This is an optimization exercise on Yosys and OpenROAD, whose aim is small area, not a production implementation.
In this exercise RTL edits were held to simulation tests only and were not proved equivalent to the original.
Some runs may be left out. An edit can pass the tests and still lose a function that they never use.

--- flow/config.mk ---
export PLATFORM = sky130hd
export DESIGN_NAME = PE_array
export DESIGN_NICKNAME = PE_array
export VERILOG_FILES = /design/flow/design.v
export SDC_FILE = /design/flow/constraint.sdc
export NUM_CORES = 4
export LEC_CHECK = 0
export CAP_MARGIN = 20
export CORE_MARGIN = 2
export CORE_UTILIZATION = 40
export SLEW_MARGIN = 20
--- flow/constraint.sdc ---
create_clock -name core_clock -period 8.0 [get_ports {clk}]
set_input_delay 1.6000 -clock core_clock [delete_from_list [all_inputs] [get_ports {clk}]]
set_output_delay 1.6000 -clock core_clock [all_outputs]
set_load 0.01 [all_outputs]
--- flow/design.v ---
module PE #(
	parameter DATA_WIDTH = 16
) (
	input                           clk          ,
	input                           rst_n        ,
	input                           reset_pe     ,
	input                           write_out_en ,
	input      [DATA_WIDTH - 1 : 0] top_in       ,
	input      [DATA_WIDTH - 1 : 0] left_in      ,
	input      [DATA_WIDTH - 1 : 0] mac_in       ,
	output reg [DATA_WIDTH - 1 : 0] bottom_out   ,
	output reg [DATA_WIDTH - 1 : 0] right_out    ,
	output reg [DATA_WIDTH - 1 : 0] mac_out
);
	reg  [DATA_WIDTH - 1 : 0] result ;
	wire [DATA_WIDTH - 1 : 0] mult   ;
	always @(posedge clk or negedge rst_n) begin
		if (!rst_n) begin
			result     <= {DATA_WIDTH{1'b0}} ;
			bottom_out <= {DATA_WIDTH{1'b0}} ;
			right_out  <= {DATA_WIDTH{1'b0}} ;
			mac_out    <= {DATA_WIDTH{1'b0}} ;
		end
		else begin
			result     <= (reset_pe) ? {DATA_WIDTH{1'b0}} : (mult + result) ;  
			bottom_out <= top_in                                            ;
			right_out  <= left_in                                           ;
			mac_out    <= (write_out_en) ? mac_in : result                  ;
		end
	end
	assign mult = $signed(top_in) * $signed(left_in) ;
endmodule
module PE_array #(
    parameter DATA_WIDTH    = 16 , 
    parameter SYSTOLIC_SIZE = 8
) (
    input                                       clk          ,
    input                                       rst_n        ,
    input                                       reset_pe     ,
    input                                       write_out_en ,
    input  [SYSTOLIC_SIZE * DATA_WIDTH - 1 : 0] wgt_in       ,
    input  [SYSTOLIC_SIZE * DATA_WIDTH - 1 : 0] ifm_in       ,
    output [SYSTOLIC_SIZE * DATA_WIDTH - 1 : 0] ofm_out
);
    wire [SYSTOLIC_SIZE * SYSTOLIC_SIZE * DATA_WIDTH - 1 : 0] right_out  ;  
    wire [SYSTOLIC_SIZE * SYSTOLIC_SIZE * DATA_WIDTH - 1 : 0] bottom_out ;
    wire [SYSTOLIC_SIZE * SYSTOLIC_SIZE * DATA_WIDTH - 1 : 0] mac_out    ;
    genvar i, j;
    generate
        for (i = 0; i < SYSTOLIC_SIZE; i = i + 1) begin : row
            for (j = 0; j < SYSTOLIC_SIZE; j = j + 1) begin : col
                PE #(.DATA_WIDTH (DATA_WIDTH)) pe_inst (
                    .clk          ( clk                                                                                                                                ) ,
                    .rst_n        ( rst_n                                                                                                                              ) ,
                    .write_out_en ( write_out_en                                                                                                                       ) , 
                    .reset_pe     ( reset_pe                                                                                                                           ) ,
                    .top_in       ( (i == 0                ) ? wgt_in [j*DATA_WIDTH +: DATA_WIDTH] : bottom_out [((i-1)*SYSTOLIC_SIZE + j) * DATA_WIDTH +: DATA_WIDTH] ) ,
                    .left_in      ( (j == 0                ) ? ifm_in [i*DATA_WIDTH +: DATA_WIDTH] : right_out  [(i*SYSTOLIC_SIZE + (j-1)) * DATA_WIDTH +: DATA_WIDTH] ) ,
                    .mac_in       ( (j == SYSTOLIC_SIZE - 1) ? {DATA_WIDTH{1'b0}}                  : mac_out    [(i*SYSTOLIC_SIZE + (j+1)) * DATA_WIDTH +: DATA_WIDTH] ) ,
                    .bottom_out   ( bottom_out [(i*SYSTOLIC_SIZE + j) * DATA_WIDTH +: DATA_WIDTH]                                                                      ) ,
                    .right_out    ( right_out  [(i*SYSTOLIC_SIZE + j) * DATA_WIDTH +: DATA_WIDTH]                                                                      ) ,
                    .mac_out      ( mac_out    [(i*SYSTOLIC_SIZE + j) * DATA_WIDTH +: DATA_WIDTH]                                                                      )
                );
            end
        end
    endgenerate
    generate
        for (i = 0; i < SYSTOLIC_SIZE; i = i + 1) begin : ofm
            assign ofm_out[i*DATA_WIDTH +: DATA_WIDTH] = mac_out[i*SYSTOLIC_SIZE*DATA_WIDTH +: DATA_WIDTH] ;
        end
    endgenerate
endmodule
--- flow/run.sh ---
#!/bin/bash
# synth_recipe.tcl (not shown) runs the flow's synth.tcl, then flattens the netlist and writes it again
# the make line also repeats each setting of config.mk as NAME=value (left out here)
make -C /OpenROAD-flow-scripts/flow DESIGN_CONFIG=/design/flow/config.mk WORK_HOME=/design/flow/orfs CLKGATE_MAP_FILE= SYNTH_SCRIPT=/design/flow/synth_recipe.tcl finish
Fig. 1: run 1, sequential cells coloured by netlist name
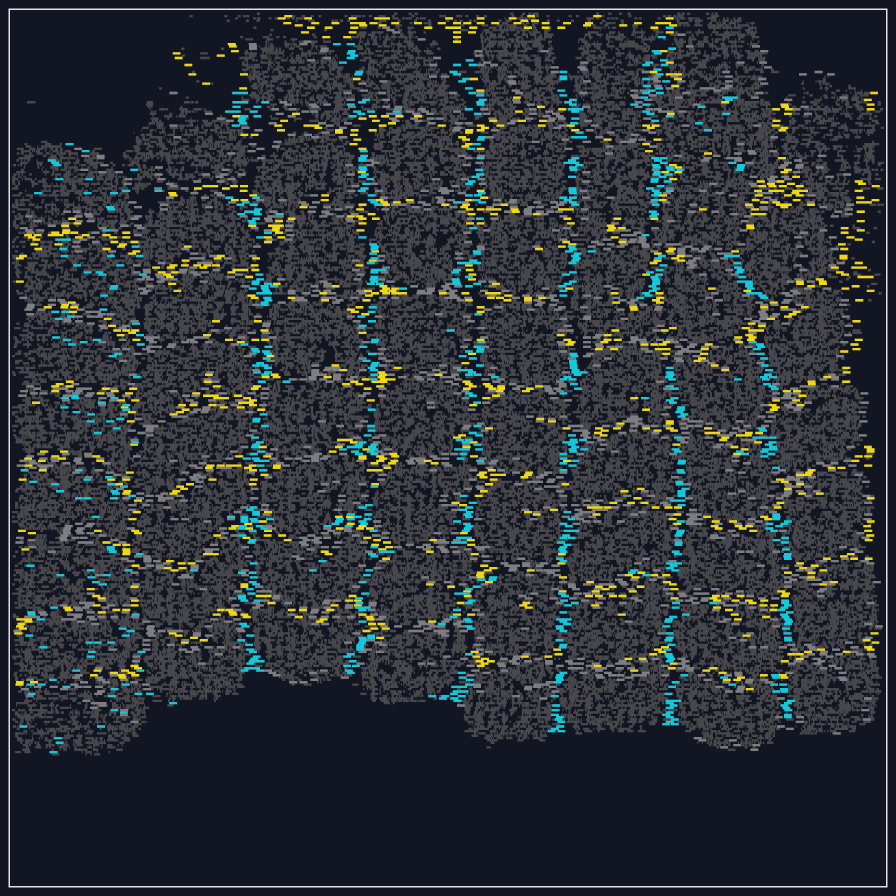
Cyan is row.col.pe_inst.bottom_out, sequential cells 896, where widely spread. Yellow is row.col.pe_inst.mac_out, sequential cells 1,024.

Fig. 2: run 1, worst path highlighted
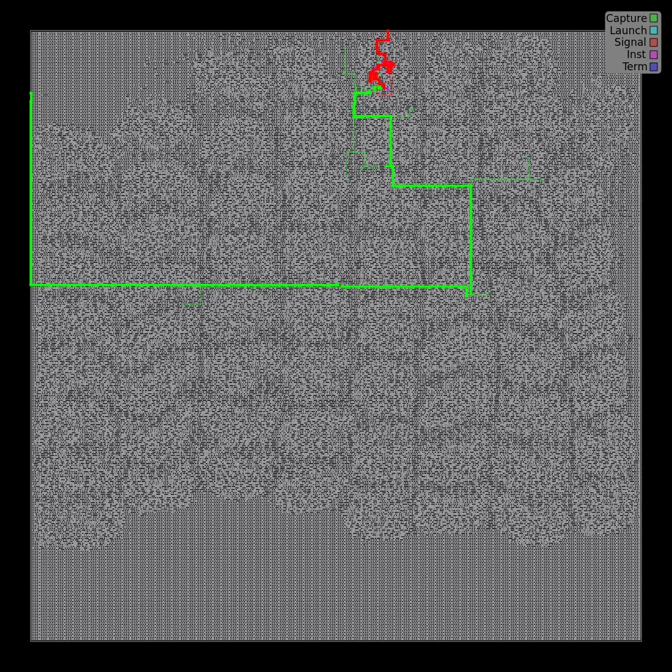
post-layout util: 43.4%
Tmin final: 6.46 ns

==> metrics.yaml, run 1 <==
outcome: "complete, no violations"
use_met1_pct: 28.7
nFillCells: 99200
drc_errors: 0
met2_usage_pct: 37.7
multi_input_area_um2: 273000
root_buffer: "clkbuf_16"
fin_area_um2: 449000
path_class: "primary input to register"
ys_seq_area_share_pct: 23.1
viasPerCell: 4.86
syn_area_um2: 415000
fin_cells: 55900
grt_use_met3_pct: 2.55
grt_max_degree: 169
drt-met1-wl_um: 475000
regArea_um2: 96100
rows: 374
vias: 271000
route.met3.wl_um: 51200
cp.required_ns: 8.95
fmax_ghz: 0.155
htree_levels: 5
yosysTopAreaCellShare_pct: 28.7
cp-startpoint: "ifm_in[65]"
cts_resized: 0
clock_buffers: 589
bufAreaShareNonClock_pct: 1.34
non_clock_inverter_count: 11000
startpoint_type: "primary input"
final-setup-viol-count: 0
whs_endpoint: "row[6].col[1].pe_inst.bottom_out[15]"
nWellTaps: 13700
endpoint_kind: "register"
syn_avg_cell_area_um2: 9.92
timing.setup.tns_ns: 0
start_util_pct: 40.1
crit_family: "adder cells"
arrival_ns: 7.41
area_dominant_class: "multi-input combinational cells"
setup.worst_path.end: "row[4].col[0].pe_inst.result[15]"
grt.total_usage_pct: 21.8
postCtsSetupRepairBufs: 0
wl_per_cell_um: 20.0
die_height_um: 1020
whs_path_depth: 0
synthCells: 41900
place_congestion: 0.895
dieWidth_um: 1020
Fig. 3: run 1, I/O nets highlighted
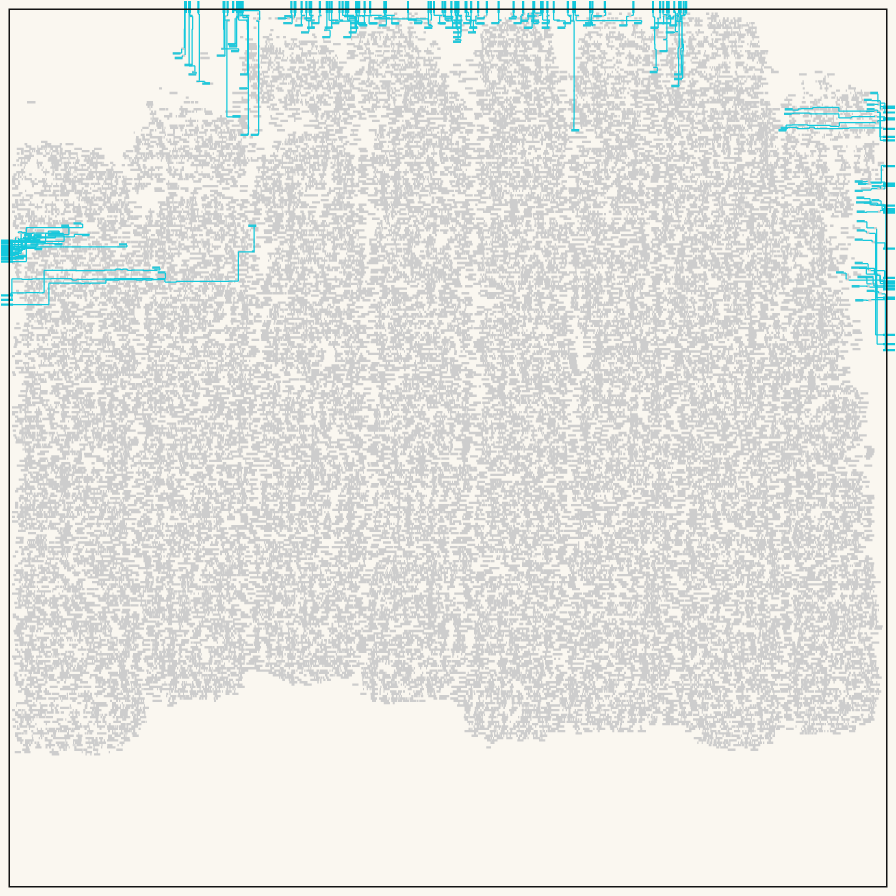
Cyan is ofm_out, bits 128, direction output, edge 80 top, 29 right, 19 left, end cells 128, buffers 128, wire 6,960 um.

Fig. 4: run 1, M1 wires
Cells faint in the background.
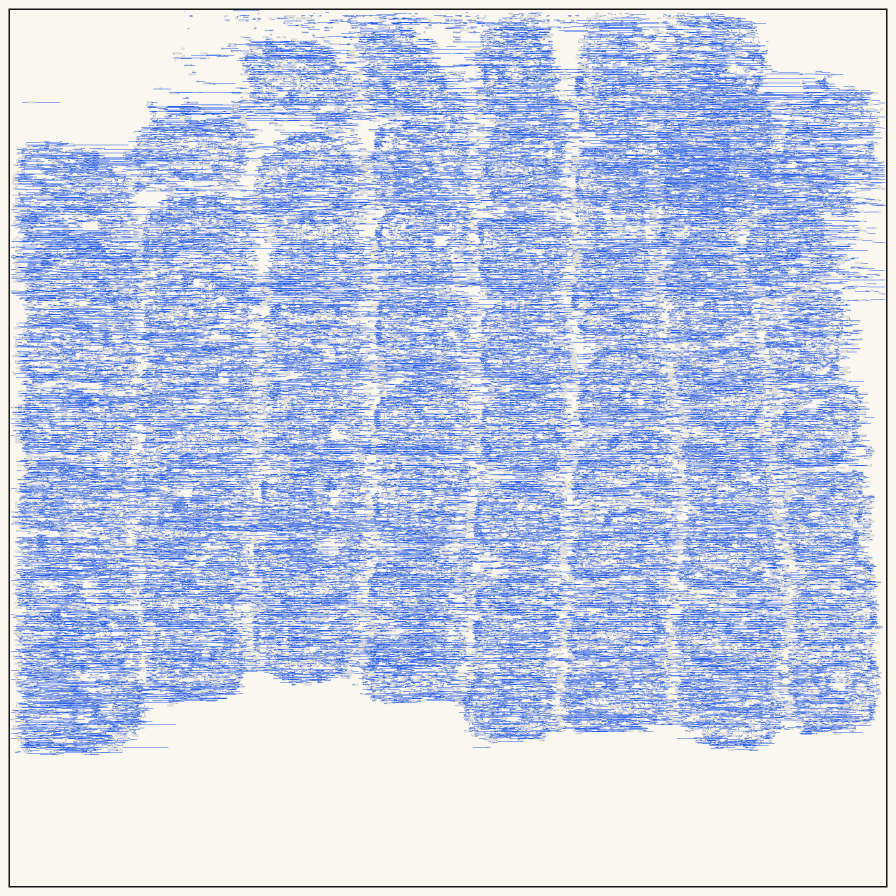
The layer holds 43% of the routed length. The longest straight run is 213 um. The layer carries 475 mm of wire. 48,683 nets have wire on it. The wires run mostly horizontal.

-- run 1: kinds of logic after synthesis --
| family | after synthesis | synth area share [%] |
|---|---|---|
| xor+xnor | 2624 | 5.96 |
| buf+inv | 12200 | 11.2 |
| compound gates | 1689 | 2.67 |
| simple gates | 10400 | 13.2 |
| mux | 896 | 2.43 |
| flops | 3840 | 23.1 |
| fa+ha+maj | 10200 | 41.4 |
-- run 1: Yosys cell counts (all sizes together) --
library cell / n
a2111oi: 1
a211o: 4
a211oi: 77
a21o: 505
a21oi: 479
a221oi: 9
a311o: 31
a31oi: 99
a32oi: 31
a41o: 4
and2: 5184
and4: 63
buf: 185
clkbuf: 1017
dfrtp: 3840
fa: 5952
ha: 4224
inv: 11000
mux2: 896
nand2: 3467
nand2b: 153
nand3: 68
nor2: 786
nor2b: 546
nor3: 62
nor4: 43
nor4b: 47
nor4bb: 9
o211ai: 47
o21a: 23
o21ai: 284
o21bai: 8
o311a: 62
o31ai: 4
o41ai: 21
xnor2: 1830
xnor3: 128
xor2: 666
-- run 1: sequential cells by signal (all words and copies together) (netlist names) --
name / flops
row.col.pe_inst.mac_out: 1024
row.col.pe_inst.result: 1024
row.col.pe_inst.bottom_out: 896
row.col.pe_inst.right_out: 896
-- run 1: layout by cell type, fill, tap and decap left out, drive strengths merged, types with 55 or more instances in the layout --
| cell | Yosys | final |
|---|---|---|
| nand2b | 153 | 153 |
| and4 | 63 | 63 |
| fa | 5952 | 5952 |
| nand3 | 68 | 68 |
| nand2 | 3467 | 3467 |
| xnor2 | 1830 | 1830 |
| a21oi | 479 | 479 |
| ha | 4224 | 4224 |
| nor3 | 62 | 62 |
| nor2b | 546 | 546 |
| buf | 185 | 215 |
| clkinv | 0 | 101 |
| mux2 | 896 | 896 |
| xor2 | 666 | 666 |
| a31oi | 99 | 99 |
| dfrtp | 3840 | 3840 |
| xnor3 | 128 | 128 |
| o21ai | 284 | 284 |
| inv | 11000 | 11100 |
| and2 | 5184 | 5184 |
| clkdlybuf4s50 | 0 | 384 |
| a211oi | 77 | 77 |
| bufinv | 0 | 55 |
| clkbuf | 1017 | 589 |
| nor2 | 786 | 786 |
| o311a | 62 | 62 |
| a21o | 505 | 505 |
--- run 2 (changed files replaced; the others as in run 1) ---
==> flow/design.v <==
module PE (
    input  [15:0] a   ,   
    input  [15:0] bn  ,   
    input  [15:0] acc ,
    input         clr ,
    output [15:0] d
);
    wire one_n0, two_n0;
    assign one_n0 = ~a[0];
    assign two_n0 = ~(a[1] & ~a[0]);
    wire p1;
    NR u2 (.a(one_n0), .b(bn[0]), .y(p1));
    wire x3;
    XR u4 (.a(p1), .b(a[1]), .y(x3));
    wire p5;
    BSEL u6 (.one_n(one_n0), .two_n(two_n0), .bn0(bn[1]), .bn1(bn[0]), .sel(p5));
    wire x7;
    XR u8 (.a(p5), .b(a[1]), .y(x7));
    wire p9;
    BSEL u10 (.one_n(one_n0), .two_n(two_n0), .bn0(bn[2]), .bn1(bn[1]), .sel(p9));
    wire x11;
    XR u12 (.a(p9), .b(a[1]), .y(x11));
    wire p13;
    BSEL u14 (.one_n(one_n0), .two_n(two_n0), .bn0(bn[3]), .bn1(bn[2]), .sel(p13));
    wire x15;
    XR u16 (.a(p13), .b(a[1]), .y(x15));
    wire p17;
    BSEL u18 (.one_n(one_n0), .two_n(two_n0), .bn0(bn[4]), .bn1(bn[3]), .sel(p17));
    wire x19;
    XR u20 (.a(p17), .b(a[1]), .y(x19));
    wire p21;
    BSEL u22 (.one_n(one_n0), .two_n(two_n0), .bn0(bn[5]), .bn1(bn[4]), .sel(p21));
    wire x23;
    XR u24 (.a(p21), .b(a[1]), .y(x23));
    wire p25;
    BSEL u26 (.one_n(one_n0), .two_n(two_n0), .bn0(bn[6]), .bn1(bn[5]), .sel(p25));
    wire x27;
    XR u28 (.a(p25), .b(a[1]), .y(x27));
    wire p29;
    BSEL u30 (.one_n(one_n0), .two_n(two_n0), .bn0(bn[7]), .bn1(bn[6]), .sel(p29));
    wire x31;
    XR u32 (.a(p29), .b(a[1]), .y(x31));
    wire p33;
    BSEL u34 (.one_n(one_n0), .two_n(two_n0), .bn0(bn[8]), .bn1(bn[7]), .sel(p33));
    wire x35;
    XR u36 (.a(p33), .b(a[1]), .y(x35));
    wire p37;
    BSEL u38 (.one_n(one_n0), .two_n(two_n0), .bn0(bn[9]), .bn1(bn[8]), .sel(p37));
    wire x39;
    XR u40 (.a(p37), .b(a[1]), .y(x39));
    wire p41;
    BSEL u42 (.one_n(one_n0), .two_n(two_n0), .bn0(bn[10]), .bn1(bn[9]), .sel(p41));
    wire x43;
    XR u44 (.a(p41), .b(a[1]), .y(x43));
    wire p45;
    BSEL u46 (.one_n(one_n0), .two_n(two_n0), .bn0(bn[11]), .bn1(bn[10]), .sel(p45));
    wire x47;
    XR u48 (.a(p45), .b(a[1]), .y(x47));
    wire p49;
    BSEL u50 (.one_n(one_n0), .two_n(two_n0), .bn0(bn[12]), .bn1(bn[11]), .sel(p49));
    wire x51;
    XR u52 (.a(p49), .b(a[1]), .y(x51));
    wire p53;
    BSEL u54 (.one_n(one_n0), .two_n(two_n0), .bn0(bn[13]), .bn1(bn[12]), .sel(p53));
    wire x55;
    XR u56 (.a(p53), .b(a[1]), .y(x55));
    wire p57;
    BSEL u58 (.one_n(one_n0), .two_n(two_n0), .bn0(bn[14]), .bn1(bn[13]), .sel(p57));
    wire x59;
    XR u60 (.a(p57), .b(a[1]), .y(x59));
    wire p61;
    BSEL u62 (.one_n(one_n0), .two_n(two_n0), .bn0(bn[15]), .bn1(bn[14]), .sel(p61));
    wire x63;
    XR u64 (.a(p61), .b(a[1]), .y(x63));
    wire one_n1, two_n1;
    BENC u65 (.hi(a[3]), .mid(a[2]), .lo(a[1]), .one_n(one_n1), .two_n(two_n1));
    wire p66;
    NR u67 (.a(one_n1), .b(bn[0]), .y(p66));
    wire x68;
    XR u69 (.a(p66), .b(a[3]), .y(x68));
    wire p70;
    BSEL u71 (.one_n(one_n1), .two_n(two_n1), .bn0(bn[1]), .bn1(bn[0]), .sel(p70));
    wire x72;
    XR u73 (.a(p70), .b(a[3]), .y(x72));
    wire p74;
    BSEL u75 (.one_n(one_n1), .two_n(two_n1), .bn0(bn[2]), .bn1(bn[1]), .sel(p74));
    wire x76;
    XR u77 (.a(p74), .b(a[3]), .y(x76));
    wire p78;
    BSEL u79 (.one_n(one_n1), .two_n(two_n1), .bn0(bn[3]), .bn1(bn[2]), .sel(p78));
    wire x80;
    XR u81 (.a(p78), .b(a[3]), .y(x80));
    wire p82;
    BSEL u83 (.one_n(one_n1), .two_n(two_n1), .bn0(bn[4]), .bn1(bn[3]), .sel(p82));
    wire x84;
    XR u85 (.a(p82), .b(a[3]), .y(x84));
    wire p86;
    BSEL u87 (.one_n(one_n1), .two_n(two_n1), .bn0(bn[5]), .bn1(bn[4]), .sel(p86));
    wire x88;
    XR u89 (.a(p86), .b(a[3]), .y(x88));
    wire p90;
    BSEL u91 (.one_n(one_n1), .two_n(two_n1), .bn0(bn[6]), .bn1(bn[5]), .sel(p90));
    wire x92;
    XR u93 (.a(p90), .b(a[3]), .y(x92));
    wire p94;
    BSEL u95 (.one_n(one_n1), .two_n(two_n1), .bn0(bn[7]), .bn1(bn[6]), .sel(p94));
    wire x96;
    XR u97 (.a(p94), .b(a[3]), .y(x96));
    wire p98;
    BSEL u99 (.one_n(one_n1), .two_n(two_n1), .bn0(bn[8]), .bn1(bn[7]), .sel(p98));
    wire x100;
    XR u101 (.a(p98), .b(a[3]), .y(x100));
    wire p102;
    BSEL u103 (.one_n(one_n1), .two_n(two_n1), .bn0(bn[9]), .bn1(bn[8]), .sel(p102));
    wire x104;
    XR u105 (.a(p102), .b(a[3]), .y(x104));
    wire p106;
    BSEL u107 (.one_n(one_n1), .two_n(two_n1), .bn0(bn[10]), .bn1(bn[9]), .sel(p106));
    wire x108;
    XR u109 (.a(p106), .b(a[3]), .y(x108));
    wire p110;
    BSEL u111 (.one_n(one_n1), .two_n(two_n1), .bn0(bn[11]), .bn1(bn[10]), .sel(p110));
    wire x112;
    XR u113 (.a(p110), .b(a[3]), .y(x112));
    wire p114;
    BSEL u115 (.one_n(one_n1), .two_n(two_n1), .bn0(bn[12]), .bn1(bn[11]), .sel(p114));
    wire x116;
    XR u117 (.a(p114), .b(a[3]), .y(x116));
    wire p118;
    BSEL u119 (.one_n(one_n1), .two_n(two_n1), .bn0(bn[13]), .bn1(bn[12]), .sel(p118));
    wire x120;
    XR u121 (.a(p118), .b(a[3]), .y(x120));
    wire one_n2, two_n2;
    BENC u122 (.hi(a[5]), .mid(a[4]), .lo(a[3]), .one_n(one_n2), .two_n(two_n2));
    wire p123;
    NR u124 (.a(one_n2), .b(bn[0]), .y(p123));
    wire x125;
    XR u126 (.a(p123), .b(a[5]), .y(x125));
    wire p127;
    BSEL u128 (.one_n(one_n2), .two_n(two_n2), .bn0(bn[1]), .bn1(bn[0]), .sel(p127));
    wire x129;
    XR u130 (.a(p127), .b(a[5]), .y(x129));
    wire p131;
    BSEL u132 (.one_n(one_n2), .two_n(two_n2), .bn0(bn[2]), .bn1(bn[1]), .sel(p131));
    wire x133;
    XR u134 (.a(p131), .b(a[5]), .y(x133));
    wire p135;
    BSEL u136 (.one_n(one_n2), .two_n(two_n2), .bn0(bn[3]), .bn1(bn[2]), .sel(p135));
    wire x137;
    XR u138 (.a(p135), .b(a[5]), .y(x137));
    wire p139;
    BSEL u140 (.one_n(one_n2), .two_n(two_n2), .bn0(bn[4]), .bn1(bn[3]), .sel(p139));
    wire x141;
    XR u142 (.a(p139), .b(a[5]), .y(x141));
    wire p143;
    BSEL u144 (.one_n(one_n2), .two_n(two_n2), .bn0(bn[5]), .bn1(bn[4]), .sel(p143));
    wire x145;
    XR u146 (.a(p143), .b(a[5]), .y(x145));
    wire p147;
    BSEL u148 (.one_n(one_n2), .two_n(two_n2), .bn0(bn[6]), .bn1(bn[5]), .sel(p147));
    wire x149;
    XR u150 (.a(p147), .b(a[5]), .y(x149));
    wire p151;
    BSEL u152 (.one_n(one_n2), .two_n(two_n2), .bn0(bn[7]), .bn1(bn[6]), .sel(p151));
    wire x153;
    XR u154 (.a(p151), .b(a[5]), .y(x153));
    wire p155;
    BSEL u156 (.one_n(one_n2), .two_n(two_n2), .bn0(bn[8]), .bn1(bn[7]), .sel(p155));
    wire x157;
    XR u158 (.a(p155), .b(a[5]), .y(x157));
    wire p159;
    BSEL u160 (.one_n(one_n2), .two_n(two_n2), .bn0(bn[9]), .bn1(bn[8]), .sel(p159));
    wire x161;
    XR u162 (.a(p159), .b(a[5]), .y(x161));
    wire p163;
    BSEL u164 (.one_n(one_n2), .two_n(two_n2), .bn0(bn[10]), .bn1(bn[9]), .sel(p163));
    wire x165;
    XR u166 (.a(p163), .b(a[5]), .y(x165));
    wire p167;
    BSEL u168 (.one_n(one_n2), .two_n(two_n2), .bn0(bn[11]), .bn1(bn[10]), .sel(p167));
    wire x169;
    XR u170 (.a(p167), .b(a[5]), .y(x169));
    wire one_n3, two_n3;
    BENC u171 (.hi(a[7]), .mid(a[6]), .lo(a[5]), .one_n(one_n3), .two_n(two_n3));
    wire p172;
    NR u173 (.a(one_n3), .b(bn[0]), .y(p172));
    wire x174;
    XR u175 (.a(p172), .b(a[7]), .y(x174));
    wire p176;
    BSEL u177 (.one_n(one_n3), .two_n(two_n3), .bn0(bn[1]), .bn1(bn[0]), .sel(p176));
    wire x178;
    XR u179 (.a(p176), .b(a[7]), .y(x178));
    wire p180;
    BSEL u181 (.one_n(one_n3), .two_n(two_n3), .bn0(bn[2]), .bn1(bn[1]), .sel(p180));
    wire x182;
    XR u183 (.a(p180), .b(a[7]), .y(x182));
    wire p184;
    BSEL u185 (.one_n(one_n3), .two_n(two_n3), .bn0(bn[3]), .bn1(bn[2]), .sel(p184));
    wire x186;
    XR u187 (.a(p184), .b(a[7]), .y(x186));
    wire p188;
    BSEL u189 (.one_n(one_n3), .two_n(two_n3), .bn0(bn[4]), .bn1(bn[3]), .sel(p188));
    wire x190;
    XR u191 (.a(p188), .b(a[7]), .y(x190));
    wire p192;
    BSEL u193 (.one_n(one_n3), .two_n(two_n3), .bn0(bn[5]), .bn1(bn[4]), .sel(p192));
    wire x194;
    XR u195 (.a(p192), .b(a[7]), .y(x194));
    wire p196;
    BSEL u197 (.one_n(one_n3), .two_n(two_n3), .bn0(bn[6]), .bn1(bn[5]), .sel(p196));
    wire x198;
    XR u199 (.a(p196), .b(a[7]), .y(x198));
    wire p200;
    BSEL u201 (.one_n(one_n3), .two_n(two_n3), .bn0(bn[7]), .bn1(bn[6]), .sel(p200));
    wire x202;
    XR u203 (.a(p200), .b(a[7]), .y(x202));
    wire p204;
    BSEL u205 (.one_n(one_n3), .two_n(two_n3), .bn0(bn[8]), .bn1(bn[7]), .sel(p204));
    wire x206;
    XR u207 (.a(p204), .b(a[7]), .y(x206));
    wire p208;
    BSEL u209 (.one_n(one_n3), .two_n(two_n3), .bn0(bn[9]), .bn1(bn[8]), .sel(p208));
    wire x210;
    XR u211 (.a(p208), .b(a[7]), .y(x210));
    wire one_n4, two_n4;
    BENC u212 (.hi(a[9]), .mid(a[8]), .lo(a[7]), .one_n(one_n4), .two_n(two_n4));
    wire p213;
    NR u214 (.a(one_n4), .b(bn[0]), .y(p213));
    wire x215;
    XR u216 (.a(p213), .b(a[9]), .y(x215));
    wire p217;
    BSEL u218 (.one_n(one_n4), .two_n(two_n4), .bn0(bn[1]), .bn1(bn[0]), .sel(p217));
    wire x219;
    XR u220 (.a(p217), .b(a[9]), .y(x219));
    wire p221;
    BSEL u222 (.one_n(one_n4), .two_n(two_n4), .bn0(bn[2]), .bn1(bn[1]), .sel(p221));
    wire x223;
    XR u224 (.a(p221), .b(a[9]), .y(x223));
    wire p225;
    BSEL u226 (.one_n(one_n4), .two_n(two_n4), .bn0(bn[3]), .bn1(bn[2]), .sel(p225));
    wire x227;
    XR u228 (.a(p225), .b(a[9]), .y(x227));
    wire p229;
    BSEL u230 (.one_n(one_n4), .two_n(two_n4), .bn0(bn[4]), .bn1(bn[3]), .sel(p229));
    wire x231;
    XR u232 (.a(p229), .b(a[9]), .y(x231));
    wire p233;
    BSEL u234 (.one_n(one_n4), .two_n(two_n4), .bn0(bn[5]), .bn1(bn[4]), .sel(p233));
    wire x235;
    XR u236 (.a(p233), .b(a[9]), .y(x235));
    wire p237;
    BSEL u238 (.one_n(one_n4), .two_n(two_n4), .bn0(bn[6]), .bn1(bn[5]), .sel(p237));
    wire x239;
    XR u240 (.a(p237), .b(a[9]), .y(x239));
    wire p241;
    BSEL u242 (.one_n(one_n4), .two_n(two_n4), .bn0(bn[7]), .bn1(bn[6]), .sel(p241));
    wire x243;
    XR u244 (.a(p241), .b(a[9]), .y(x243));
    wire one_n5, two_n5;
    BENC u245 (.hi(a[11]), .mid(a[10]), .lo(a[9]), .one_n(one_n5), .two_n(two_n5));
    wire p246;
    NR u247 (.a(one_n5), .b(bn[0]), .y(p246));
    wire x248;
    XR u249 (.a(p246), .b(a[11]), .y(x248));
    wire p250;
    BSEL u251 (.one_n(one_n5), .two_n(two_n5), .bn0(bn[1]), .bn1(bn[0]), .sel(p250));
    wire x252;
    XR u253 (.a(p250), .b(a[11]), .y(x252));
    wire p254;
    BSEL u255 (.one_n(one_n5), .two_n(two_n5), .bn0(bn[2]), .bn1(bn[1]), .sel(p254));
    wire x256;
    XR u257 (.a(p254), .b(a[11]), .y(x256));
    wire p258;
    BSEL u259 (.one_n(one_n5), .two_n(two_n5), .bn0(bn[3]), .bn1(bn[2]), .sel(p258));
    wire x260;
    XR u261 (.a(p258), .b(a[11]), .y(x260));
    wire p262;
    BSEL u263 (.one_n(one_n5), .two_n(two_n5), .bn0(bn[4]), .bn1(bn[3]), .sel(p262));
    wire x264;
    XR u265 (.a(p262), .b(a[11]), .y(x264));
    wire p266;
    BSEL u267 (.one_n(one_n5), .two_n(two_n5), .bn0(bn[5]), .bn1(bn[4]), .sel(p266));
    wire x268;
    XR u269 (.a(p266), .b(a[11]), .y(x268));
    wire one_n6, two_n6;
    BENC u270 (.hi(a[13]), .mid(a[12]), .lo(a[11]), .one_n(one_n6), .two_n(two_n6));
    wire p271;
    NR u272 (.a(one_n6), .b(bn[0]), .y(p271));
    wire x273;
    XR u274 (.a(p271), .b(a[13]), .y(x273));
    wire p275;
    BSEL u276 (.one_n(one_n6), .two_n(two_n6), .bn0(bn[1]), .bn1(bn[0]), .sel(p275));
    wire x277;
    XR u278 (.a(p275), .b(a[13]), .y(x277));
    wire p279;
    BSEL u280 (.one_n(one_n6), .two_n(two_n6), .bn0(bn[2]), .bn1(bn[1]), .sel(p279));
    wire x281;
    XR u282 (.a(p279), .b(a[13]), .y(x281));
    wire p283;
    BSEL u284 (.one_n(one_n6), .two_n(two_n6), .bn0(bn[3]), .bn1(bn[2]), .sel(p283));
    wire x285;
    XR u286 (.a(p283), .b(a[13]), .y(x285));
    wire one_n7, two_n7;
    BENC u287 (.hi(a[15]), .mid(a[14]), .lo(a[13]), .one_n(one_n7), .two_n(two_n7));
    wire p288;
    NR u289 (.a(one_n7), .b(bn[0]), .y(p288));
    wire x290;
    XR u291 (.a(p288), .b(a[15]), .y(x290));
    wire p292;
    BSEL u293 (.one_n(one_n7), .two_n(two_n7), .bn0(bn[1]), .bn1(bn[0]), .sel(p292));
    wire x294;
    XR u295 (.a(p292), .b(a[15]), .y(x294));
    wire s296, c297;
    FA u298 (.a(acc[0]), .b(a[1]), .c(x3), .s(s296), .co(c297));
    wire s299, c300;
    FA u301 (.a(acc[1]), .b(x7), .c(c297), .s(s299), .co(c300));
    wire s302, c303;
    FA u304 (.a(acc[2]), .b(a[3]), .c(x11), .s(s302), .co(c303));
    wire s305, c306;
    FA u307 (.a(x68), .b(s302), .c(c300), .s(s305), .co(c306));
    wire s308, c309;
    FA u310 (.a(acc[3]), .b(x15), .c(x72), .s(s308), .co(c309));
    wire s311, c312;
    FA u313 (.a(c303), .b(s308), .c(c306), .s(s311), .co(c312));
    wire s314, c315;
    FA u316 (.a(acc[4]), .b(a[5]), .c(x125), .s(s314), .co(c315));
    wire s317, c318;
    FA u319 (.a(x19), .b(x76), .c(c309), .s(s317), .co(c318));
    wire s320, c321;
    FA u322 (.a(s314), .b(s317), .c(c312), .s(s320), .co(c321));
    wire s323, c324;
    FA u325 (.a(acc[5]), .b(x129), .c(x23), .s(s323), .co(c324));
    wire s326, c327;
    FA u328 (.a(x80), .b(c315), .c(s323), .s(s326), .co(c327));
    wire s329, c330;
    FA u331 (.a(c318), .b(s326), .c(c321), .s(s329), .co(c330));
    wire s332, c333;
    FA u334 (.a(acc[6]), .b(a[7]), .c(x133), .s(s332), .co(c333));
    wire s335, c336;
    FA u337 (.a(x174), .b(x27), .c(x84), .s(s335), .co(c336));
    wire s338, c339;
    FA u340 (.a(c324), .b(s332), .c(s335), .s(s338), .co(c339));
    wire s341, c342;
    FA u343 (.a(c327), .b(s338), .c(c330), .s(s341), .co(c342));
    wire s344, c345;
    FA u346 (.a(acc[7]), .b(x137), .c(x178), .s(s344), .co(c345));
    wire s347, c348;
    FA u349 (.a(x31), .b(x88), .c(c333), .s(s347), .co(c348));
    wire s350, c351;
    FA u352 (.a(c336), .b(s344), .c(c339), .s(s350), .co(c351));
    wire s353, c354;
    FA u355 (.a(s347), .b(s350), .c(c342), .s(s353), .co(c354));
    wire s356, c357;
    FA u358 (.a(acc[8]), .b(a[9]), .c(x141), .s(s356), .co(c357));
    wire s359, c360;
    FA u361 (.a(x182), .b(x215), .c(x35), .s(s359), .co(c360));
    wire s362, c363;
    FA u364 (.a(x92), .b(c345), .c(s356), .s(s362), .co(c363));
    wire s365, c366;
    FA u367 (.a(s359), .b(c348), .c(s362), .s(s365), .co(c366));
    wire s368, c369;
    FA u370 (.a(c351), .b(s365), .c(c354), .s(s368), .co(c369));
    wire s371, c372;
    FA u373 (.a(acc[9]), .b(x145), .c(x186), .s(s371), .co(c372));
    wire s374, c375;
    FA u376 (.a(x219), .b(x39), .c(x96), .s(s374), .co(c375));
    wire s377, c378;
    FA u379 (.a(c357), .b(c360), .c(s371), .s(s377), .co(c378));
    wire s380, c381;
    FA u382 (.a(s374), .b(c363), .c(s377), .s(s380), .co(c381));
    wire s383, c384;
    FA u385 (.a(c366), .b(s380), .c(c369), .s(s383), .co(c384));
    wire s386, c387;
    FA u388 (.a(acc[10]), .b(a[11]), .c(x100), .s(s386), .co(c387));
    wire s389, c390;
    FA u391 (.a(x149), .b(x190), .c(x223), .s(s389), .co(c390));
    wire s392, c393;
    FA u394 (.a(x248), .b(x43), .c(c372), .s(s392), .co(c393));
    wire s395, c396;
    FA u397 (.a(c375), .b(s386), .c(s389), .s(s395), .co(c396));
    wire s398, c399;
    FA u400 (.a(c378), .b(s392), .c(s395), .s(s398), .co(c399));
    wire s401, c402;
    FA u403 (.a(c381), .b(s398), .c(c384), .s(s401), .co(c402));
    wire s404, c405;
    FA u406 (.a(acc[11]), .b(x104), .c(x153), .s(s404), .co(c405));
    wire s407, c408;
    FA u409 (.a(x194), .b(x227), .c(x252), .s(s407), .co(c408));
    wire s410, c411;
    FA u412 (.a(x47), .b(c387), .c(c390), .s(s410), .co(c411));
    wire s413, c414;
    FA u415 (.a(s404), .b(s407), .c(c393), .s(s413), .co(c414));
    wire s416, c417;
    FA u418 (.a(c396), .b(s410), .c(s413), .s(s416), .co(c417));
    wire s419, c420;
    FA u421 (.a(c399), .b(s416), .c(c402), .s(s419), .co(c420));
    wire s422, c423;
    FA u424 (.a(acc[12]), .b(a[13]), .c(x108), .s(s422), .co(c423));
    wire s425, c426;
    FA u427 (.a(x157), .b(x198), .c(x231), .s(s425), .co(c426));
    wire s428, c429;
    FA u430 (.a(x256), .b(x273), .c(x51), .s(s428), .co(c429));
    wire s431, c432;
    FA u433 (.a(c405), .b(c408), .c(s422), .s(s431), .co(c432));
    wire s434, c435;
    FA u436 (.a(s425), .b(s428), .c(c411), .s(s434), .co(c435));
    wire s437, c438;
    FA u439 (.a(s431), .b(c414), .c(s434), .s(s437), .co(c438));
    wire s440, c441;
    FA u442 (.a(c417), .b(s437), .c(c420), .s(s440), .co(c441));
    wire s443, c444;
    FA u445 (.a(acc[13]), .b(x112), .c(x161), .s(s443), .co(c444));
    wire s446, c447;
    FA u448 (.a(x202), .b(x235), .c(x260), .s(s446), .co(c447));
    wire s449, c450;
    FA u451 (.a(x277), .b(x55), .c(c423), .s(s449), .co(c450));
    wire s452, c453;
    FA u454 (.a(c426), .b(c429), .c(s443), .s(s452), .co(c453));
    wire s455, c456;
    FA u457 (.a(s446), .b(c432), .c(s449), .s(s455), .co(c456));
    wire s458, c459;
    FA u460 (.a(s452), .b(c435), .c(s455), .s(s458), .co(c459));
    wire s461, c462;
    FA u463 (.a(c438), .b(s458), .c(c441), .s(s461), .co(c462));
    wire s464, c465;
    FA u466 (.a(acc[14]), .b(a[15]), .c(x116), .s(s464), .co(c465));
    wire s467, c468;
    FA u469 (.a(x165), .b(x206), .c(x239), .s(s467), .co(c468));
    wire s470, c471;
    FA u472 (.a(x264), .b(x281), .c(x290), .s(s470), .co(c471));
    wire s473, c474;
    FA u475 (.a(x59), .b(c444), .c(c447), .s(s473), .co(c474));
    wire s476, c477;
    FA u478 (.a(s464), .b(s467), .c(s470), .s(s476), .co(c477));
    wire s479, c480;
    FA u481 (.a(c450), .b(c453), .c(s473), .s(s479), .co(c480));
    wire s482, c483;
    FA u484 (.a(s476), .b(c456), .c(s479), .s(s482), .co(c483));
    wire s485, c486;
    FA u487 (.a(c459), .b(s482), .c(c462), .s(s485), .co(c486));
    wire x488;
    XR u489 (.a(acc[15]), .b(x120), .y(x488));
    wire x490;
    XR u491 (.a(x169), .b(x210), .y(x490));
    wire x492;
    XR u493 (.a(x243), .b(x268), .y(x492));
    wire x494;
    XR u495 (.a(x285), .b(x294), .y(x494));
    wire x496;
    XR u497 (.a(x63), .b(x488), .y(x496));
    wire x498;
    XR u499 (.a(x490), .b(x492), .y(x498));
    wire x500;
    XR u501 (.a(x494), .b(x496), .y(x500));
    wire x502;
    XR u503 (.a(x498), .b(c465), .y(x502));
    wire x504;
    XR u505 (.a(c468), .b(c471), .y(x504));
    wire x506;
    XR u507 (.a(x500), .b(x502), .y(x506));
    wire x508;
    XR u509 (.a(x504), .b(x506), .y(x508));
    wire x510;
    XR u511 (.a(c474), .b(c477), .y(x510));
    wire x512;
    XR u513 (.a(x508), .b(x510), .y(x512));
    wire x514;
    XR u515 (.a(x512), .b(c480), .y(x514));
    wire x516;
    XR u517 (.a(x514), .b(c483), .y(x516));
    wire x518;
    XR u519 (.a(x516), .b(c486), .y(x518));
    wire [15:0] sum = {x518, s485, s461, s440, s419, s401, s383, s368, s353, s341, s329, s320, s311, s305, s299, s296};
    assign d = {16{~clr}} & sum;
endmodule
module PE_F (
    input  [15:0] a   ,   
    input  [15:0] bn  ,   
    input  [15:0] acc ,
    input         clr ,
    output [15:0] d
);
    wire one_n0, two_n0;
    assign one_n0 = ~a[0];
    assign two_n0 = ~(a[1] & ~a[0]);
    wire p1;
    NR u2 (.a(one_n0), .b(bn[0]), .y(p1));
    wire x3;
    XR u4 (.a(p1), .b(a[1]), .y(x3));
    wire p5;
    BSEL u6 (.one_n(one_n0), .two_n(two_n0), .bn0(bn[1]), .bn1(bn[0]), .sel(p5));
    wire x7;
    XR u8 (.a(p5), .b(a[1]), .y(x7));
    wire p9;
    BSEL u10 (.one_n(one_n0), .two_n(two_n0), .bn0(bn[2]), .bn1(bn[1]), .sel(p9));
    wire x11;
    XR u12 (.a(p9), .b(a[1]), .y(x11));
    wire p13;
    BSEL u14 (.one_n(one_n0), .two_n(two_n0), .bn0(bn[3]), .bn1(bn[2]), .sel(p13));
    wire x15;
    XR u16 (.a(p13), .b(a[1]), .y(x15));
    wire p17;
    BSEL u18 (.one_n(one_n0), .two_n(two_n0), .bn0(bn[4]), .bn1(bn[3]), .sel(p17));
    wire x19;
    XR u20 (.a(p17), .b(a[1]), .y(x19));
    wire p21;
    BSEL u22 (.one_n(one_n0), .two_n(two_n0), .bn0(bn[5]), .bn1(bn[4]), .sel(p21));
    wire x23;
    XR u24 (.a(p21), .b(a[1]), .y(x23));
    wire p25;
    BSEL u26 (.one_n(one_n0), .two_n(two_n0), .bn0(bn[6]), .bn1(bn[5]), .sel(p25));
    wire x27;
    XR u28 (.a(p25), .b(a[1]), .y(x27));
    wire p29;
    BSEL u30 (.one_n(one_n0), .two_n(two_n0), .bn0(bn[7]), .bn1(bn[6]), .sel(p29));
    wire x31;
    XR u32 (.a(p29), .b(a[1]), .y(x31));
    wire p33;
    BSEL u34 (.one_n(one_n0), .two_n(two_n0), .bn0(bn[8]), .bn1(bn[7]), .sel(p33));
    wire x35;
    XR u36 (.a(p33), .b(a[1]), .y(x35));
    wire p37;
    BSEL u38 (.one_n(one_n0), .two_n(two_n0), .bn0(bn[9]), .bn1(bn[8]), .sel(p37));
    wire x39;
    XR u40 (.a(p37), .b(a[1]), .y(x39));
    wire p41;
    BSEL u42 (.one_n(one_n0), .two_n(two_n0), .bn0(bn[10]), .bn1(bn[9]), .sel(p41));
    wire x43;
    XR u44 (.a(p41), .b(a[1]), .y(x43));
    wire p45;
    BSEL u46 (.one_n(one_n0), .two_n(two_n0), .bn0(bn[11]), .bn1(bn[10]), .sel(p45));
    wire x47;
    XR u48 (.a(p45), .b(a[1]), .y(x47));
    wire p49;
    BSEL u50 (.one_n(one_n0), .two_n(two_n0), .bn0(bn[12]), .bn1(bn[11]), .sel(p49));
    wire x51;
    XR u52 (.a(p49), .b(a[1]), .y(x51));
    wire p53;
    BSEL u54 (.one_n(one_n0), .two_n(two_n0), .bn0(bn[13]), .bn1(bn[12]), .sel(p53));
    wire x55;
    XR u56 (.a(p53), .b(a[1]), .y(x55));
    wire p57;
    BSEL u58 (.one_n(one_n0), .two_n(two_n0), .bn0(bn[14]), .bn1(bn[13]), .sel(p57));
    wire x59;
    XR u60 (.a(p57), .b(a[1]), .y(x59));
    wire p61;
    BSEL u62 (.one_n(one_n0), .two_n(two_n0), .bn0(bn[15]), .bn1(bn[14]), .sel(p61));
    wire x63;
    XR u64 (.a(p61), .b(a[1]), .y(x63));
    wire one_n1, two_n1;
    BENC u65 (.hi(a[3]), .mid(a[2]), .lo(a[1]), .one_n(one_n1), .two_n(two_n1));
    wire p66;
    NR u67 (.a(one_n1), .b(bn[0]), .y(p66));
    wire x68;
    XR u69 (.a(p66), .b(a[3]), .y(x68));
    wire p70;
    BSEL u71 (.one_n(one_n1), .two_n(two_n1), .bn0(bn[1]), .bn1(bn[0]), .sel(p70));
    wire x72;
    XR u73 (.a(p70), .b(a[3]), .y(x72));
    wire p74;
    BSEL u75 (.one_n(one_n1), .two_n(two_n1), .bn0(bn[2]), .bn1(bn[1]), .sel(p74));
    wire x76;
    XR u77 (.a(p74), .b(a[3]), .y(x76));
    wire p78;
    BSEL u79 (.one_n(one_n1), .two_n(two_n1), .bn0(bn[3]), .bn1(bn[2]), .sel(p78));
    wire x80;
    XR u81 (.a(p78), .b(a[3]), .y(x80));
    wire p82;
    BSEL u83 (.one_n(one_n1), .two_n(two_n1), .bn0(bn[4]), .bn1(bn[3]), .sel(p82));
    wire x84;
    XR u85 (.a(p82), .b(a[3]), .y(x84));
    wire p86;
    BSEL u87 (.one_n(one_n1), .two_n(two_n1), .bn0(bn[5]), .bn1(bn[4]), .sel(p86));
    wire x88;
    XR u89 (.a(p86), .b(a[3]), .y(x88));
    wire p90;
    BSEL u91 (.one_n(one_n1), .two_n(two_n1), .bn0(bn[6]), .bn1(bn[5]), .sel(p90));
    wire x92;
    XR u93 (.a(p90), .b(a[3]), .y(x92));
    wire p94;
    BSEL u95 (.one_n(one_n1), .two_n(two_n1), .bn0(bn[7]), .bn1(bn[6]), .sel(p94));
    wire x96;
    XR u97 (.a(p94), .b(a[3]), .y(x96));
    wire p98;
    BSEL u99 (.one_n(one_n1), .two_n(two_n1), .bn0(bn[8]), .bn1(bn[7]), .sel(p98));
    wire x100;
    XR u101 (.a(p98), .b(a[3]), .y(x100));
    wire p102;
    BSEL u103 (.one_n(one_n1), .two_n(two_n1), .bn0(bn[9]), .bn1(bn[8]), .sel(p102));
    wire x104;
    XR u105 (.a(p102), .b(a[3]), .y(x104));
    wire p106;
    BSEL u107 (.one_n(one_n1), .two_n(two_n1), .bn0(bn[10]), .bn1(bn[9]), .sel(p106));
    wire x108;
    XR u109 (.a(p106), .b(a[3]), .y(x108));
    wire p110;
    BSEL u111 (.one_n(one_n1), .two_n(two_n1), .bn0(bn[11]), .bn1(bn[10]), .sel(p110));
    wire x112;
    XR u113 (.a(p110), .b(a[3]), .y(x112));
    wire p114;
    BSEL u115 (.one_n(one_n1), .two_n(two_n1), .bn0(bn[12]), .bn1(bn[11]), .sel(p114));
    wire x116;
    XR u117 (.a(p114), .b(a[3]), .y(x116));
    wire p118;
    BSEL u119 (.one_n(one_n1), .two_n(two_n1), .bn0(bn[13]), .bn1(bn[12]), .sel(p118));
    wire x120;
    XR u121 (.a(p118), .b(a[3]), .y(x120));
    wire one_n2, two_n2;
    BENC u122 (.hi(a[5]), .mid(a[4]), .lo(a[3]), .one_n(one_n2), .two_n(two_n2));
    wire p123;
    NR u124 (.a(one_n2), .b(bn[0]), .y(p123));
    wire x125;
    XR u126 (.a(p123), .b(a[5]), .y(x125));
    wire p127;
    BSEL u128 (.one_n(one_n2), .two_n(two_n2), .bn0(bn[1]), .bn1(bn[0]), .sel(p127));
    wire x129;
    XR u130 (.a(p127), .b(a[5]), .y(x129));
    wire p131;
    BSEL u132 (.one_n(one_n2), .two_n(two_n2), .bn0(bn[2]), .bn1(bn[1]), .sel(p131));
    wire x133;
    XR u134 (.a(p131), .b(a[5]), .y(x133));
    wire p135;
    BSEL u136 (.one_n(one_n2), .two_n(two_n2), .bn0(bn[3]), .bn1(bn[2]), .sel(p135));
    wire x137;
    XR u138 (.a(p135), .b(a[5]), .y(x137));
    wire p139;
    BSEL u140 (.one_n(one_n2), .two_n(two_n2), .bn0(bn[4]), .bn1(bn[3]), .sel(p139));
    wire x141;
    XR u142 (.a(p139), .b(a[5]), .y(x141));
    wire p143;
    BSEL u144 (.one_n(one_n2), .two_n(two_n2), .bn0(bn[5]), .bn1(bn[4]), .sel(p143));
    wire x145;
    XR u146 (.a(p143), .b(a[5]), .y(x145));
    wire p147;
    BSEL u148 (.one_n(one_n2), .two_n(two_n2), .bn0(bn[6]), .bn1(bn[5]), .sel(p147));
    wire x149;
    XR u150 (.a(p147), .b(a[5]), .y(x149));
    wire p151;
    BSEL u152 (.one_n(one_n2), .two_n(two_n2), .bn0(bn[7]), .bn1(bn[6]), .sel(p151));
    wire x153;
    XR u154 (.a(p151), .b(a[5]), .y(x153));
    wire p155;
    BSEL u156 (.one_n(one_n2), .two_n(two_n2), .bn0(bn[8]), .bn1(bn[7]), .sel(p155));
    wire x157;
    XR u158 (.a(p155), .b(a[5]), .y(x157));
    wire p159;
    BSEL u160 (.one_n(one_n2), .two_n(two_n2), .bn0(bn[9]), .bn1(bn[8]), .sel(p159));
    wire x161;
    XR u162 (.a(p159), .b(a[5]), .y(x161));
    wire p163;
    BSEL u164 (.one_n(one_n2), .two_n(two_n2), .bn0(bn[10]), .bn1(bn[9]), .sel(p163));
    wire x165;
    XR u166 (.a(p163), .b(a[5]), .y(x165));
    wire p167;
    BSEL u168 (.one_n(one_n2), .two_n(two_n2), .bn0(bn[11]), .bn1(bn[10]), .sel(p167));
    wire x169;
    XR u170 (.a(p167), .b(a[5]), .y(x169));
    wire one_n3, two_n3;
    BENC u171 (.hi(a[7]), .mid(a[6]), .lo(a[5]), .one_n(one_n3), .two_n(two_n3));
    wire p172;
    NR u173 (.a(one_n3), .b(bn[0]), .y(p172));
    wire x174;
    XR u175 (.a(p172), .b(a[7]), .y(x174));
    wire p176;
    BSEL u177 (.one_n(one_n3), .two_n(two_n3), .bn0(bn[1]), .bn1(bn[0]), .sel(p176));
    wire x178;
    XR u179 (.a(p176), .b(a[7]), .y(x178));
    wire p180;
    BSEL u181 (.one_n(one_n3), .two_n(two_n3), .bn0(bn[2]), .bn1(bn[1]), .sel(p180));
    wire x182;
    XR u183 (.a(p180), .b(a[7]), .y(x182));
    wire p184;
    BSEL u185 (.one_n(one_n3), .two_n(two_n3), .bn0(bn[3]), .bn1(bn[2]), .sel(p184));
    wire x186;
    XR u187 (.a(p184), .b(a[7]), .y(x186));
    wire p188;
    BSEL u189 (.one_n(one_n3), .two_n(two_n3), .bn0(bn[4]), .bn1(bn[3]), .sel(p188));
    wire x190;
    XR u191 (.a(p188), .b(a[7]), .y(x190));
    wire p192;
    BSEL u193 (.one_n(one_n3), .two_n(two_n3), .bn0(bn[5]), .bn1(bn[4]), .sel(p192));
    wire x194;
    XR u195 (.a(p192), .b(a[7]), .y(x194));
    wire p196;
    BSEL u197 (.one_n(one_n3), .two_n(two_n3), .bn0(bn[6]), .bn1(bn[5]), .sel(p196));
    wire x198;
    XR u199 (.a(p196), .b(a[7]), .y(x198));
    wire p200;
    BSEL u201 (.one_n(one_n3), .two_n(two_n3), .bn0(bn[7]), .bn1(bn[6]), .sel(p200));
    wire x202;
    XR u203 (.a(p200), .b(a[7]), .y(x202));
    wire p204;
    BSEL u205 (.one_n(one_n3), .two_n(two_n3), .bn0(bn[8]), .bn1(bn[7]), .sel(p204));
    wire x206;
    XR u207 (.a(p204), .b(a[7]), .y(x206));
    wire p208;
    BSEL u209 (.one_n(one_n3), .two_n(two_n3), .bn0(bn[9]), .bn1(bn[8]), .sel(p208));
    wire x210;
    XR u211 (.a(p208), .b(a[7]), .y(x210));
    wire one_n4, two_n4;
    BENC u212 (.hi(a[9]), .mid(a[8]), .lo(a[7]), .one_n(one_n4), .two_n(two_n4));
    wire p213;
    NR u214 (.a(one_n4), .b(bn[0]), .y(p213));
    wire x215;
    XR u216 (.a(p213), .b(a[9]), .y(x215));
    wire p217;
    BSEL u218 (.one_n(one_n4), .two_n(two_n4), .bn0(bn[1]), .bn1(bn[0]), .sel(p217));
    wire x219;
    XR u220 (.a(p217), .b(a[9]), .y(x219));
    wire p221;
    BSEL u222 (.one_n(one_n4), .two_n(two_n4), .bn0(bn[2]), .bn1(bn[1]), .sel(p221));
    wire x223;
    XR u224 (.a(p221), .b(a[9]), .y(x223));
    wire p225;
    BSEL u226 (.one_n(one_n4), .two_n(two_n4), .bn0(bn[3]), .bn1(bn[2]), .sel(p225));
    wire x227;
    XR u228 (.a(p225), .b(a[9]), .y(x227));
    wire p229;
    BSEL u230 (.one_n(one_n4), .two_n(two_n4), .bn0(bn[4]), .bn1(bn[3]), .sel(p229));
    wire x231;
    XR u232 (.a(p229), .b(a[9]), .y(x231));
    wire p233;
    BSEL u234 (.one_n(one_n4), .two_n(two_n4), .bn0(bn[5]), .bn1(bn[4]), .sel(p233));
    wire x235;
    XR u236 (.a(p233), .b(a[9]), .y(x235));
    wire p237;
    BSEL u238 (.one_n(one_n4), .two_n(two_n4), .bn0(bn[6]), .bn1(bn[5]), .sel(p237));
    wire x239;
    XR u240 (.a(p237), .b(a[9]), .y(x239));
    wire p241;
    BSEL u242 (.one_n(one_n4), .two_n(two_n4), .bn0(bn[7]), .bn1(bn[6]), .sel(p241));
    wire x243;
    XR u244 (.a(p241), .b(a[9]), .y(x243));
    wire one_n5, two_n5;
    BENC u245 (.hi(a[11]), .mid(a[10]), .lo(a[9]), .one_n(one_n5), .two_n(two_n5));
    wire p246;
    NR u247 (.a(one_n5), .b(bn[0]), .y(p246));
    wire x248;
    XR u249 (.a(p246), .b(a[11]), .y(x248));
    wire p250;
    BSEL u251 (.one_n(one_n5), .two_n(two_n5), .bn0(bn[1]), .bn1(bn[0]), .sel(p250));
    wire x252;
    XR u253 (.a(p250), .b(a[11]), .y(x252));
    wire p254;
    BSEL u255 (.one_n(one_n5), .two_n(two_n5), .bn0(bn[2]), .bn1(bn[1]), .sel(p254));
    wire x256;
    XR u257 (.a(p254), .b(a[11]), .y(x256));
    wire p258;
    BSEL u259 (.one_n(one_n5), .two_n(two_n5), .bn0(bn[3]), .bn1(bn[2]), .sel(p258));
    wire x260;
    XR u261 (.a(p258), .b(a[11]), .y(x260));
    wire p262;
    BSEL u263 (.one_n(one_n5), .two_n(two_n5), .bn0(bn[4]), .bn1(bn[3]), .sel(p262));
    wire x264;
    XR u265 (.a(p262), .b(a[11]), .y(x264));
    wire p266;
    BSEL u267 (.one_n(one_n5), .two_n(two_n5), .bn0(bn[5]), .bn1(bn[4]), .sel(p266));
    wire x268;
    XR u269 (.a(p266), .b(a[11]), .y(x268));
    wire one_n6, two_n6;
    BENC u270 (.hi(a[13]), .mid(a[12]), .lo(a[11]), .one_n(one_n6), .two_n(two_n6));
    wire p271;
    NR u272 (.a(one_n6), .b(bn[0]), .y(p271));
    wire x273;
    XR u274 (.a(p271), .b(a[13]), .y(x273));
    wire p275;
    BSEL u276 (.one_n(one_n6), .two_n(two_n6), .bn0(bn[1]), .bn1(bn[0]), .sel(p275));
    wire x277;
    XR u278 (.a(p275), .b(a[13]), .y(x277));
    wire p279;
    BSEL u280 (.one_n(one_n6), .two_n(two_n6), .bn0(bn[2]), .bn1(bn[1]), .sel(p279));
    wire x281;
    XR u282 (.a(p279), .b(a[13]), .y(x281));
    wire p283;
    BSEL u284 (.one_n(one_n6), .two_n(two_n6), .bn0(bn[3]), .bn1(bn[2]), .sel(p283));
    wire x285;
    XR u286 (.a(p283), .b(a[13]), .y(x285));
    wire one_n7, two_n7;
    BENC u287 (.hi(a[15]), .mid(a[14]), .lo(a[13]), .one_n(one_n7), .two_n(two_n7));
    wire p288;
    NR u289 (.a(one_n7), .b(bn[0]), .y(p288));
    wire x290;
    XR u291 (.a(p288), .b(a[15]), .y(x290));
    wire p292;
    BSEL u293 (.one_n(one_n7), .two_n(two_n7), .bn0(bn[1]), .bn1(bn[0]), .sel(p292));
    wire x294;
    XR u295 (.a(p292), .b(a[15]), .y(x294));
    wire s296, c297;
    FA u298 (.a(acc[0]), .b(a[1]), .c(x3), .s(s296), .co(c297));
    wire s299, c300;
    FA u301 (.a(acc[1]), .b(x7), .c(c297), .s(s299), .co(c300));
    wire s302, c303;
    FA u304 (.a(acc[2]), .b(a[3]), .c(x11), .s(s302), .co(c303));
    wire s305, c306;
    FA u307 (.a(x68), .b(s302), .c(c300), .s(s305), .co(c306));
    wire s308, c309;
    FA u310 (.a(acc[3]), .b(x15), .c(x72), .s(s308), .co(c309));
    wire s311, c312;
    FA u313 (.a(c303), .b(s308), .c(c306), .s(s311), .co(c312));
    wire s314, c315;
    FA u316 (.a(acc[4]), .b(a[5]), .c(x125), .s(s314), .co(c315));
    wire s317, c318;
    FA u319 (.a(x19), .b(x76), .c(c309), .s(s317), .co(c318));
    wire s320, c321;
    FA u322 (.a(s314), .b(s317), .c(c312), .s(s320), .co(c321));
    wire s323, c324;
    FA u325 (.a(acc[5]), .b(x129), .c(x23), .s(s323), .co(c324));
    wire s326, c327;
    FA u328 (.a(x80), .b(c315), .c(s323), .s(s326), .co(c327));
    wire s329, c330;
    FA u331 (.a(c318), .b(s326), .c(c321), .s(s329), .co(c330));
    wire s332, c333;
    FA u334 (.a(acc[6]), .b(a[7]), .c(x133), .s(s332), .co(c333));
    wire s335, c336;
    FA u337 (.a(x174), .b(x27), .c(x84), .s(s335), .co(c336));
    wire s338, c339;
    FA u340 (.a(c324), .b(s332), .c(s335), .s(s338), .co(c339));
    wire s341, c342;
    FA u343 (.a(c327), .b(s338), .c(c330), .s(s341), .co(c342));
    wire s344, c345;
    FA u346 (.a(acc[7]), .b(x137), .c(x178), .s(s344), .co(c345));
    wire s347, c348;
    FA u349 (.a(x31), .b(x88), .c(c333), .s(s347), .co(c348));
    wire s350, c351;
    FA u352 (.a(c336), .b(s344), .c(c339), .s(s350), .co(c351));
    wire s353, c354;
    FA u355 (.a(s347), .b(s350), .c(c342), .s(s353), .co(c354));
    wire s356, c357;
    FA u358 (.a(acc[8]), .b(a[9]), .c(x141), .s(s356), .co(c357));
    wire s359, c360;
    FA u361 (.a(x182), .b(x215), .c(x35), .s(s359), .co(c360));
    wire s362, c363;
    FA u364 (.a(x92), .b(c345), .c(s356), .s(s362), .co(c363));
    wire s365, c366;
    FA u367 (.a(s359), .b(c348), .c(s362), .s(s365), .co(c366));
    wire s368, c369;
    FA u370 (.a(c351), .b(s365), .c(c354), .s(s368), .co(c369));
    wire s371, c372;
    FA u373 (.a(acc[9]), .b(x145), .c(x186), .s(s371), .co(c372));
    wire s374, c375;
    FA u376 (.a(x219), .b(x39), .c(x96), .s(s374), .co(c375));
    wire s377, c378;
    FA u379 (.a(c357), .b(c360), .c(s371), .s(s377), .co(c378));
    wire s380, c381;
    FA u382 (.a(s374), .b(c363), .c(s377), .s(s380), .co(c381));
    wire s383, c384;
    FA u385 (.a(c366), .b(s380), .c(c369), .s(s383), .co(c384));
    wire s386, c387;
    FA u388 (.a(acc[10]), .b(a[11]), .c(x100), .s(s386), .co(c387));
    wire s389, c390;
    FA u391 (.a(x149), .b(x190), .c(x223), .s(s389), .co(c390));
    wire s392, c393;
    FA u394 (.a(x248), .b(x43), .c(c372), .s(s392), .co(c393));
    wire s395, c396;
    FA u397 (.a(c375), .b(s386), .c(s389), .s(s395), .co(c396));
    wire s398, c399;
    FA u400 (.a(c378), .b(s392), .c(s395), .s(s398), .co(c399));
    wire s401, c402;
    FA u403 (.a(c381), .b(s398), .c(c384), .s(s401), .co(c402));
    wire s404, c405;
    FA u406 (.a(acc[11]), .b(x104), .c(x153), .s(s404), .co(c405));
    wire s407, c408;
    FA u409 (.a(x194), .b(x227), .c(x252), .s(s407), .co(c408));
    wire s410, c411;
    FA u412 (.a(x47), .b(c387), .c(c390), .s(s410), .co(c411));
    wire s413, c414;
    FA u415 (.a(s404), .b(s407), .c(c393), .s(s413), .co(c414));
    wire s416, c417;
    FA u418 (.a(c396), .b(s410), .c(s413), .s(s416), .co(c417));
    wire x419;
    XR u420 (.a(c399), .b(s416), .y(x419));
    wire g421;
    AN u422 (.a(c399), .b(s416), .y(g421));
    wire x423;
    XR u424 (.a(x419), .b(c402), .y(x423));
    wire c425;
    AO u426 (.a1(x419), .a2(c402), .b(g421), .y(c425));
    wire s427, c428;
    FA u429 (.a(acc[12]), .b(a[13]), .c(x108), .s(s427), .co(c428));
    wire s430, c431;
    FA u432 (.a(x157), .b(x198), .c(x231), .s(s430), .co(c431));
    wire s433, c434;
    FA u435 (.a(x256), .b(x273), .c(x51), .s(s433), .co(c434));
    wire s436, c437;
    FA u438 (.a(c405), .b(c408), .c(s427), .s(s436), .co(c437));
    wire s439, c440;
    FA u441 (.a(s430), .b(s433), .c(c411), .s(s439), .co(c440));
    wire s442, c443;
    FA u444 (.a(s436), .b(c414), .c(s439), .s(s442), .co(c443));
    wire x445;
    XR u446 (.a(c417), .b(s442), .y(x445));
    wire g447;
    AN u448 (.a(c417), .b(s442), .y(g447));
    wire x449;
    XR u450 (.a(x445), .b(c425), .y(x449));
    wire c451;
    AO u452 (.a1(x445), .a2(c425), .b(g447), .y(c451));
    wire s453, c454;
    FA u455 (.a(acc[13]), .b(x112), .c(x161), .s(s453), .co(c454));
    wire s456, c457;
    FA u458 (.a(x202), .b(x235), .c(x260), .s(s456), .co(c457));
    wire s459, c460;
    FA u461 (.a(x277), .b(x55), .c(c428), .s(s459), .co(c460));
    wire s462, c463;
    FA u464 (.a(c431), .b(c434), .c(s453), .s(s462), .co(c463));
    wire s465, c466;
    FA u467 (.a(s456), .b(c437), .c(s459), .s(s465), .co(c466));
    wire s468, c469;
    FA u470 (.a(s462), .b(c440), .c(s465), .s(s468), .co(c469));
    wire x471;
    XR u472 (.a(c443), .b(s468), .y(x471));
    wire g473;
    AN u474 (.a(c443), .b(s468), .y(g473));
    wire x475;
    XR u476 (.a(x471), .b(c451), .y(x475));
    wire c477;
    AO u478 (.a1(x471), .a2(c451), .b(g473), .y(c477));
    wire s479, c480;
    FA u481 (.a(acc[14]), .b(a[15]), .c(x116), .s(s479), .co(c480));
    wire s482, c483;
    FA u484 (.a(x165), .b(x206), .c(x239), .s(s482), .co(c483));
    wire s485, c486;
    FA u487 (.a(x264), .b(x281), .c(x290), .s(s485), .co(c486));
    wire s488, c489;
    FA u490 (.a(x59), .b(c454), .c(c457), .s(s488), .co(c489));
    wire s491, c492;
    FA u493 (.a(s479), .b(s482), .c(s485), .s(s491), .co(c492));
    wire s494, c495;
    FA u496 (.a(c460), .b(c463), .c(s488), .s(s494), .co(c495));
    wire s497, c498;
    FA u499 (.a(s491), .b(c466), .c(s494), .s(s497), .co(c498));
    wire x500;
    XR u501 (.a(c469), .b(s497), .y(x500));
    wire g502;
    AN u503 (.a(c469), .b(s497), .y(g502));
    wire x504;
    XR u505 (.a(x500), .b(c477), .y(x504));
    wire c506;
    AO u507 (.a1(x500), .a2(c477), .b(g502), .y(c506));
    wire x508;
    XR u509 (.a(acc[15]), .b(x120), .y(x508));
    wire x510;
    XR u511 (.a(x169), .b(x210), .y(x510));
    wire x512;
    XR u513 (.a(x243), .b(x268), .y(x512));
    wire x514;
    XR u515 (.a(x285), .b(x294), .y(x514));
    wire x516;
    XR u517 (.a(x63), .b(x508), .y(x516));
    wire x518;
    XR u519 (.a(x510), .b(x512), .y(x518));
    wire x520;
    XR u521 (.a(x514), .b(x516), .y(x520));
    wire x522;
    XR u523 (.a(x518), .b(c480), .y(x522));
    wire x524;
    XR u525 (.a(c483), .b(c486), .y(x524));
    wire x526;
    XR u527 (.a(x520), .b(x522), .y(x526));
    wire x528;
    XR u529 (.a(x524), .b(x526), .y(x528));
    wire x530;
    XR u531 (.a(c489), .b(c492), .y(x530));
    wire x532;
    XR u533 (.a(x528), .b(x530), .y(x532));
    wire x534;
    XR u535 (.a(x532), .b(c495), .y(x534));
    wire x536;
    XR u537 (.a(x534), .b(c498), .y(x536));
    wire x538;
    XR u539 (.a(x536), .b(c506), .y(x538));
    wire [15:0] sum = {x538, x504, x475, x449, x423, s401, s383, s368, s353, s341, s329, s320, s311, s305, s299, s296};
    assign d = {16{~clr}} & sum;
endmodule
module BENC (
    input  hi ,
    input  mid ,
    input  lo ,
    output one_n ,
    output two_n
);
    wire d ;
    XNR u_one (.a(mid), .b(lo), .y(one_n));
    XR  u_d   (.a(hi), .b(mid), .y(d));
    ND  u_two (.a(d), .b(one_n), .y(two_n));
endmodule
module BSEL (
    input  one_n ,
    input  two_n ,
    input  bn0 ,    
    input  bn1 ,    
    output sel
);
    assign sel = ~((one_n | bn0) & (two_n | bn1)) ;
endmodule
module XR (input a, input b, output y);
    assign y = a ^ b ;
endmodule
module XNR (input a, input b, output y);
    assign y = ~(a ^ b) ;
endmodule
module ND (input a, input b, output y);
    assign y = ~(a & b) ;
endmodule
module NR (input a, input b, output y);
    assign y = ~(a | b) ;
endmodule
module AN (input a, input b, output y);
    assign y = a & b ;
endmodule
module AO (input a1, input a2, input b, output y);
    assign y = (a1 & a2) | b ;
endmodule
module HA (input a, input b, output s, output co);
    assign s  = a ^ b ;
    assign co = a & b ;
endmodule
module FA (input a, input b, input c, output s, output co);
    assign s  = a ^ b ^ c ;
    assign co = (a & b) | (a & c) | (b & c) ;
endmodule
module PE_array #(
    parameter DATA_WIDTH    = 16 ,
    parameter SYSTOLIC_SIZE = 8
) (
    input                                       clk          ,
    input                                       rst_n        ,
    input                                       reset_pe     ,
    input                                       write_out_en ,
    input  [SYSTOLIC_SIZE * DATA_WIDTH - 1 : 0] wgt_in       ,
    input  [SYSTOLIC_SIZE * DATA_WIDTH - 1 : 0] ifm_in       ,
    output [SYSTOLIC_SIZE * DATA_WIDTH - 1 : 0] ofm_out
);
    localparam S  = SYSTOLIC_SIZE ;
    localparam DW = DATA_WIDTH ;
    reg  [2 : 0]     cnt ;
    reg  [S - 1 : 1] mac_ok ;
    wire             acc_ok = (cnt != 3'd0) ;
    always @(posedge clk or negedge rst_n) begin
        if (!rst_n) begin
            cnt    <= 3'd0 ;
            mac_ok <= {(S - 1){1'b0}} ;
        end
        else begin
            if (cnt != 3'd7) cnt <= cnt + 3'd1 ;
            mac_ok <= write_out_en ? {1'b1, mac_ok[S - 1 : 2]} : {(S - 1){acc_ok}} ;
        end
    end
    wire [S - 1 : 0] clr_m ;
    genvar i, j, k;
    generate
        for (i = 0; i < S; i = i + 1) begin : g_clr
            assign clr_m[i] = reset_pe | (cnt < i) ;
        end
    endgenerate
    wire sel_mac  = write_out_en ;
    wire sel_acc  = ~write_out_en ;
    wire sel_mac0 = write_out_en & mac_ok[1] ;
    wire sel_acc0 = ~write_out_en & acc_ok ;
    wire [S * S * DW - 1 : 0] bottom_q ;
    wire [S * S * DW - 1 : 0] right_q  ;
    wire [S * S * DW - 1 : 0] mac_q    ;
    generate
        for (i = 0; i < S; i = i + 1) begin : row
            for (j = 0; j < S; j = j + 1) begin : col
                reg  [DW - 1 : 0] bottom ;
                reg  [DW - 1 : 0] right ;
                reg  [DW - 1 : 0] acc ;
                reg  [DW - 1 : 0] mac ;
                wire [DW - 1 : 0] acc_d ;
                wire [DW - 1 : 0] mac_d ;
                wire [DW - 1 : 0] a      = (i == 0)     ? wgt_in[j*DW +: DW] : bottom_q[((i-1)*S + j)*DW +: DW] ;
                wire [DW - 1 : 0] bn     = (j == 0)     ? ~ifm_in[i*DW +: DW] : right_q[(i*S + j-1)*DW +: DW] ;
                assign bottom_q[(i*S + j)*DW +: DW] = bottom ;
                assign right_q[(i*S + j)*DW +: DW]  = right ;
                assign mac_q[(i*S + j)*DW +: DW]    = mac ;
                if (i == 0 || j == 0) begin : g_fast
                    PE_F pe_inst (.a (a), .bn (bn), .acc (acc), .clr (clr_m[(i > j) ? i : j]), .d (acc_d));
                end else begin : g_pe
                    PE   pe_inst (.a (a), .bn (bn), .acc (acc), .clr (clr_m[(i > j) ? i : j]), .d (acc_d));
                end
                if (j == S - 1) begin : g_sel_last
                    assign mac_d = {DW{sel_acc}} & acc ;
                end else begin : g_sel
                    wire [DW - 1 : 0] mac_in = mac_q[(i*S + j+1)*DW +: DW] ;
                    for (k = 0; k < DW; k = k + 1) begin : g_bit
                        MS u_ms (
                            .s1 ( (j == 0) ? sel_mac0 : sel_mac ) ,
                            .a1 ( mac_in[k] ) ,
                            .s2 ( (j == 0) ? sel_acc0 : sel_acc ) ,
                            .a2 ( acc[k] ) ,
                            .y  ( mac_d[k] )
                        );
                    end
                end
                always @(posedge clk) begin
                    bottom <= a ;
                    right  <= bn ;
                end
                if (i == 0 && j == 0) begin : g_acc_rst
                    always @(posedge clk or negedge rst_n)
                        if (!rst_n) acc <= {DW{1'b0}} ;
                        else        acc <= acc_d ;
                end else begin : g_acc
                    always @(posedge clk)
                        acc <= acc_d ;
                end
                if (j == 0) begin : g_mac_rst
                    always @(posedge clk or negedge rst_n)
                        if (!rst_n) mac <= {DW{1'b0}} ;
                        else        mac <= mac_d ;
                end else begin : g_mac
                    always @(posedge clk)
                        mac <= mac_d ;
                end
            end
        end
    endgenerate
    generate
        for (i = 0; i < S; i = i + 1) begin : ofm
            assign ofm_out[i*DW +: DW] = mac_q[i*S*DW +: DW] ;
        end
    endgenerate
endmodule
module MS (
    input  s1 ,
    input  a1 ,
    input  s2 ,
    input  a2 ,
    output y
);
    assign y = (s1 & a1) | (s2 & a2) ;
endmodule
==> flow/config.mk <==
export PLATFORM = sky130hd
export DESIGN_NAME = PE_array
export DESIGN_NICKNAME = PE_array
export VERILOG_FILES = /design/flow/design.v
export SDC_FILE = /design/flow/constraint.sdc
export NUM_CORES = 4
export LEC_CHECK = 0
export CAP_MARGIN = 20
export CORE_MARGIN = 2
export CORE_UTILIZATION = 40
export SLEW_MARGIN = 20
export SYNTH_HIERARCHICAL = 1
export SYNTH_MINIMUM_KEEP_SIZE = 0
Fig. 5: run 2, M1 wires
Drawn at 1 px/um. Cells faint in the background.
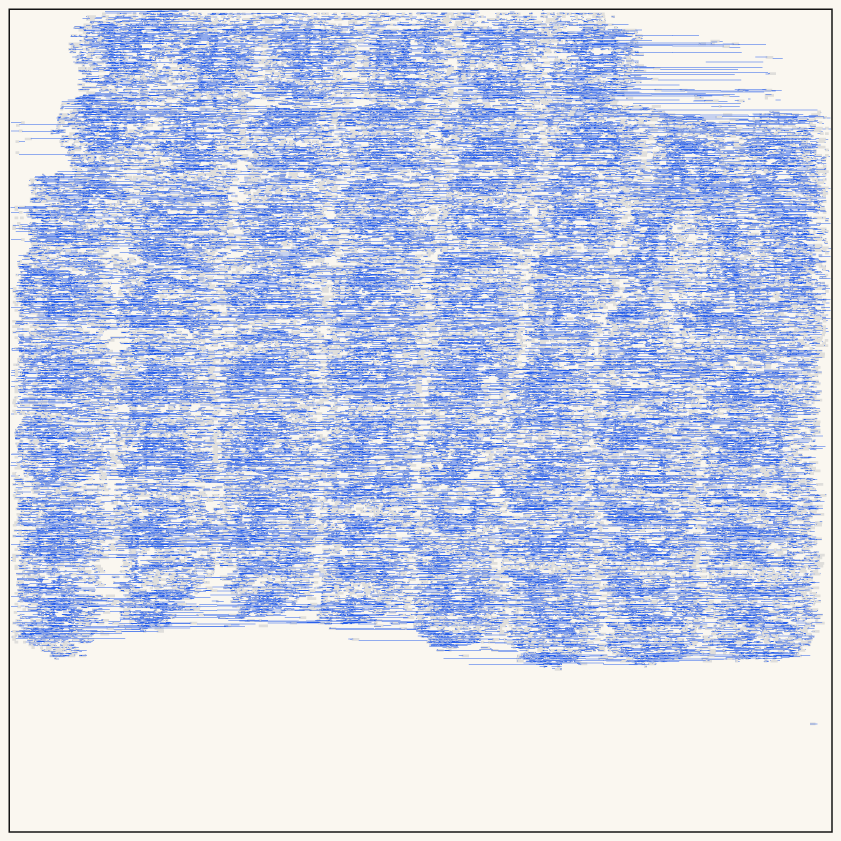
The longest straight run is 176 um. 26,311 nets have wire on it. The layer carries 328 mm of wire.

Fig. 6: run 2, sequential cells coloured by netlist name
Drawn at 1 px/um.
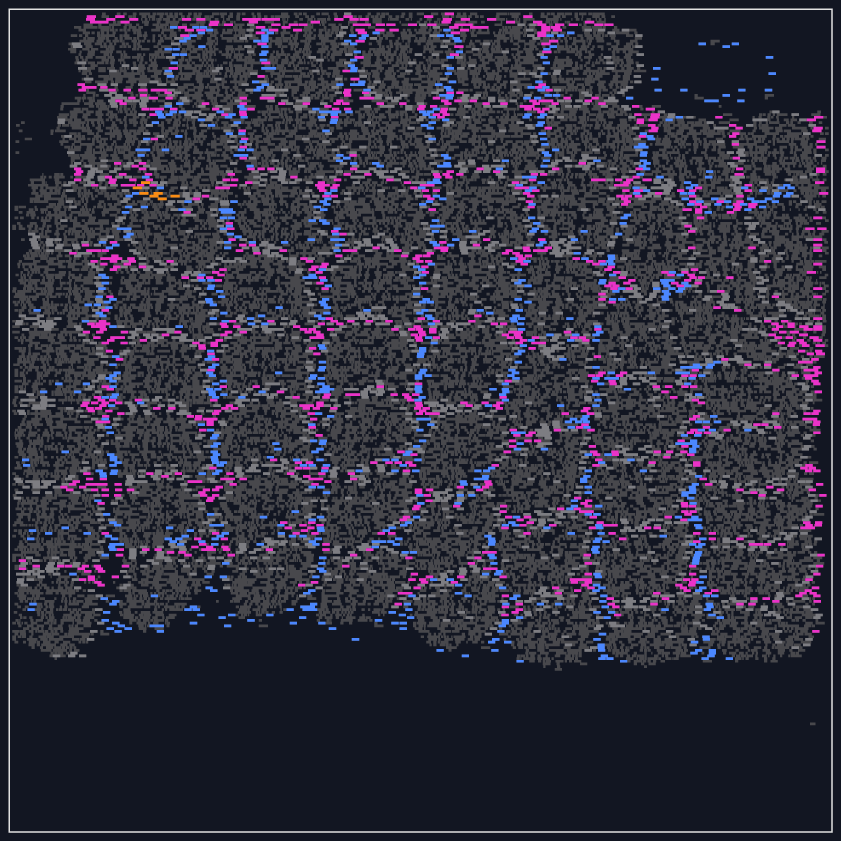
Blue is row.col.bottom, sequential cells 896, where widely spread. Magenta is row.col.mac, sequential cells 1,024. Orange is mac_ok, sequential cells 7, where top left.

==> run 2 against run 1 <==
The layout now fails its checks (antenna violations); clock skew increased by 0.0036 ns; utilization grew 2.1 points; cell count fell by 41%; sequential share of layout area rose by 4.3 points; flip-flop and latch count increased by 10.
==> metrics.yaml, run 2 <==
outcome: "finished with violations"
so_faults: "antenna violations"
htree_levels: 5
syn_area_um2: 267000
die_height_um: 821
synthCells: 22300
root_buffer: "clkbuf_16"
syn_avg_cell_area_um2: 12.0
yosysTopAreaCellShare_pct: 30.2
start_util_pct: 40.1
endpoint_kind: "register"
synth_edf_count: 0
grt.total_usage_pct: 22.4
viasPerCell: 5.48
reg_top3: "row.col.acc x1024, row.col.mac x1024"
crit_family: "adder cells"
postCtsSetupRepairBufs: 0
final_util_pct: 45.5
arrival_ns: 8.47
vias: 182000
synth.most_common_cell: "xor2_1"
synthTopCellsByCount: "xor2_1 (6,200), o22ai_1 (4,096), fa_1 (4,036)"
final-setup-viol-count: 0
ys_seq_area_share_pct: 29.1
cp.required_ns: 8.93
antenna_left: 1
cp-startpoint: "row[3].col[1].bottom[1]"
grt_max_degree: 149
wl_per_cell_um: 23.3
rows: 300
==> run 2: cell count changes in the layout (fill, tap and decap cells not counted), moves of 472 or more <==
| cell | change |
|---|---|
| inv_1 | -10800 |
| xor2_1 | +5534 |
| and2_1 | -5124 |
| ha_1 | -4221 |
| o22ai_1 | +4096 |
| dfxtp_1 | +3696 |
| dfrtp_1 | -3686 |
| nand2_1 | -2975 |
| fa_1 | -1916 |
| xnor2_1 | -1380 |
| a22o_1 | +896 |
| mux2_2 | -894 |
| buf_4 | +840 |
| a21oi_1 | -472 |
==> run 2: cells by family (layout without fill, tap and decap cells) <==
family / count (synthesis) / in the layout / synth area share [%]
XOR/XNOR: 6649 / 6649 / 21.8
adder cells (fa/ha/maj): 4039 / 4039 / 30.3
multiplexers: 2 / 2 / 0.00843
flip-flops: 3850 / 3850 / 29.1
other: 0 / 39 / 0
AO/OA/AOI/OAI: 5063 / 5063 / 12.7
AND/OR/NAND/NOR: 2242 / 2242 / 5.13
buffers and inverters: 411 / 2370 / 0.944
==> run 2: path summary, 6_finish.rpt <==
path                                      endpoint  slack (ns)  depth (start not counted)
max                          row[4].col[1].acc[15]        0.46                         19
min                        row[3].col[4].right[15]        0.36                          0
max reg2reg                  row[4].col[1].acc[15]        0.46                         19
min reg2reg                row[3].col[4].right[15]        0.36                          0
max in group asynchronous                   cnt[2]        6.23                          2
min in group asynchronous    row[7].col[0].mac[13]        0.54                          1
==> run 2: layer usage <==
layer | vias up | wire length, um | track usage, %
met5 | - | 30 | 0
met4 | 4 | 26400 | 6.85
met3 | 1336 | 41300 | 2.58
met2 | 6694 | 376000 | 37.9
met1 | 92800 | 328000 | 30.3
li1 | 80800 | - | -
==> run 2: cell type report <==
cell class	count	area [um^2]	share of cell area, %
clock inverters	210	2960	0.977
flip-flops and latches	3850	77800	25.7
multi-input cells	18000	187000	61.7
clock buffers	537	11400	3.78
repair buffers	1419	11900	3.92
well taps	8909	11100	3.68
diodes	39	97.6	0.0322
inverters	204	774	0.256
==> run 3, diff against run 2 <==
--- a/flow/config.mk
+++ b/flow/config.mk
@@ -7,7 +7,7 @@
 export LEC_CHECK = 0
 export CAP_MARGIN = 20
 export CORE_MARGIN = 2
-export CORE_UTILIZATION = 40
+export CORE_UTILIZATION = 55
 export SLEW_MARGIN = 20
 export SYNTH_HIERARCHICAL = 1
 export SYNTH_MINIMUM_KEEP_SIZE = 0
Fig. 7: run 3, I/O nets highlighted
Drawn at 1 px/um.
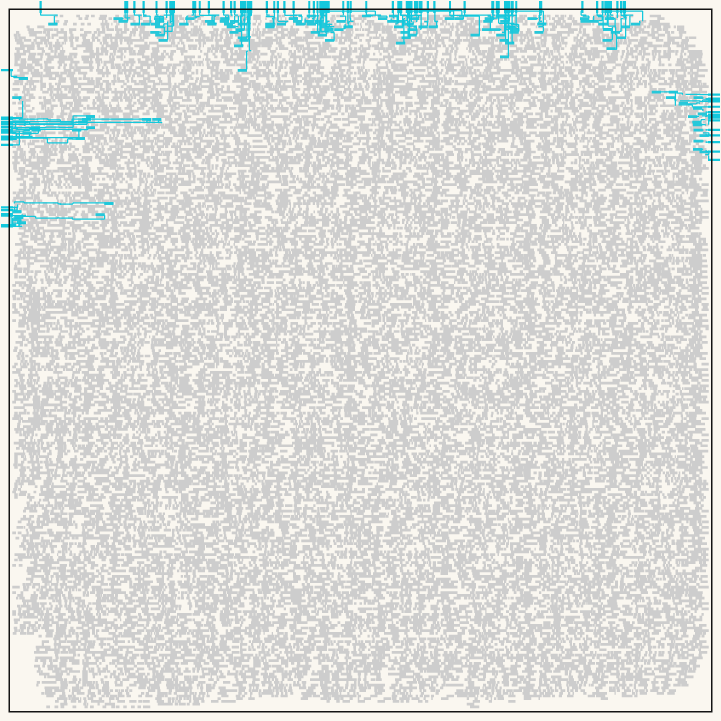
Cyan is ofm_out, bits 128, direction output, edge 93 top, 20 left, 15 right, end cells 128, buffers 128, wire 4,040 um.

Fig. 8: run 3, worst path highlighted
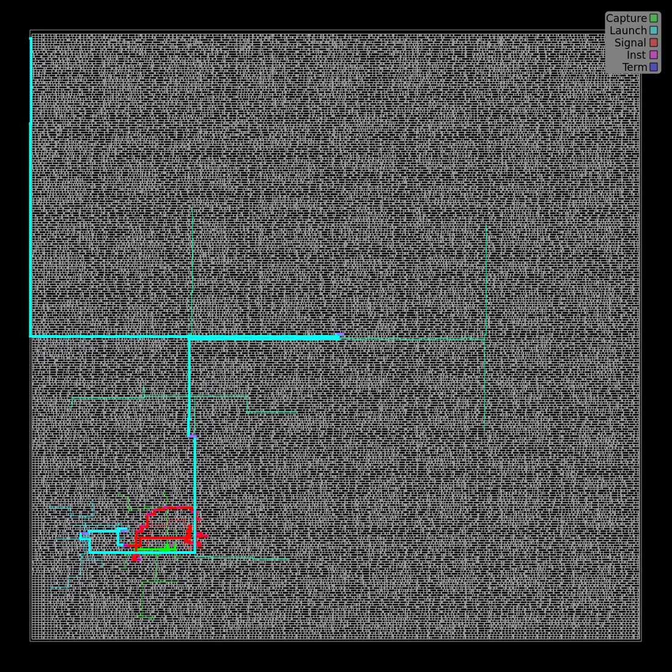
fin worst setup slack: 0.471 ns
final setup TNS: 0 ns
Tmin final: 7.53 ns
post-layout util: 62.2%
Final Non-Filler Cells: 30,700

==> run 3 against run 2 <==
Now clean on timing, DRC and antenna; global-route usage is 8.4 points higher; largest cell class unchanged; first-iteration DRC count shrank 6.3%.
==> metrics.yaml, run 3 <==
wl_per_cell_um: 24.8
use_met1_pct: 41.2
synthTopCellsByCount: "xor2_1 (6,200), o22ai_1 (4,096), fa_1 (4,036)"
arrival_ns: 8.43
htree_levels: 5
die_height_um: 701
antenna_left: 0
ys_seq_area_share_pct: 29.1
start_util_pct: 55.3
cp.required_ns: 8.91
yosys_most_used_dff: "dfxtp_1"
reg_top3: "row.col.acc x1024, row.col.mac x1024"
drc_errors: 0
grt_max_degree: 150
dieWidth_um: 701
vias: 180000
rows: 255
final_common_cell: "xor2_1"
yosysTopAreaCellShare_pct: 30.2
fmax_ghz: 0.133
regArea_um2: 77800
synth_top_family_by_area: "adder cells"
outcome: "complete, no violations"
path_class: "register to register"
synthCells: 22300
grt_use_met3_pct: 2.80
syn_avg_cell_area_um2: 12.0
rrSetupSlack_ns: 0.47
endpoint_kind: "register"
run 3: cell counts after synthesis:
Identical to the previous run, type by type.
run 3: layer usage:
metal | share of wire (%) | vias up | routed length (um)
met2 | 51 | 6245 | 385000
met5 | 0.0097 | - | 74
met3 | 4.7 | 1254 | 35600
met4 | 3.5 | 8 | 26400
li1 | - | 80900 | -
met1 | 41 | 92100 | 315000
run 3: logic make-up (layout without fill, tap and decap cells):
| group | count (synthesis) | after routing |
|---|---|---|
| AOI/OAI and AO/OA | 5063 | 5063 |
| xor gates and xnor gates | 6649 | 6649 |
| adders and majority gates | 4039 | 4039 |
| buffers and inverters | 411 | 2442 |
| DFF | 3850 | 3850 |
| muxes | 2 | 2 |
| other | 0 | 18 |
| and+or+nand+nor | 2242 | 2242 |
run 3: final cells by class:
cell class / count / area share, %
Clock buffer: 536 / 3.86
Antenna cell: 18 / 0.0150
Sequential cell: 3850 / 25.9
Multi-Input combinational cell: 18000 / 62.2
Tap cell: 6425 / 2.68
Clock inverter: 234 / 1.01
Timing Repair Buffer: 1468 / 4.05
Inverter: 204 / 0.258
run 3: path summary, 6_finish.rpt:
kind                                          from                 endpoint  cells past startpoint
max                        row[0].col[6].bottom[1]    row[1].col[6].acc[15]                     20
min                        row[3].col[0].right[15]  row[3].col[1].right[15]                      0
max reg2reg                row[0].col[6].bottom[1]    row[1].col[6].acc[15]                     20
min reg2reg                row[3].col[0].right[15]  row[3].col[1].right[15]                      0
max in group asynchronous                    rst_n     row[1].col[0].mac[0]                      2
min in group asynchronous                    rst_n     row[7].col[0].mac[4]                      1
run 3: modules after synthesis, one instance, submodules excluded, a selection:
module | copies in the design | area (um^2) | cells inside | flip-flops and latches
FA | 4036 | 20.0 | 1 | 0
BSEL | 4096 | 6.26 | 1 | 0
AO | 60 | 7.51 | 1 | 0
XR | 6200 | 8.76 | 1 | 0
AN | 60 | 6.26 | 1 | 0
ND | 448 | 3.75 | 1 | 0
==> run 4, diff against run 3 <==
--- a/flow/config.mk
+++ b/flow/config.mk
@@ -7,7 +7,9 @@
 export LEC_CHECK = 0
 export CAP_MARGIN = 20
 export CORE_MARGIN = 2
-export CORE_UTILIZATION = 55
+export CORE_UTILIZATION = 40
+export CTS_BUF_LIST = sky130_fd_sc_hd__clkbuf_4 sky130_fd_sc_hd__clkbuf_8
+export CTS_CLUSTER_SIZE = 30
 export SLEW_MARGIN = 20
 export SYNTH_HIERARCHICAL = 1
 export SYNTH_MINIMUM_KEEP_SIZE = 0
Fig. 9: run 4, M1 wires
Drawn at 1 px/um. Cells faint in the background.
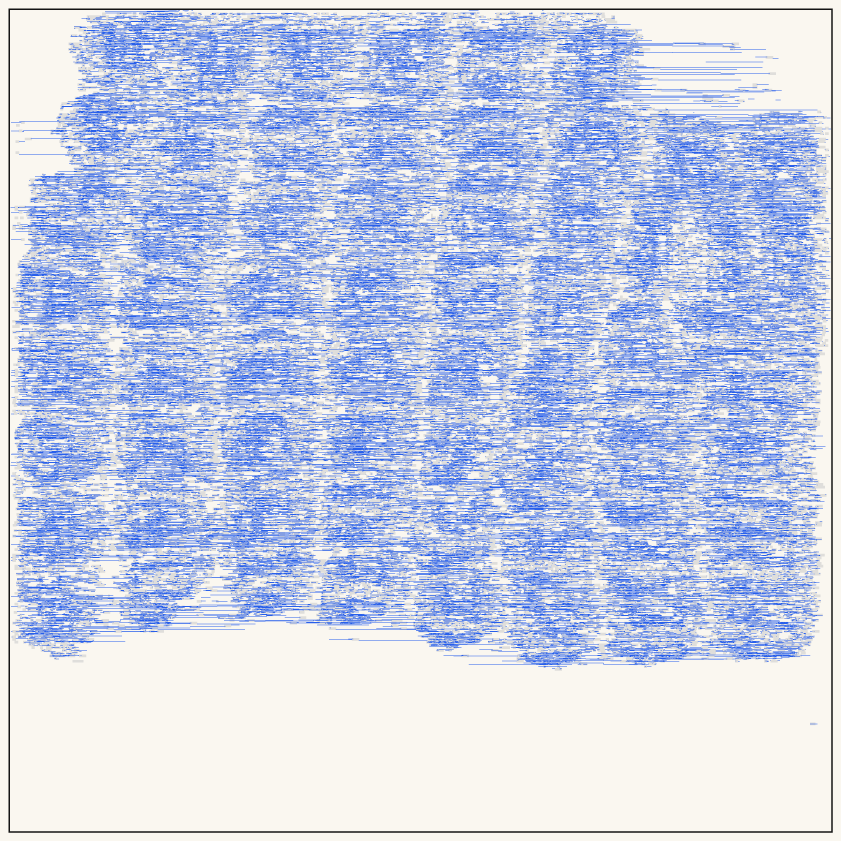
26,516 nets have wire on it. The longest straight run is 173 um. The layer holds 42% of the routed length. The layer carries 328 mm of wire.

Fig. 10: run 4, I/O nets highlighted
Drawn at 1 px/um.
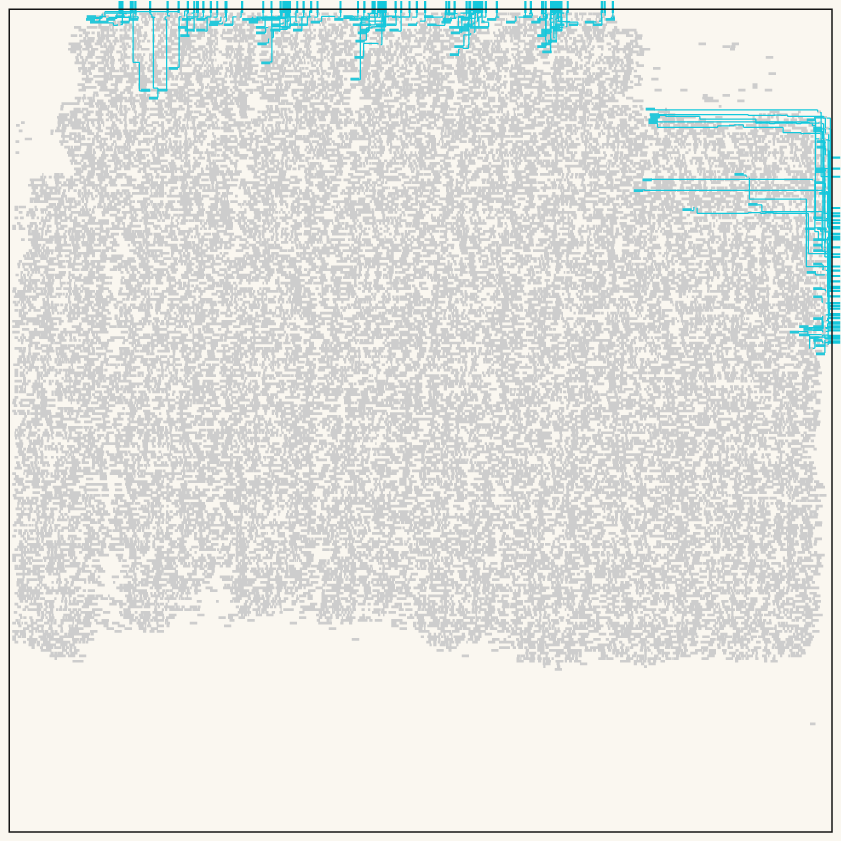
Cyan is ofm_out, bits 128, direction output, edge 87 top, 41 right, end cells 128, buffers 128, wire 6,420 um.

==> run 4 against run 3 <==
Now fails the layout checks on antenna violations; hold slack got worse by 0.074 ns; global-route usage decreased by 8.3 points; count of clock-buffer cells in the layout increased by 366; flip-flop and latch count unchanged; via count increased by 1.5%; critical path depth decreased by 1; sequential share of layout area fell by 0.24 points; non-clock buffer count decreased by 49; wire length is 1.8% higher; first-iteration DRC count is 9.0% higher.
==> metrics.yaml, run 4 <==
wl_per_cell_um: 23.1
root_buffer: "clkbuf_8"
endpoint_kind: "register"
yosys_most_used_dff: "dfxtp_1"
synthTopCellsByCount: "xor2_1 (6,200), o22ai_1 (4,096), fa_1 (4,036)"
vias: 183000
fmax_ghz: 0.133
layout_common_cells: "xor2_1 (6,200), o22ai_1 (4,096), fa_1 (4,036), dfxtp_1 (3,696), buf_4 (1,011)"
synth_edf_count: 0
route.met3.wl_um: 42800
path_class: "register to register"
drc_errors: 0
arrival_ns: 8.73
grt_max_degree: 149
antenna_left: 1
crit_family: "adder cells"
outcome: "finished with violations"
viasPerCell: 5.46
final_common_cell: "xor2_1"
so_faults: "antenna violations"
synthArstFlopShare_pct: 4.00
rows: 300
final_util_pct: 45.5
ys_seq_area_share_pct: 29.1
reg_top3: "row.col.acc x1024, row.col.mac x1024"
startpoint_type: "register"
place_congestion: 0.894
cts_resized: 0
postCtsSetupRepairBufs: 0
syn_avg_cell_area_um2: 12.0
min_period_ns: 7.53
syn_area_um2: 267000
highest_layer: "met5"
final-setup-viol-count: 0
==> run 4: cell counts after synthesis <==
No cell type changed its count.
==> run 4: final timing paths <==
path	start	cells past startpoint	endpoint	slack [ns]
max	row[3].col[1].bottom[1]	19	row[4].col[1].acc[15]	0.47
min	rst_n	1	row[7].col[0].mac[13]	0.28
min in group core_clock	row[2].col[1].bottom[0]	0	row[3].col[1].bottom[0]	0.36
max in group asynchronous	rst_n	2	cnt[0]	6.46
max reg2reg	row[3].col[1].bottom[1]	19	row[4].col[1].acc[15]	0.47
min reg2reg	row[2].col[1].bottom[0]	0	row[3].col[1].bottom[0]	0.36
==> run 4: layout make-up <==
type                            count  area [um^2]  area share, %
Timing Repair Buffer             1419        11900           3.92
Inverter                          204          774          0.255
Tap cell                         8909        11100           3.68
Antenna cell                       45          113         0.0371
Clock inverter                    233         2990          0.987
Sequential cell                  3850        77800           25.7
Clock buffer                      902        11600           3.82
Multi-Input combinational cell  18000       187000           61.6
==> run 4: metrics by stage <==
stage | worst slack (ns) | setup TNS, ns | hold slack [ns] | cells | area (um^2)
2_1_floorplan | -1.63 | -1255.47 | 0.331 | 22300 | 267000
3_3_place_gp | -0.0329 | -0.0329 | 0.346 | 32400 | 289000
3_5_place_dp | -0.0717 | -0.205 | 0.347 | 32400 | 289000
4_1_cts | 0.497 | 0 | 0.171 | 33500 | 303000
5_1_grt | 0.106 | 0 | 0.277 | 33500 | 303000
6_report | 0.471 | 0 | 0.280 | 33600 | 303000
==> run 4: per-layer routing <==
metal,vias up,track usage (%)
met5,-,0
met4,8,7.08
met3,1416,2.72
met2,7033,37.9
met1,93400,30.3
li1,81400,-
==> run 4: cells by family (layout without fill, tap and decap cells) <==
family,after synthesis,after routing,share of synthesized area [%]
AOI/OAI and AO/OA,5063,5063,12.7
xor gates and xnor gates,6649,6649,21.8
adders and majority gates,4039,4039,30.3
buffers and inverters,411,2758,0.944
DFF,3850,3850,29.1
muxes,2,2,0.00843
other,0,45,0
and+or+nand+nor,2242,2242,5.13
--- run 5: outline of the changes from run 4 ---
flow/design.v: 1133 -> 1127 lines; modules unchanged: 11
  PE: edited, 475 -> 460 lines
  PE_F: edited, 499 -> 484 lines
  ENC: new, 18 lines
  PE_array: edited, 103 -> 109 lines
==> module PE_array as of run 5 <==
module PE_array #(
    parameter DATA_WIDTH    = 16 ,
    parameter SYSTOLIC_SIZE = 8
) (
    input                                       clk          ,
    input                                       rst_n        ,
    input                                       reset_pe     ,
    input                                       write_out_en ,
    input  [SYSTOLIC_SIZE * DATA_WIDTH - 1 : 0] wgt_in       ,
    input  [SYSTOLIC_SIZE * DATA_WIDTH - 1 : 0] ifm_in       ,
    output [SYSTOLIC_SIZE * DATA_WIDTH - 1 : 0] ofm_out
);
    localparam S  = SYSTOLIC_SIZE ;
    localparam DW = DATA_WIDTH ;
    reg  [2 : 0]     cnt ;
    reg  [S - 1 : 1] mac_ok ;
    wire             acc_ok = (cnt != 3'd0) ;
    always @(posedge clk or negedge rst_n) begin
        if (!rst_n) begin
            cnt    <= 3'd0 ;
            mac_ok <= {(S - 1){1'b0}} ;
        end
        else begin
            if (cnt != 3'd7) cnt <= cnt + 3'd1 ;
            mac_ok <= write_out_en ? {1'b1, mac_ok[S - 1 : 2]} : {(S - 1){acc_ok}} ;
        end
    end
    wire [S - 1 : 0] clr_m ;
    genvar i, j, k;
    generate
        for (i = 0; i < S; i = i + 1) begin : g_clr
            assign clr_m[i] = reset_pe | (cnt < i) ;
        end
    endgenerate
    wire sel_mac  = write_out_en ;
    wire sel_acc  = ~write_out_en ;
    wire sel_mac0 = write_out_en & mac_ok[1] ;
    wire sel_acc0 = ~write_out_en & acc_ok ;
    localparam EW = 24 ;   
    wire [S * S * EW - 1 : 0] bottom_q ;
    wire [S * S * DW - 1 : 0] right_q  ;
    wire [S * S * DW - 1 : 0] mac_q    ;
    generate
        for (i = 0; i < S; i = i + 1) begin : row
            for (j = 0; j < S; j = j + 1) begin : col
                reg  [EW - 1 : 0] bottom ;
                reg  [DW - 1 : 0] right ;
                reg  [DW - 1 : 0] acc ;
                reg  [DW - 1 : 0] mac ;
                wire [DW - 1 : 0] acc_d ;
                wire [DW - 1 : 0] mac_d ;
                wire [EW - 1 : 0] enc ;
                if (i == 0) begin : g_enc
                    ENC u_enc (.a (wgt_in[j*DW +: DW]), .one_n (enc[7:0]), .two_n (enc[15:8]), .neg (enc[23:16]));
                end else begin : g_enc_q
                    assign enc = bottom_q[((i-1)*S + j)*EW +: EW] ;
                end
                wire [DW - 1 : 0] bn     = (j == 0)     ? ~ifm_in[i*DW +: DW] : right_q[(i*S + j-1)*DW +: DW] ;
                assign bottom_q[(i*S + j)*EW +: EW] = bottom ;
                assign right_q[(i*S + j)*DW +: DW]  = right ;
                assign mac_q[(i*S + j)*DW +: DW]    = mac ;
                if (i == 0 || j == 0) begin : g_fast
                    PE_F pe_inst (.one_n (enc[7:0]), .two_n (enc[15:8]), .neg (enc[23:16]), .bn (bn), .acc (acc), .clr (clr_m[(i > j) ? i : j]), .d (acc_d));
                end else begin : g_pe
                    PE   pe_inst (.one_n (enc[7:0]), .two_n (enc[15:8]), .neg (enc[23:16]), .bn (bn), .acc (acc), .clr (clr_m[(i > j) ? i : j]), .d (acc_d));
                end
                if (j == S - 1) begin : g_sel_last
                    assign mac_d = {DW{sel_acc}} & acc ;
                end else begin : g_sel
                    wire [DW - 1 : 0] mac_in = mac_q[(i*S + j+1)*DW +: DW] ;
                    for (k = 0; k < DW; k = k + 1) begin : g_bit
                        MS u_ms (
                            .s1 ( (j == 0) ? sel_mac0 : sel_mac ) ,
                            .a1 ( mac_in[k] ) ,
                            .s2 ( (j == 0) ? sel_acc0 : sel_acc ) ,
                            .a2 ( acc[k] ) ,
                            .y  ( mac_d[k] )
                        );
                    end
                end
                always @(posedge clk) begin
                    bottom <= enc ;
                    right  <= bn ;
                end
                if (i == 0 && j == 0) begin : g_acc_rst
                    always @(posedge clk or negedge rst_n)
                        if (!rst_n) acc <= {DW{1'b0}} ;
                        else        acc <= acc_d ;
                end else begin : g_acc
                    always @(posedge clk)
                        acc <= acc_d ;
                end
                if (j == 0) begin : g_mac_rst
                    always @(posedge clk or negedge rst_n)
                        if (!rst_n) mac <= {DW{1'b0}} ;
                        else        mac <= mac_d ;
                end else begin : g_mac
                    always @(posedge clk)
                        mac <= mac_d ;
                end
            end
        end
    endgenerate
    generate
        for (i = 0; i < S; i = i + 1) begin : ofm
            assign ofm_out[i*DW +: DW] = mac_q[i*S*DW +: DW] ;
        end
    endgenerate
endmodule
==> module ENC as of run 5 <==
module ENC (
    input  [15:0] a ,
    output [7:0]  one_n ,
    output [7:0]  two_n ,
    output [7:0]  neg
);
    assign one_n[0] = ~a[0] ;
    assign two_n[0] = ~(a[1] & ~a[0]) ;
    genvar r ;
    generate
        for (r = 1; r < 8; r = r + 1) begin : g_digit
            BENC u_enc (.hi(a[2*r+1]), .mid(a[2*r]), .lo(a[2*r-1]), .one_n(one_n[r]), .two_n(two_n[r]));
        end
        for (r = 0; r < 8; r = r + 1) begin : g_neg
            assign neg[r] = a[2*r+1] ;
        end
    endgenerate
endmodule
--- a/flow/config.mk
+++ b/flow/config.mk
@@ -8,7 +8,5 @@
 export CAP_MARGIN = 20
 export CORE_MARGIN = 2
-export CORE_UTILIZATION = 40
-export CTS_BUF_LIST = sky130_fd_sc_hd__clkbuf_4 sky130_fd_sc_hd__clkbuf_8
-export CTS_CLUSTER_SIZE = 30
+export CORE_UTILIZATION = 55
 export SLEW_MARGIN = 20
 export SYNTH_HIERARCHICAL = 1
Fig. 11: run 5, M1 wires
Drawn at 1 px/um. Cells faint in the background.
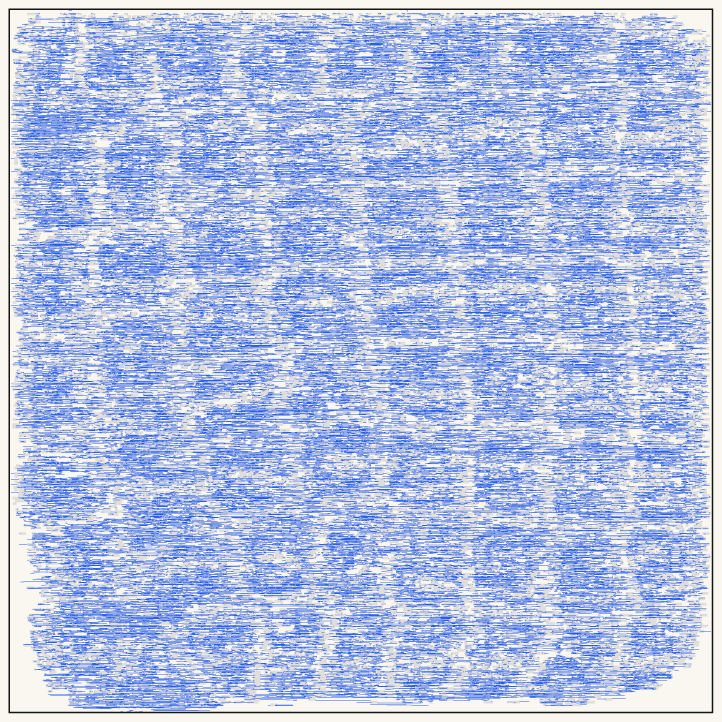
The layer holds 41% of the routed length. The wires run mostly horizontal. The longest straight run is 256 um. The layer carries 328 mm of wire.

Fig. 12: run 5, sequential cells coloured by netlist name
Drawn at 1 px/um.
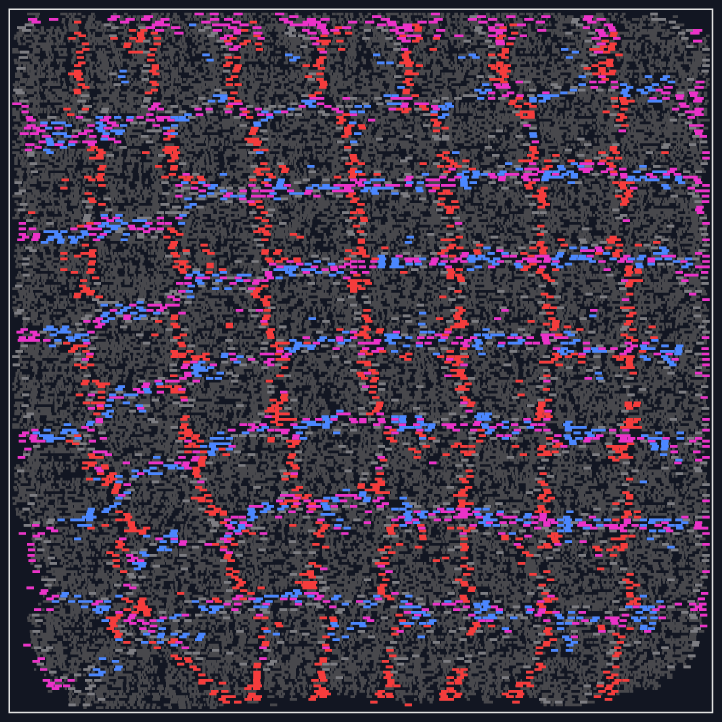
Magenta is row.col.mac, sequential cells 1,024, where widely spread. Red is row.col.bottom, sequential cells 1,344, where widely spread. Blue is row.col.right, sequential cells 896, where widely spread.
Another 1,034 sequential cells are not coloured.

==> run 5 against run 4 <==
The run now finishes clean; non-clock buffer count is 2 lower; maximum frequency is 1.1% higher; sequential share of layout area is 3.2 points higher; hold slack better by 0.064 ns; clock skew is 0.050 ns lower; largest cell class unchanged.
==> metrics.yaml, run 5 <==
outcome: "complete, no violations"
drc_errors: 0
synthArstFlopShare_pct: 3.58
viasPerCell: 6.04
layout_common_cells: "xor2_1 (5,808), dfxtp_1 (4,144), o22ai_1 (4,096), fa_1 (4,036), buf_4 (1,008)"
cp.required_ns: 8.92
root_buffer: "clkbuf_16"
yosys_most_used_dff: "dfxtp_1"
postCtsSetupRepairBufs: 0
highest_layer: "met5"
die_height_um: 702
layout_setup_ws_ns: 0.552
startpoint_type: "register"
rrSetupSlack_ns: 0.55
r2r_start: "row[0].col[1].bottom[16]"
reg2reg_depth: 18
top_register: "row.col.bottom"
wl_per_cell_um: 26.8
nFillCells: 39200
crit_family: "adder cells"
cpPeakStageDelay_ns: 0.71
start_util_pct: 55.1
place_congestion: 0.919
vias: 181000
arrival_ns: 8.36
synth_edf_count: 0
worstReg2RegEnd: "row[1].col[1].acc[15]"
synth.most_common_cell: "xor2_1"
dieWidth_um: 702
endpoint_kind: "register"
grt_max_degree: 152
grt.total_usage_pct: 32.4
route.met3.wl_um: 45400
hold_slack_ns: 0.345
antenna_left: 0
syn_area_um2: 268000
synthCells: 21500
htree_levels: 5
syn_avg_cell_area_um2: 12.5
cts_resized: 0
min_from: "row[3].col[0].right[15]"
final_common_cell: "xor2_1"
path_class: "register to register"
largest_reg_flops: 1344
min_period_ns: 7.45
drt-met1-wl_um: 328000
ys_seq_area_share_pct: 32.4
dp_slack_ns: -0.114
rows: 256
reg_top3: "row.col.bottom x1344, row.col.acc x1024, row.col.mac x1024"
whs_path_depth: 0
dr_wl_met2_um: 390000
final-setup-viol-count: 0
-- run 5: cell types whose count changed in the layout (fill, tap and decap cells not counted), sizes merged, moves of 29 or more --
cell / delta
dfxtp: +448
nand2: -392
xnor2: -392
xor2: -392
clkbuf: -297
nand2b: -56
inv: -46
diode: -29
-- run 5: worst max path at each step --
stage / end / start / cells after the start / slack [ns]
after floorplan: row[0].col[1].mac[0] / write_out_en / 4 / -1.63
after global placement: row[0].col[0].acc[15] / wgt_in[0] / 21 / -0.01
after detailed placement: row[0].col[0].acc[15] / wgt_in[1] / 20 / -0.11
after CTS: row[1].col[1].acc[15] / row[0].col[1].bottom[16] / 18 / 0.57
after global routing: row[1].col[7].acc[15] / row[0].col[7].bottom[0] / 19 / 0.40
final: row[1].col[1].acc[15] / row[0].col[1].bottom[16] / 18 / 0.55
-- run 5: cells by family (layout without fill, tap and decap cells) --
logic type / Yosys count / in the layout / synth area share, %
adder cells (fa/ha/maj): 4039 / 4039 / 30.2
other: 0 / 16 / 0
AO/OA/AOI/OAI: 5063 / 5063 / 12.7
flip-flops: 4298 / 4298 / 32.4
buffers and inverters: 419 / 2394 / 1.04
XOR/XNOR: 5865 / 5865 / 19.2
multiplexers: 2 / 2 / 0.00841
AND/OR/NAND/NOR: 1794 / 1794 / 4.44
-- run 5: layout make-up --
type	instances	area (um^2)	share of cell area, %
well taps	6450	8070	2.68
diodes	16	40.0	0.0133
clock buffers	605	12900	4.29
clock inverters	224	2650	0.880
multi-input cells	16800	178000	59.2
inverters	148	564	0.187
repair buffers	1417	11900	3.95
flip-flops and latches	4298	86800	28.8
-- run 5: metrics by stage --
step	cells	cell area, um^2	setup TNS (ns)	util, %
CTS	29900	301000	0	62.0
global route	29900	301000	0	62.0
floorplan	21500	268000	-1255.47	-
finish	29900	301000	0	62.0
global placement	29100	285000	-0.0139	58.8
detailed placement	29100	285000	-0.265	58.8
-- run 5: metal layers --
| metal | vias to the layer above | GRT usage, % |
|---|---|---|
| met1 | 93300 | 43.5 |
| met5 | - | 0 |
| met4 | 4 | 13.8 |
| met2 | 7591 | 53.7 |
| li1 | 78300 | - |
| met3 | 1698 | 3.59 |
==> run 6: too many edits to list; what changed since run 5 <==
flow/design.v: 1127 -> 1152 lines; modules unchanged: 11
  PE: edited, 460 -> 471 lines
  PE_F: edited, 484 -> 489 lines
  ENC: edited, 18 -> 27 lines
  PE_array: edited, 109 -> 109 lines
==> module PE_array as of run 6 <==
module PE_array #(
    parameter DATA_WIDTH    = 16 ,
    parameter SYSTOLIC_SIZE = 8
) (
    input                                       clk          ,
    input                                       rst_n        ,
    input                                       reset_pe     ,
    input                                       write_out_en ,
    input  [SYSTOLIC_SIZE * DATA_WIDTH - 1 : 0] wgt_in       ,
    input  [SYSTOLIC_SIZE * DATA_WIDTH - 1 : 0] ifm_in       ,
    output [SYSTOLIC_SIZE * DATA_WIDTH - 1 : 0] ofm_out
);
    localparam S  = SYSTOLIC_SIZE ;
    localparam DW = DATA_WIDTH ;
    reg  [2 : 0]     cnt ;
    reg  [S - 1 : 1] mac_ok ;
    wire             acc_ok = (cnt != 3'd0) ;
    always @(posedge clk or negedge rst_n) begin
        if (!rst_n) begin
            cnt    <= 3'd0 ;
            mac_ok <= {(S - 1){1'b0}} ;
        end
        else begin
            if (cnt != 3'd7) cnt <= cnt + 3'd1 ;
            mac_ok <= write_out_en ? {1'b1, mac_ok[S - 1 : 2]} : {(S - 1){acc_ok}} ;
        end
    end
    wire [S - 1 : 0] clr_m ;
    genvar i, j, k;
    generate
        for (i = 0; i < S; i = i + 1) begin : g_clr
            assign clr_m[i] = reset_pe | (cnt < i) ;
        end
    endgenerate
    wire sel_mac  = write_out_en ;
    wire sel_acc  = ~write_out_en ;
    wire sel_mac0 = write_out_en & mac_ok[1] ;
    wire sel_acc0 = ~write_out_en & acc_ok ;
    localparam EW = 25 ;   
    wire [S * S * EW - 1 : 0] bottom_q ;
    wire [S * S * DW - 1 : 0] right_q  ;
    wire [S * S * DW - 1 : 0] mac_q    ;
    generate
        for (i = 0; i < S; i = i + 1) begin : row
            for (j = 0; j < S; j = j + 1) begin : col
                reg  [EW - 1 : 0] bottom ;
                reg  [DW - 1 : 0] right ;
                reg  [DW - 1 : 0] acc ;
                reg  [DW - 1 : 0] mac ;
                wire [DW - 1 : 0] acc_d ;
                wire [DW - 1 : 0] mac_d ;
                wire [EW - 1 : 0] enc ;
                if (i == 0) begin : g_enc
                    ENC u_enc (.a (wgt_in[j*DW +: DW]), .one_n (enc[7:0]), .two_n (enc[15:8]), .neg (enc[23:16]), .negp (enc[24]));
                end else begin : g_enc_q
                    assign enc = bottom_q[((i-1)*S + j)*EW +: EW] ;
                end
                wire [DW - 1 : 0] bn     = (j == 0)     ? ~ifm_in[i*DW +: DW] : right_q[(i*S + j-1)*DW +: DW] ;
                assign bottom_q[(i*S + j)*EW +: EW] = bottom ;
                assign right_q[(i*S + j)*DW +: DW]  = right ;
                assign mac_q[(i*S + j)*DW +: DW]    = mac ;
                if (i == 0 || j == 0) begin : g_fast
                    PE_F pe_inst (.one_n (enc[7:0]), .two_n (enc[15:8]), .neg (enc[23:16]), .negp (enc[24]), .bn (bn), .acc (acc), .clr (clr_m[(i > j) ? i : j]), .d (acc_d));
                end else begin : g_pe
                    PE   pe_inst (.one_n (enc[7:0]), .two_n (enc[15:8]), .neg (enc[23:16]), .negp (enc[24]), .bn (bn), .acc (acc), .clr (clr_m[(i > j) ? i : j]), .d (acc_d));
                end
                if (j == S - 1) begin : g_sel_last
                    assign mac_d = {DW{sel_acc}} & acc ;
                end else begin : g_sel
                    wire [DW - 1 : 0] mac_in = mac_q[(i*S + j+1)*DW +: DW] ;
                    for (k = 0; k < DW; k = k + 1) begin : g_bit
                        MS u_ms (
                            .s1 ( (j == 0) ? sel_mac0 : sel_mac ) ,
                            .a1 ( mac_in[k] ) ,
                            .s2 ( (j == 0) ? sel_acc0 : sel_acc ) ,
                            .a2 ( acc[k] ) ,
                            .y  ( mac_d[k] )
                        );
                    end
                end
                always @(posedge clk) begin
                    bottom <= enc ;
                    right  <= bn ;
                end
                if (i == 0 && j == 0) begin : g_acc_rst
                    always @(posedge clk or negedge rst_n)
                        if (!rst_n) acc <= {DW{1'b0}} ;
                        else        acc <= acc_d ;
                end else begin : g_acc
                    always @(posedge clk)
                        acc <= acc_d ;
                end
                if (j == 0) begin : g_mac_rst
                    always @(posedge clk or negedge rst_n)
                        if (!rst_n) mac <= {DW{1'b0}} ;
                        else        mac <= mac_d ;
                end else begin : g_mac
                    always @(posedge clk)
                        mac <= mac_d ;
                end
            end
        end
    endgenerate
    generate
        for (i = 0; i < S; i = i + 1) begin : ofm
            assign ofm_out[i*DW +: DW] = mac_q[i*S*DW +: DW] ;
        end
    endgenerate
endmodule
==> module ENC as of run 6 <==
module ENC (
    input  [15:0] a ,
    output [7:0]  one_n ,
    output [7:0]  two_n ,
    output [7:0]  neg ,
    output        negp    
);
    assign one_n[0] = ~a[0] ;
    assign two_n[0] = ~(a[1] & ~a[0]) ;
    genvar r ;
    generate
        for (r = 1; r < 8; r = r + 1) begin : g_digit
            BENC u_enc (.hi(a[2*r+1]), .mid(a[2*r]), .lo(a[2*r-1]), .one_n(one_n[r]), .two_n(two_n[r]));
        end
        for (r = 0; r < 8; r = r + 1) begin : g_neg
            assign neg[r] = a[2*r+1] ;
        end
    endgenerate
    wire [6:0] p ;
    XR u_p0 (.a(a[1]),  .b(a[3]),  .y(p[0]));
    XR u_p1 (.a(a[5]),  .b(a[7]),  .y(p[1]));
    XR u_p2 (.a(a[9]),  .b(a[11]), .y(p[2]));
    XR u_p3 (.a(a[13]), .b(a[15]), .y(p[3]));
    XR u_p4 (.a(p[0]),  .b(p[1]),  .y(p[4]));
    XR u_p5 (.a(p[2]),  .b(p[3]),  .y(p[5]));
    XR u_p6 (.a(p[4]),  .b(p[5]),  .y(negp));
endmodule
--- a/flow/config.mk
+++ b/flow/config.mk
@@ -9,4 +9,7 @@
 export CORE_MARGIN = 2
 export CORE_UTILIZATION = 55
+export CTS_CLUSTER_DIAMETER = 100
+export CTS_CLUSTER_SIZE = 24
+export GPL_TIMING_DRIVEN = 0
 export SLEW_MARGIN = 20
 export SYNTH_HIERARCHICAL = 1
Fig. 13: run 6, I/O nets highlighted
Drawn at 1 px/um.
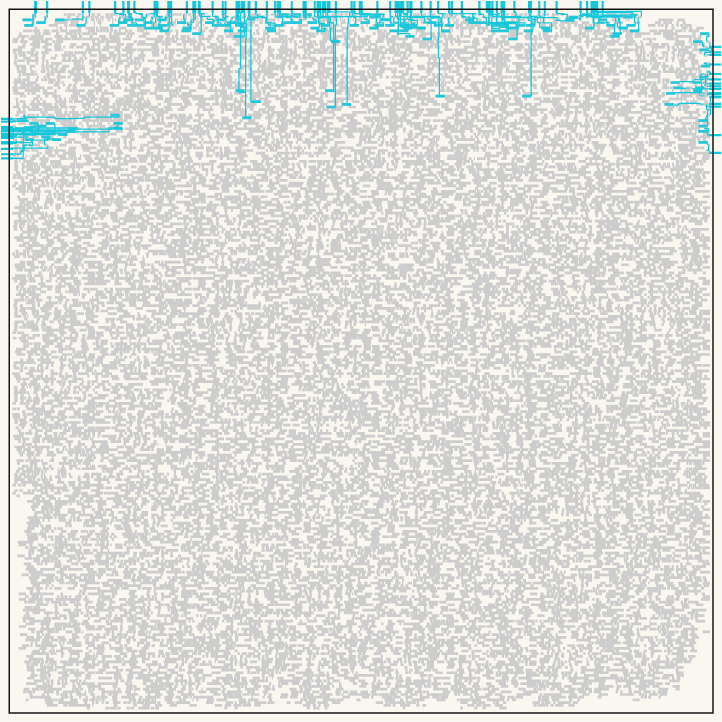
Cyan is ofm_out, bits 128, direction output, edge 97 top, 16 right, 15 left, end cells 128, buffers 256, wire 5,020 um.

Fig. 14: run 6, worst path highlighted
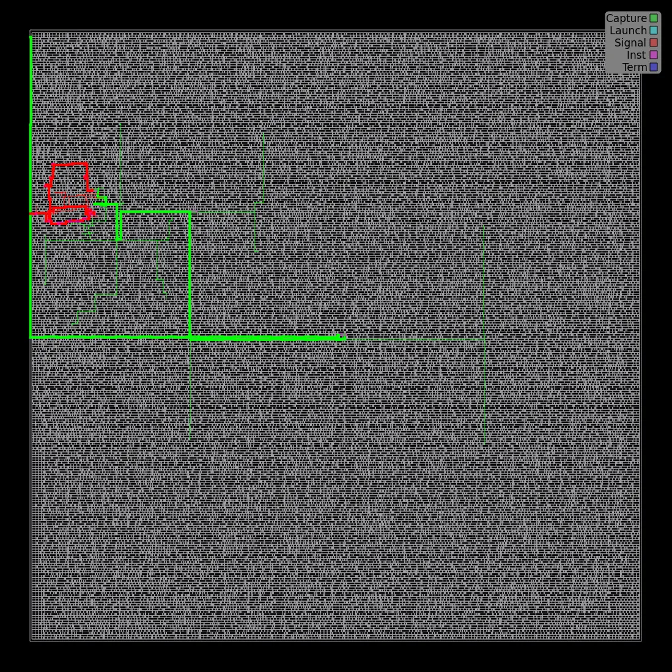
Tmin final: 7.33 ns
fin worst setup slack: 0.668 ns
Final Non-Filler Cells: 29,100
post-layout util: 59.4%

==> run 6 against run 5 <==
Register-to-register slack better by 0.49 ns; critical path type is now primary input to register; clock skew is 0.0087 ns lower; utilization is 2.6 points lower; still clean; worst setup slack better by 0.12 ns; via count is 1.5% lower.
==> metrics.yaml, run 6 <==
outcome: "complete, no violations"
grt_max_degree: 127
viasPerCell: 6.12
cts_resized: 0
start_util_pct: 55.2
final_common_cell: "xor2_1"
dp_slack_ns: -0.237
yosys.area_share.adder_pct: 28.4
yosysTopAreaCellShare_pct: 31.4
nFillCells: 40100
endpoint_kind: "register"
wl_per_cell_um: 27.0
reg_top3: "row.col.bottom x1400, row.col.acc x1024, row.col.mac x1024"
syn_avg_cell_area_um2: 12.3
synth_compound_area_share_pct: 13.4
fin_area_um2: 289000
cp.required_ns: 8.89
top_register: "row.col.bottom"
place_congestion: 0.903
antenna_left: 0
arrival_ns: 8.22
path_class: "primary input to register"
dieWidth_um: 702
ys_seq_area_share_pct: 32.8
grt.total_usage_pct: 31.6
final-setup-viol-count: 0
startpoint_type: "primary input"
cpPeakStageDelay_ns: 0.79
layout_common_cells: "xor2_1 (5,898), dfxtp_1 (4,200), o22ai_1 (4,096), fa_1 (3,795), a22o_1 (896)"
vias: 178000
postCtsSetupRepairBufs: 0
run 6: cell types whose count changed in the layout (fill, tap and decap cells not counted), moves of 69 or more:
| cell | before | now |
|---|---|---|
| a21o_1 | 60 | 301 |
| clkbuf_8 | 100 | 5 |
| buf_4 | 1008 | 192 |
| clkbuf_16 | 454 | 232 |
| and2_1 | 60 | 301 |
| buf_6 | 0 | 75 |
| clkinv_2 | 73 | 4 |
| fa_1 | 4036 | 3795 |
| xor2_1 | 5808 | 5898 |
run 6: layer usage:
metal | track usage, % | vias to the layer above | wire length (um)
met5 | 0 | - | 34
met4 | 12.0 | 4 | 34200
met3 | 2.95 | 1394 | 41400
met2 | 53.0 | 7136 | 385000
met1 | 42.7 | 92100 | 324000
li1 | - | 77600 | -
run 6: modules after synthesis (local to each module, per instance), a selection:
module | area [um^2] | copies in the design | cells
BSEL | 6.26 | 4096 | 1
XNR | 8.76 | 56 | 1
AO | 7.51 | 301 | 1
FA | 20.0 | 3795 | 1
NR | 3.75 | 512 | 1
PE_F | 144 | 15 | 17
XR | 8.76 | 5898 | 1
run 6: cell type report:
type / instances / area [um^2] / area share (%)
clock inverters: 65 / 952 / 0.330
repair buffers: 456 / 5360 / 1.86
clock buffers: 260 / 5960 / 2.06
plain buffers: 271 / 2250 / 0.779
inverters: 148 / 562 / 0.195
flip-flops and latches: 4354 / 87900 / 30.5
well taps: 6450 / 8070 / 2.79
multi-input cells: 17100 / 178000 / 61.5
diodes: 17 / 42.5 / 0.0147
run 6: path summary, 6_finish.rpt:
kind	cells past startpoint	slack, ns	endpoint	from
max in group asynchronous	3	6.44	mac_ok[2]	rst_n
setup / recovery	20	0.67	row[0].col[1].acc[15]	wgt_in[17]
setup reg to reg	18	1.04	row[1].col[1].acc[15]	row[0].col[1].bottom[16]
hold reg to reg	0	0.36	row[6].col[2].bottom[15]	row[5].col[2].bottom[15]
min in group asynchronous	1	0.37	row[7].col[0].mac[1]	rst_n
hold / removal	0	0.36	row[6].col[2].bottom[15]	row[5].col[2].bottom[15]
run 6: cells by family (layout without fill, tap and decap cells):
| family | after synthesis | after routing |
|---|---|---|
| AOI/OAI and AO/OA | 5304 | 5304 |
| DFF | 4354 | 4354 |
| other | 0 | 17 |
| and+or+nand+nor | 2035 | 2035 |
| xor gates and xnor gates | 5955 | 5955 |
| muxes | 2 | 2 |
| adders and majority gates | 3798 | 3798 |
| buffers and inverters | 419 | 1200 |
==> run 7, diff against run 6 <==
--- a/flow/config.mk
+++ b/flow/config.mk
@@ -9,7 +9,7 @@
 export CORE_MARGIN = 2
 export CORE_UTILIZATION = 55
 export CTS_CLUSTER_DIAMETER = 100
-export CTS_CLUSTER_SIZE = 24
+export CTS_CLUSTER_SIZE = 30
 export GPL_TIMING_DRIVEN = 0
 export SLEW_MARGIN = 20
 export SYNTH_HIERARCHICAL = 1
Fig. 15: run 7, worst path highlighted
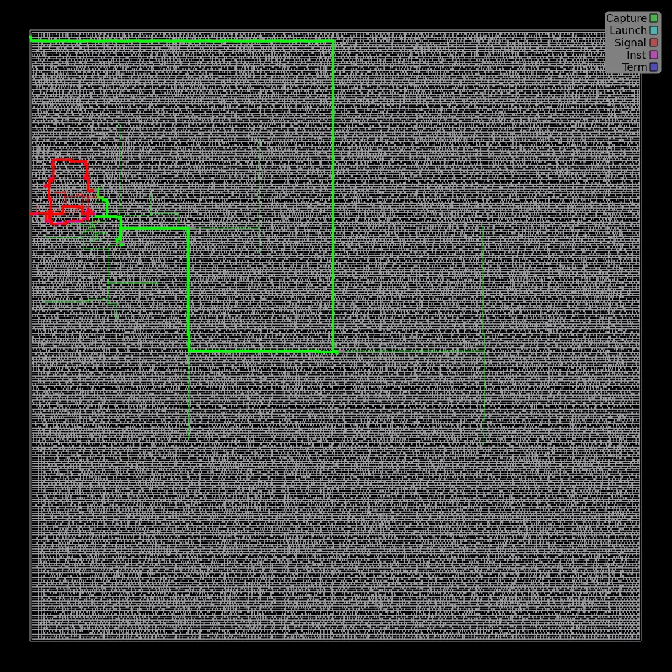
Final Non-Filler Cells: 29,100
fin worst setup slack: 0.647 ns
Tmin final: 7.35 ns

Fig. 16: run 7, I/O nets highlighted
Drawn at 1 px/um.
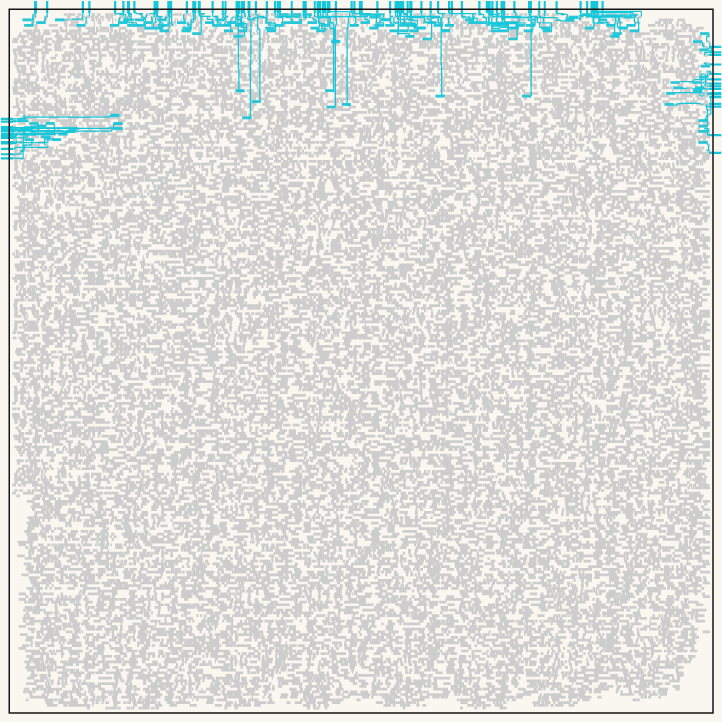
Cyan is ofm_out, bits 128, direction output, edge 97 top, 16 right, 15 left, end cells 128, buffers 256, wire 4,980 um.

==> run 7 against run 6 <==
Still clean; clock skew fell by 0.0019 ns; die area stayed put; maximum frequency down 0.28%; critical endpoint unchanged; largest cell class unchanged.
==> metrics.yaml, run 7 <==
largest_reg_flops: 1400
vias: 178000
worstReg2RegEnd: "row[1].col[1].acc[15]"
cts_resized: 0
synthCells: 21900
syn_nets: 25900
dieWidth_um: 702
cp-startpoint: "wgt_in[17]"
timing.setup.tns_ns: 0
final_common_cell: "xor2_1"
top_register: "row.col.bottom"
yosys_most_used_dff: "dfxtp_1"
nFillCells: 40000
syn_area_um2: 268000
whs_endpoint: "row[1].col[7].bottom[7]"
synthArstFlopShare_pct: 3.54
synth_edf_count: 0
final-setup-viol-count: 0
postCtsSetupRepairBufs: 0
wl_per_cell_um: 26.9
viasPerCell: 6.12
fmax_ghz: 0.136
htree_levels: 4
start_util_pct: 55.2
fin_area_um2: 289000
layout_common_cells: "xor2_1 (5,898), dfxtp_1 (4,200), o22ai_1 (4,096), fa_1 (3,795), a22o_1 (896)"
outcome: "complete, no violations"
cp.required_ns: 8.87
root_buffer: "clkbuf_16"
yosysTopAreaCellShare_pct: 31.4
ys_seq_area_share_pct: 32.8
reg2reg_depth: 18
rrSetupSlack_ns: 1.03
dp_slack_ns: -0.237
reg_top3: "row.col.bottom x1400, row.col.acc x1024, row.col.mac x1024"
syn_avg_cell_area_um2: 12.3
arrival_ns: 8.23
drc_errors: 0
antenna_left: 0
endpoint_kind: "register"
min_from: "row[0].col[7].bottom[7]"
placed_cell_area_um2: 282000
synth.most_common_cell: "xor2_1"
cpPeakStageDelay_ns: 0.79
startpoint_type: "primary input"
grt.total_usage_pct: 31.6
hold_slack_ns: 0.349
synthTopCellsByCount: "xor2_1 (5,898), dfxtp_1 (4,200), o22ai_1 (4,096)"
## run 7: through the flow
step	utilization (%)
after CTS	59.4
after global placement	57.6
after floorplan	-
after detailed placement	58.0
final	59.4
after global routing	59.4
## run 7: Yosys stat by module, one instance, submodules excluded, excerpt
module    cells  flip-flops and latches  cell area, um^2  times used
AN            1                       0             6.26         301
AO            1                       0             7.51         301
BSEL          1                       0             6.26        4096
ENC          10                       0             70.1           8
FA            1                       0             20.0        3795
MS            1                       0             8.76         896
ND            1                       0             3.75          56
NR            1                       0             3.75         512
PE           17                       0              144          49
PE_F         17                       0              144          15
PE_array   4788                    4354            90500           1
XNR           1                       0             8.76          56
XR            1                       0             8.76        5898
## run 7: final cells by class
type / instances / area (um^2) / area share [%]
Multi-Input combinational cell: 17100 / 178000 / 61.5
Sequential cell: 4354 / 87900 / 30.5
Tap cell: 6450 / 8070 / 2.80
Timing Repair Buffer: 456 / 5360 / 1.86
Clock buffer: 228 / 5330 / 1.85
Buffer: 271 / 2250 / 0.779
Clock inverter: 98 / 1470 / 0.509
Inverter: 148 / 562 / 0.195
Antenna cell: 15 / 37.5 / 0.0130
## run 7: how the worst max path moves through the flow
| stage | to | slack (ns) | depth (start not counted) |
|---|---|---|---|
| finish | row[0].col[1].acc[15] | 0.65 | 20 |
| global route | row[0].col[1].acc[15] | 0.46 | 20 |
| CTS | row[0].col[1].acc[15] | 0.83 | 20 |
| detailed placement | row[0].col[1].acc[15] | -0.24 | 20 |
| global placement | row[0].col[1].mac[14] | -40.19 | 5 |
| floorplan | row[0].col[1].mac[0] | -1.63 | 4 |
## run 7: cell families after synthesis
logic type      share of synthesized area [%]
fa+ha+maj                                28.4
mux                                   0.00840
xor+xnor                                 19.5
buf+inv                                  1.04
compound gates                           13.4
flops                                    32.8
simple gates                             5.00
## run 7: layer usage
layer	share of wire (%)	global-route usage (%)	vias to the layer above
met5	0	0	-
met4	4.3	11.7	0
met3	5.2	3.06	1365
met2	49	53.1	6966
met1	41	42.6	92400
li1	-	-	77500

-- port drivers added, routing unchanged --
The flow's constraints put no driver on any port. The routed layouts listed below were extracted and timed again, unchanged, in two steps.
Step 1 sets driving cells, clkbuf_16 on the clock port and buf_2 on the other inputs (assumed; they add their load-dependent delay and slew).
Step 2, shift: input delay + t, output delay - t, t = (earliest + latest rising clock arrival at the registers) / 2. This alone moves slack from input paths to output paths.
Three values: ideal ports, drivers, drivers and shift; two values: the first two.
run	t, ns	setup slack, ns	worst setup path after step 2	cell pins on the clock port's net
run 1	1.202	1.539 / 1.654 / 0.452	input to register	1
run 2	1.139	0.456 / 0.456 / -0.297	input to register	1
run 3	1.134	0.471 / 0.471 / -0.247	input to register	1
run 4	1.397	0.471 / 0.471 / -0.258	input to register	1
run 5	1.163	0.552 / 0.552 / -0.062	input to register	1
run 6	1.121	0.668 / 0.771 / -0.350	input to register	1
run 7	1.114	0.647 / 0.766 / -0.348	input to register	1
The setup slack of run 1, which loses most, moves by +0.115 ns with the drivers and by -1.087 ns with both steps.
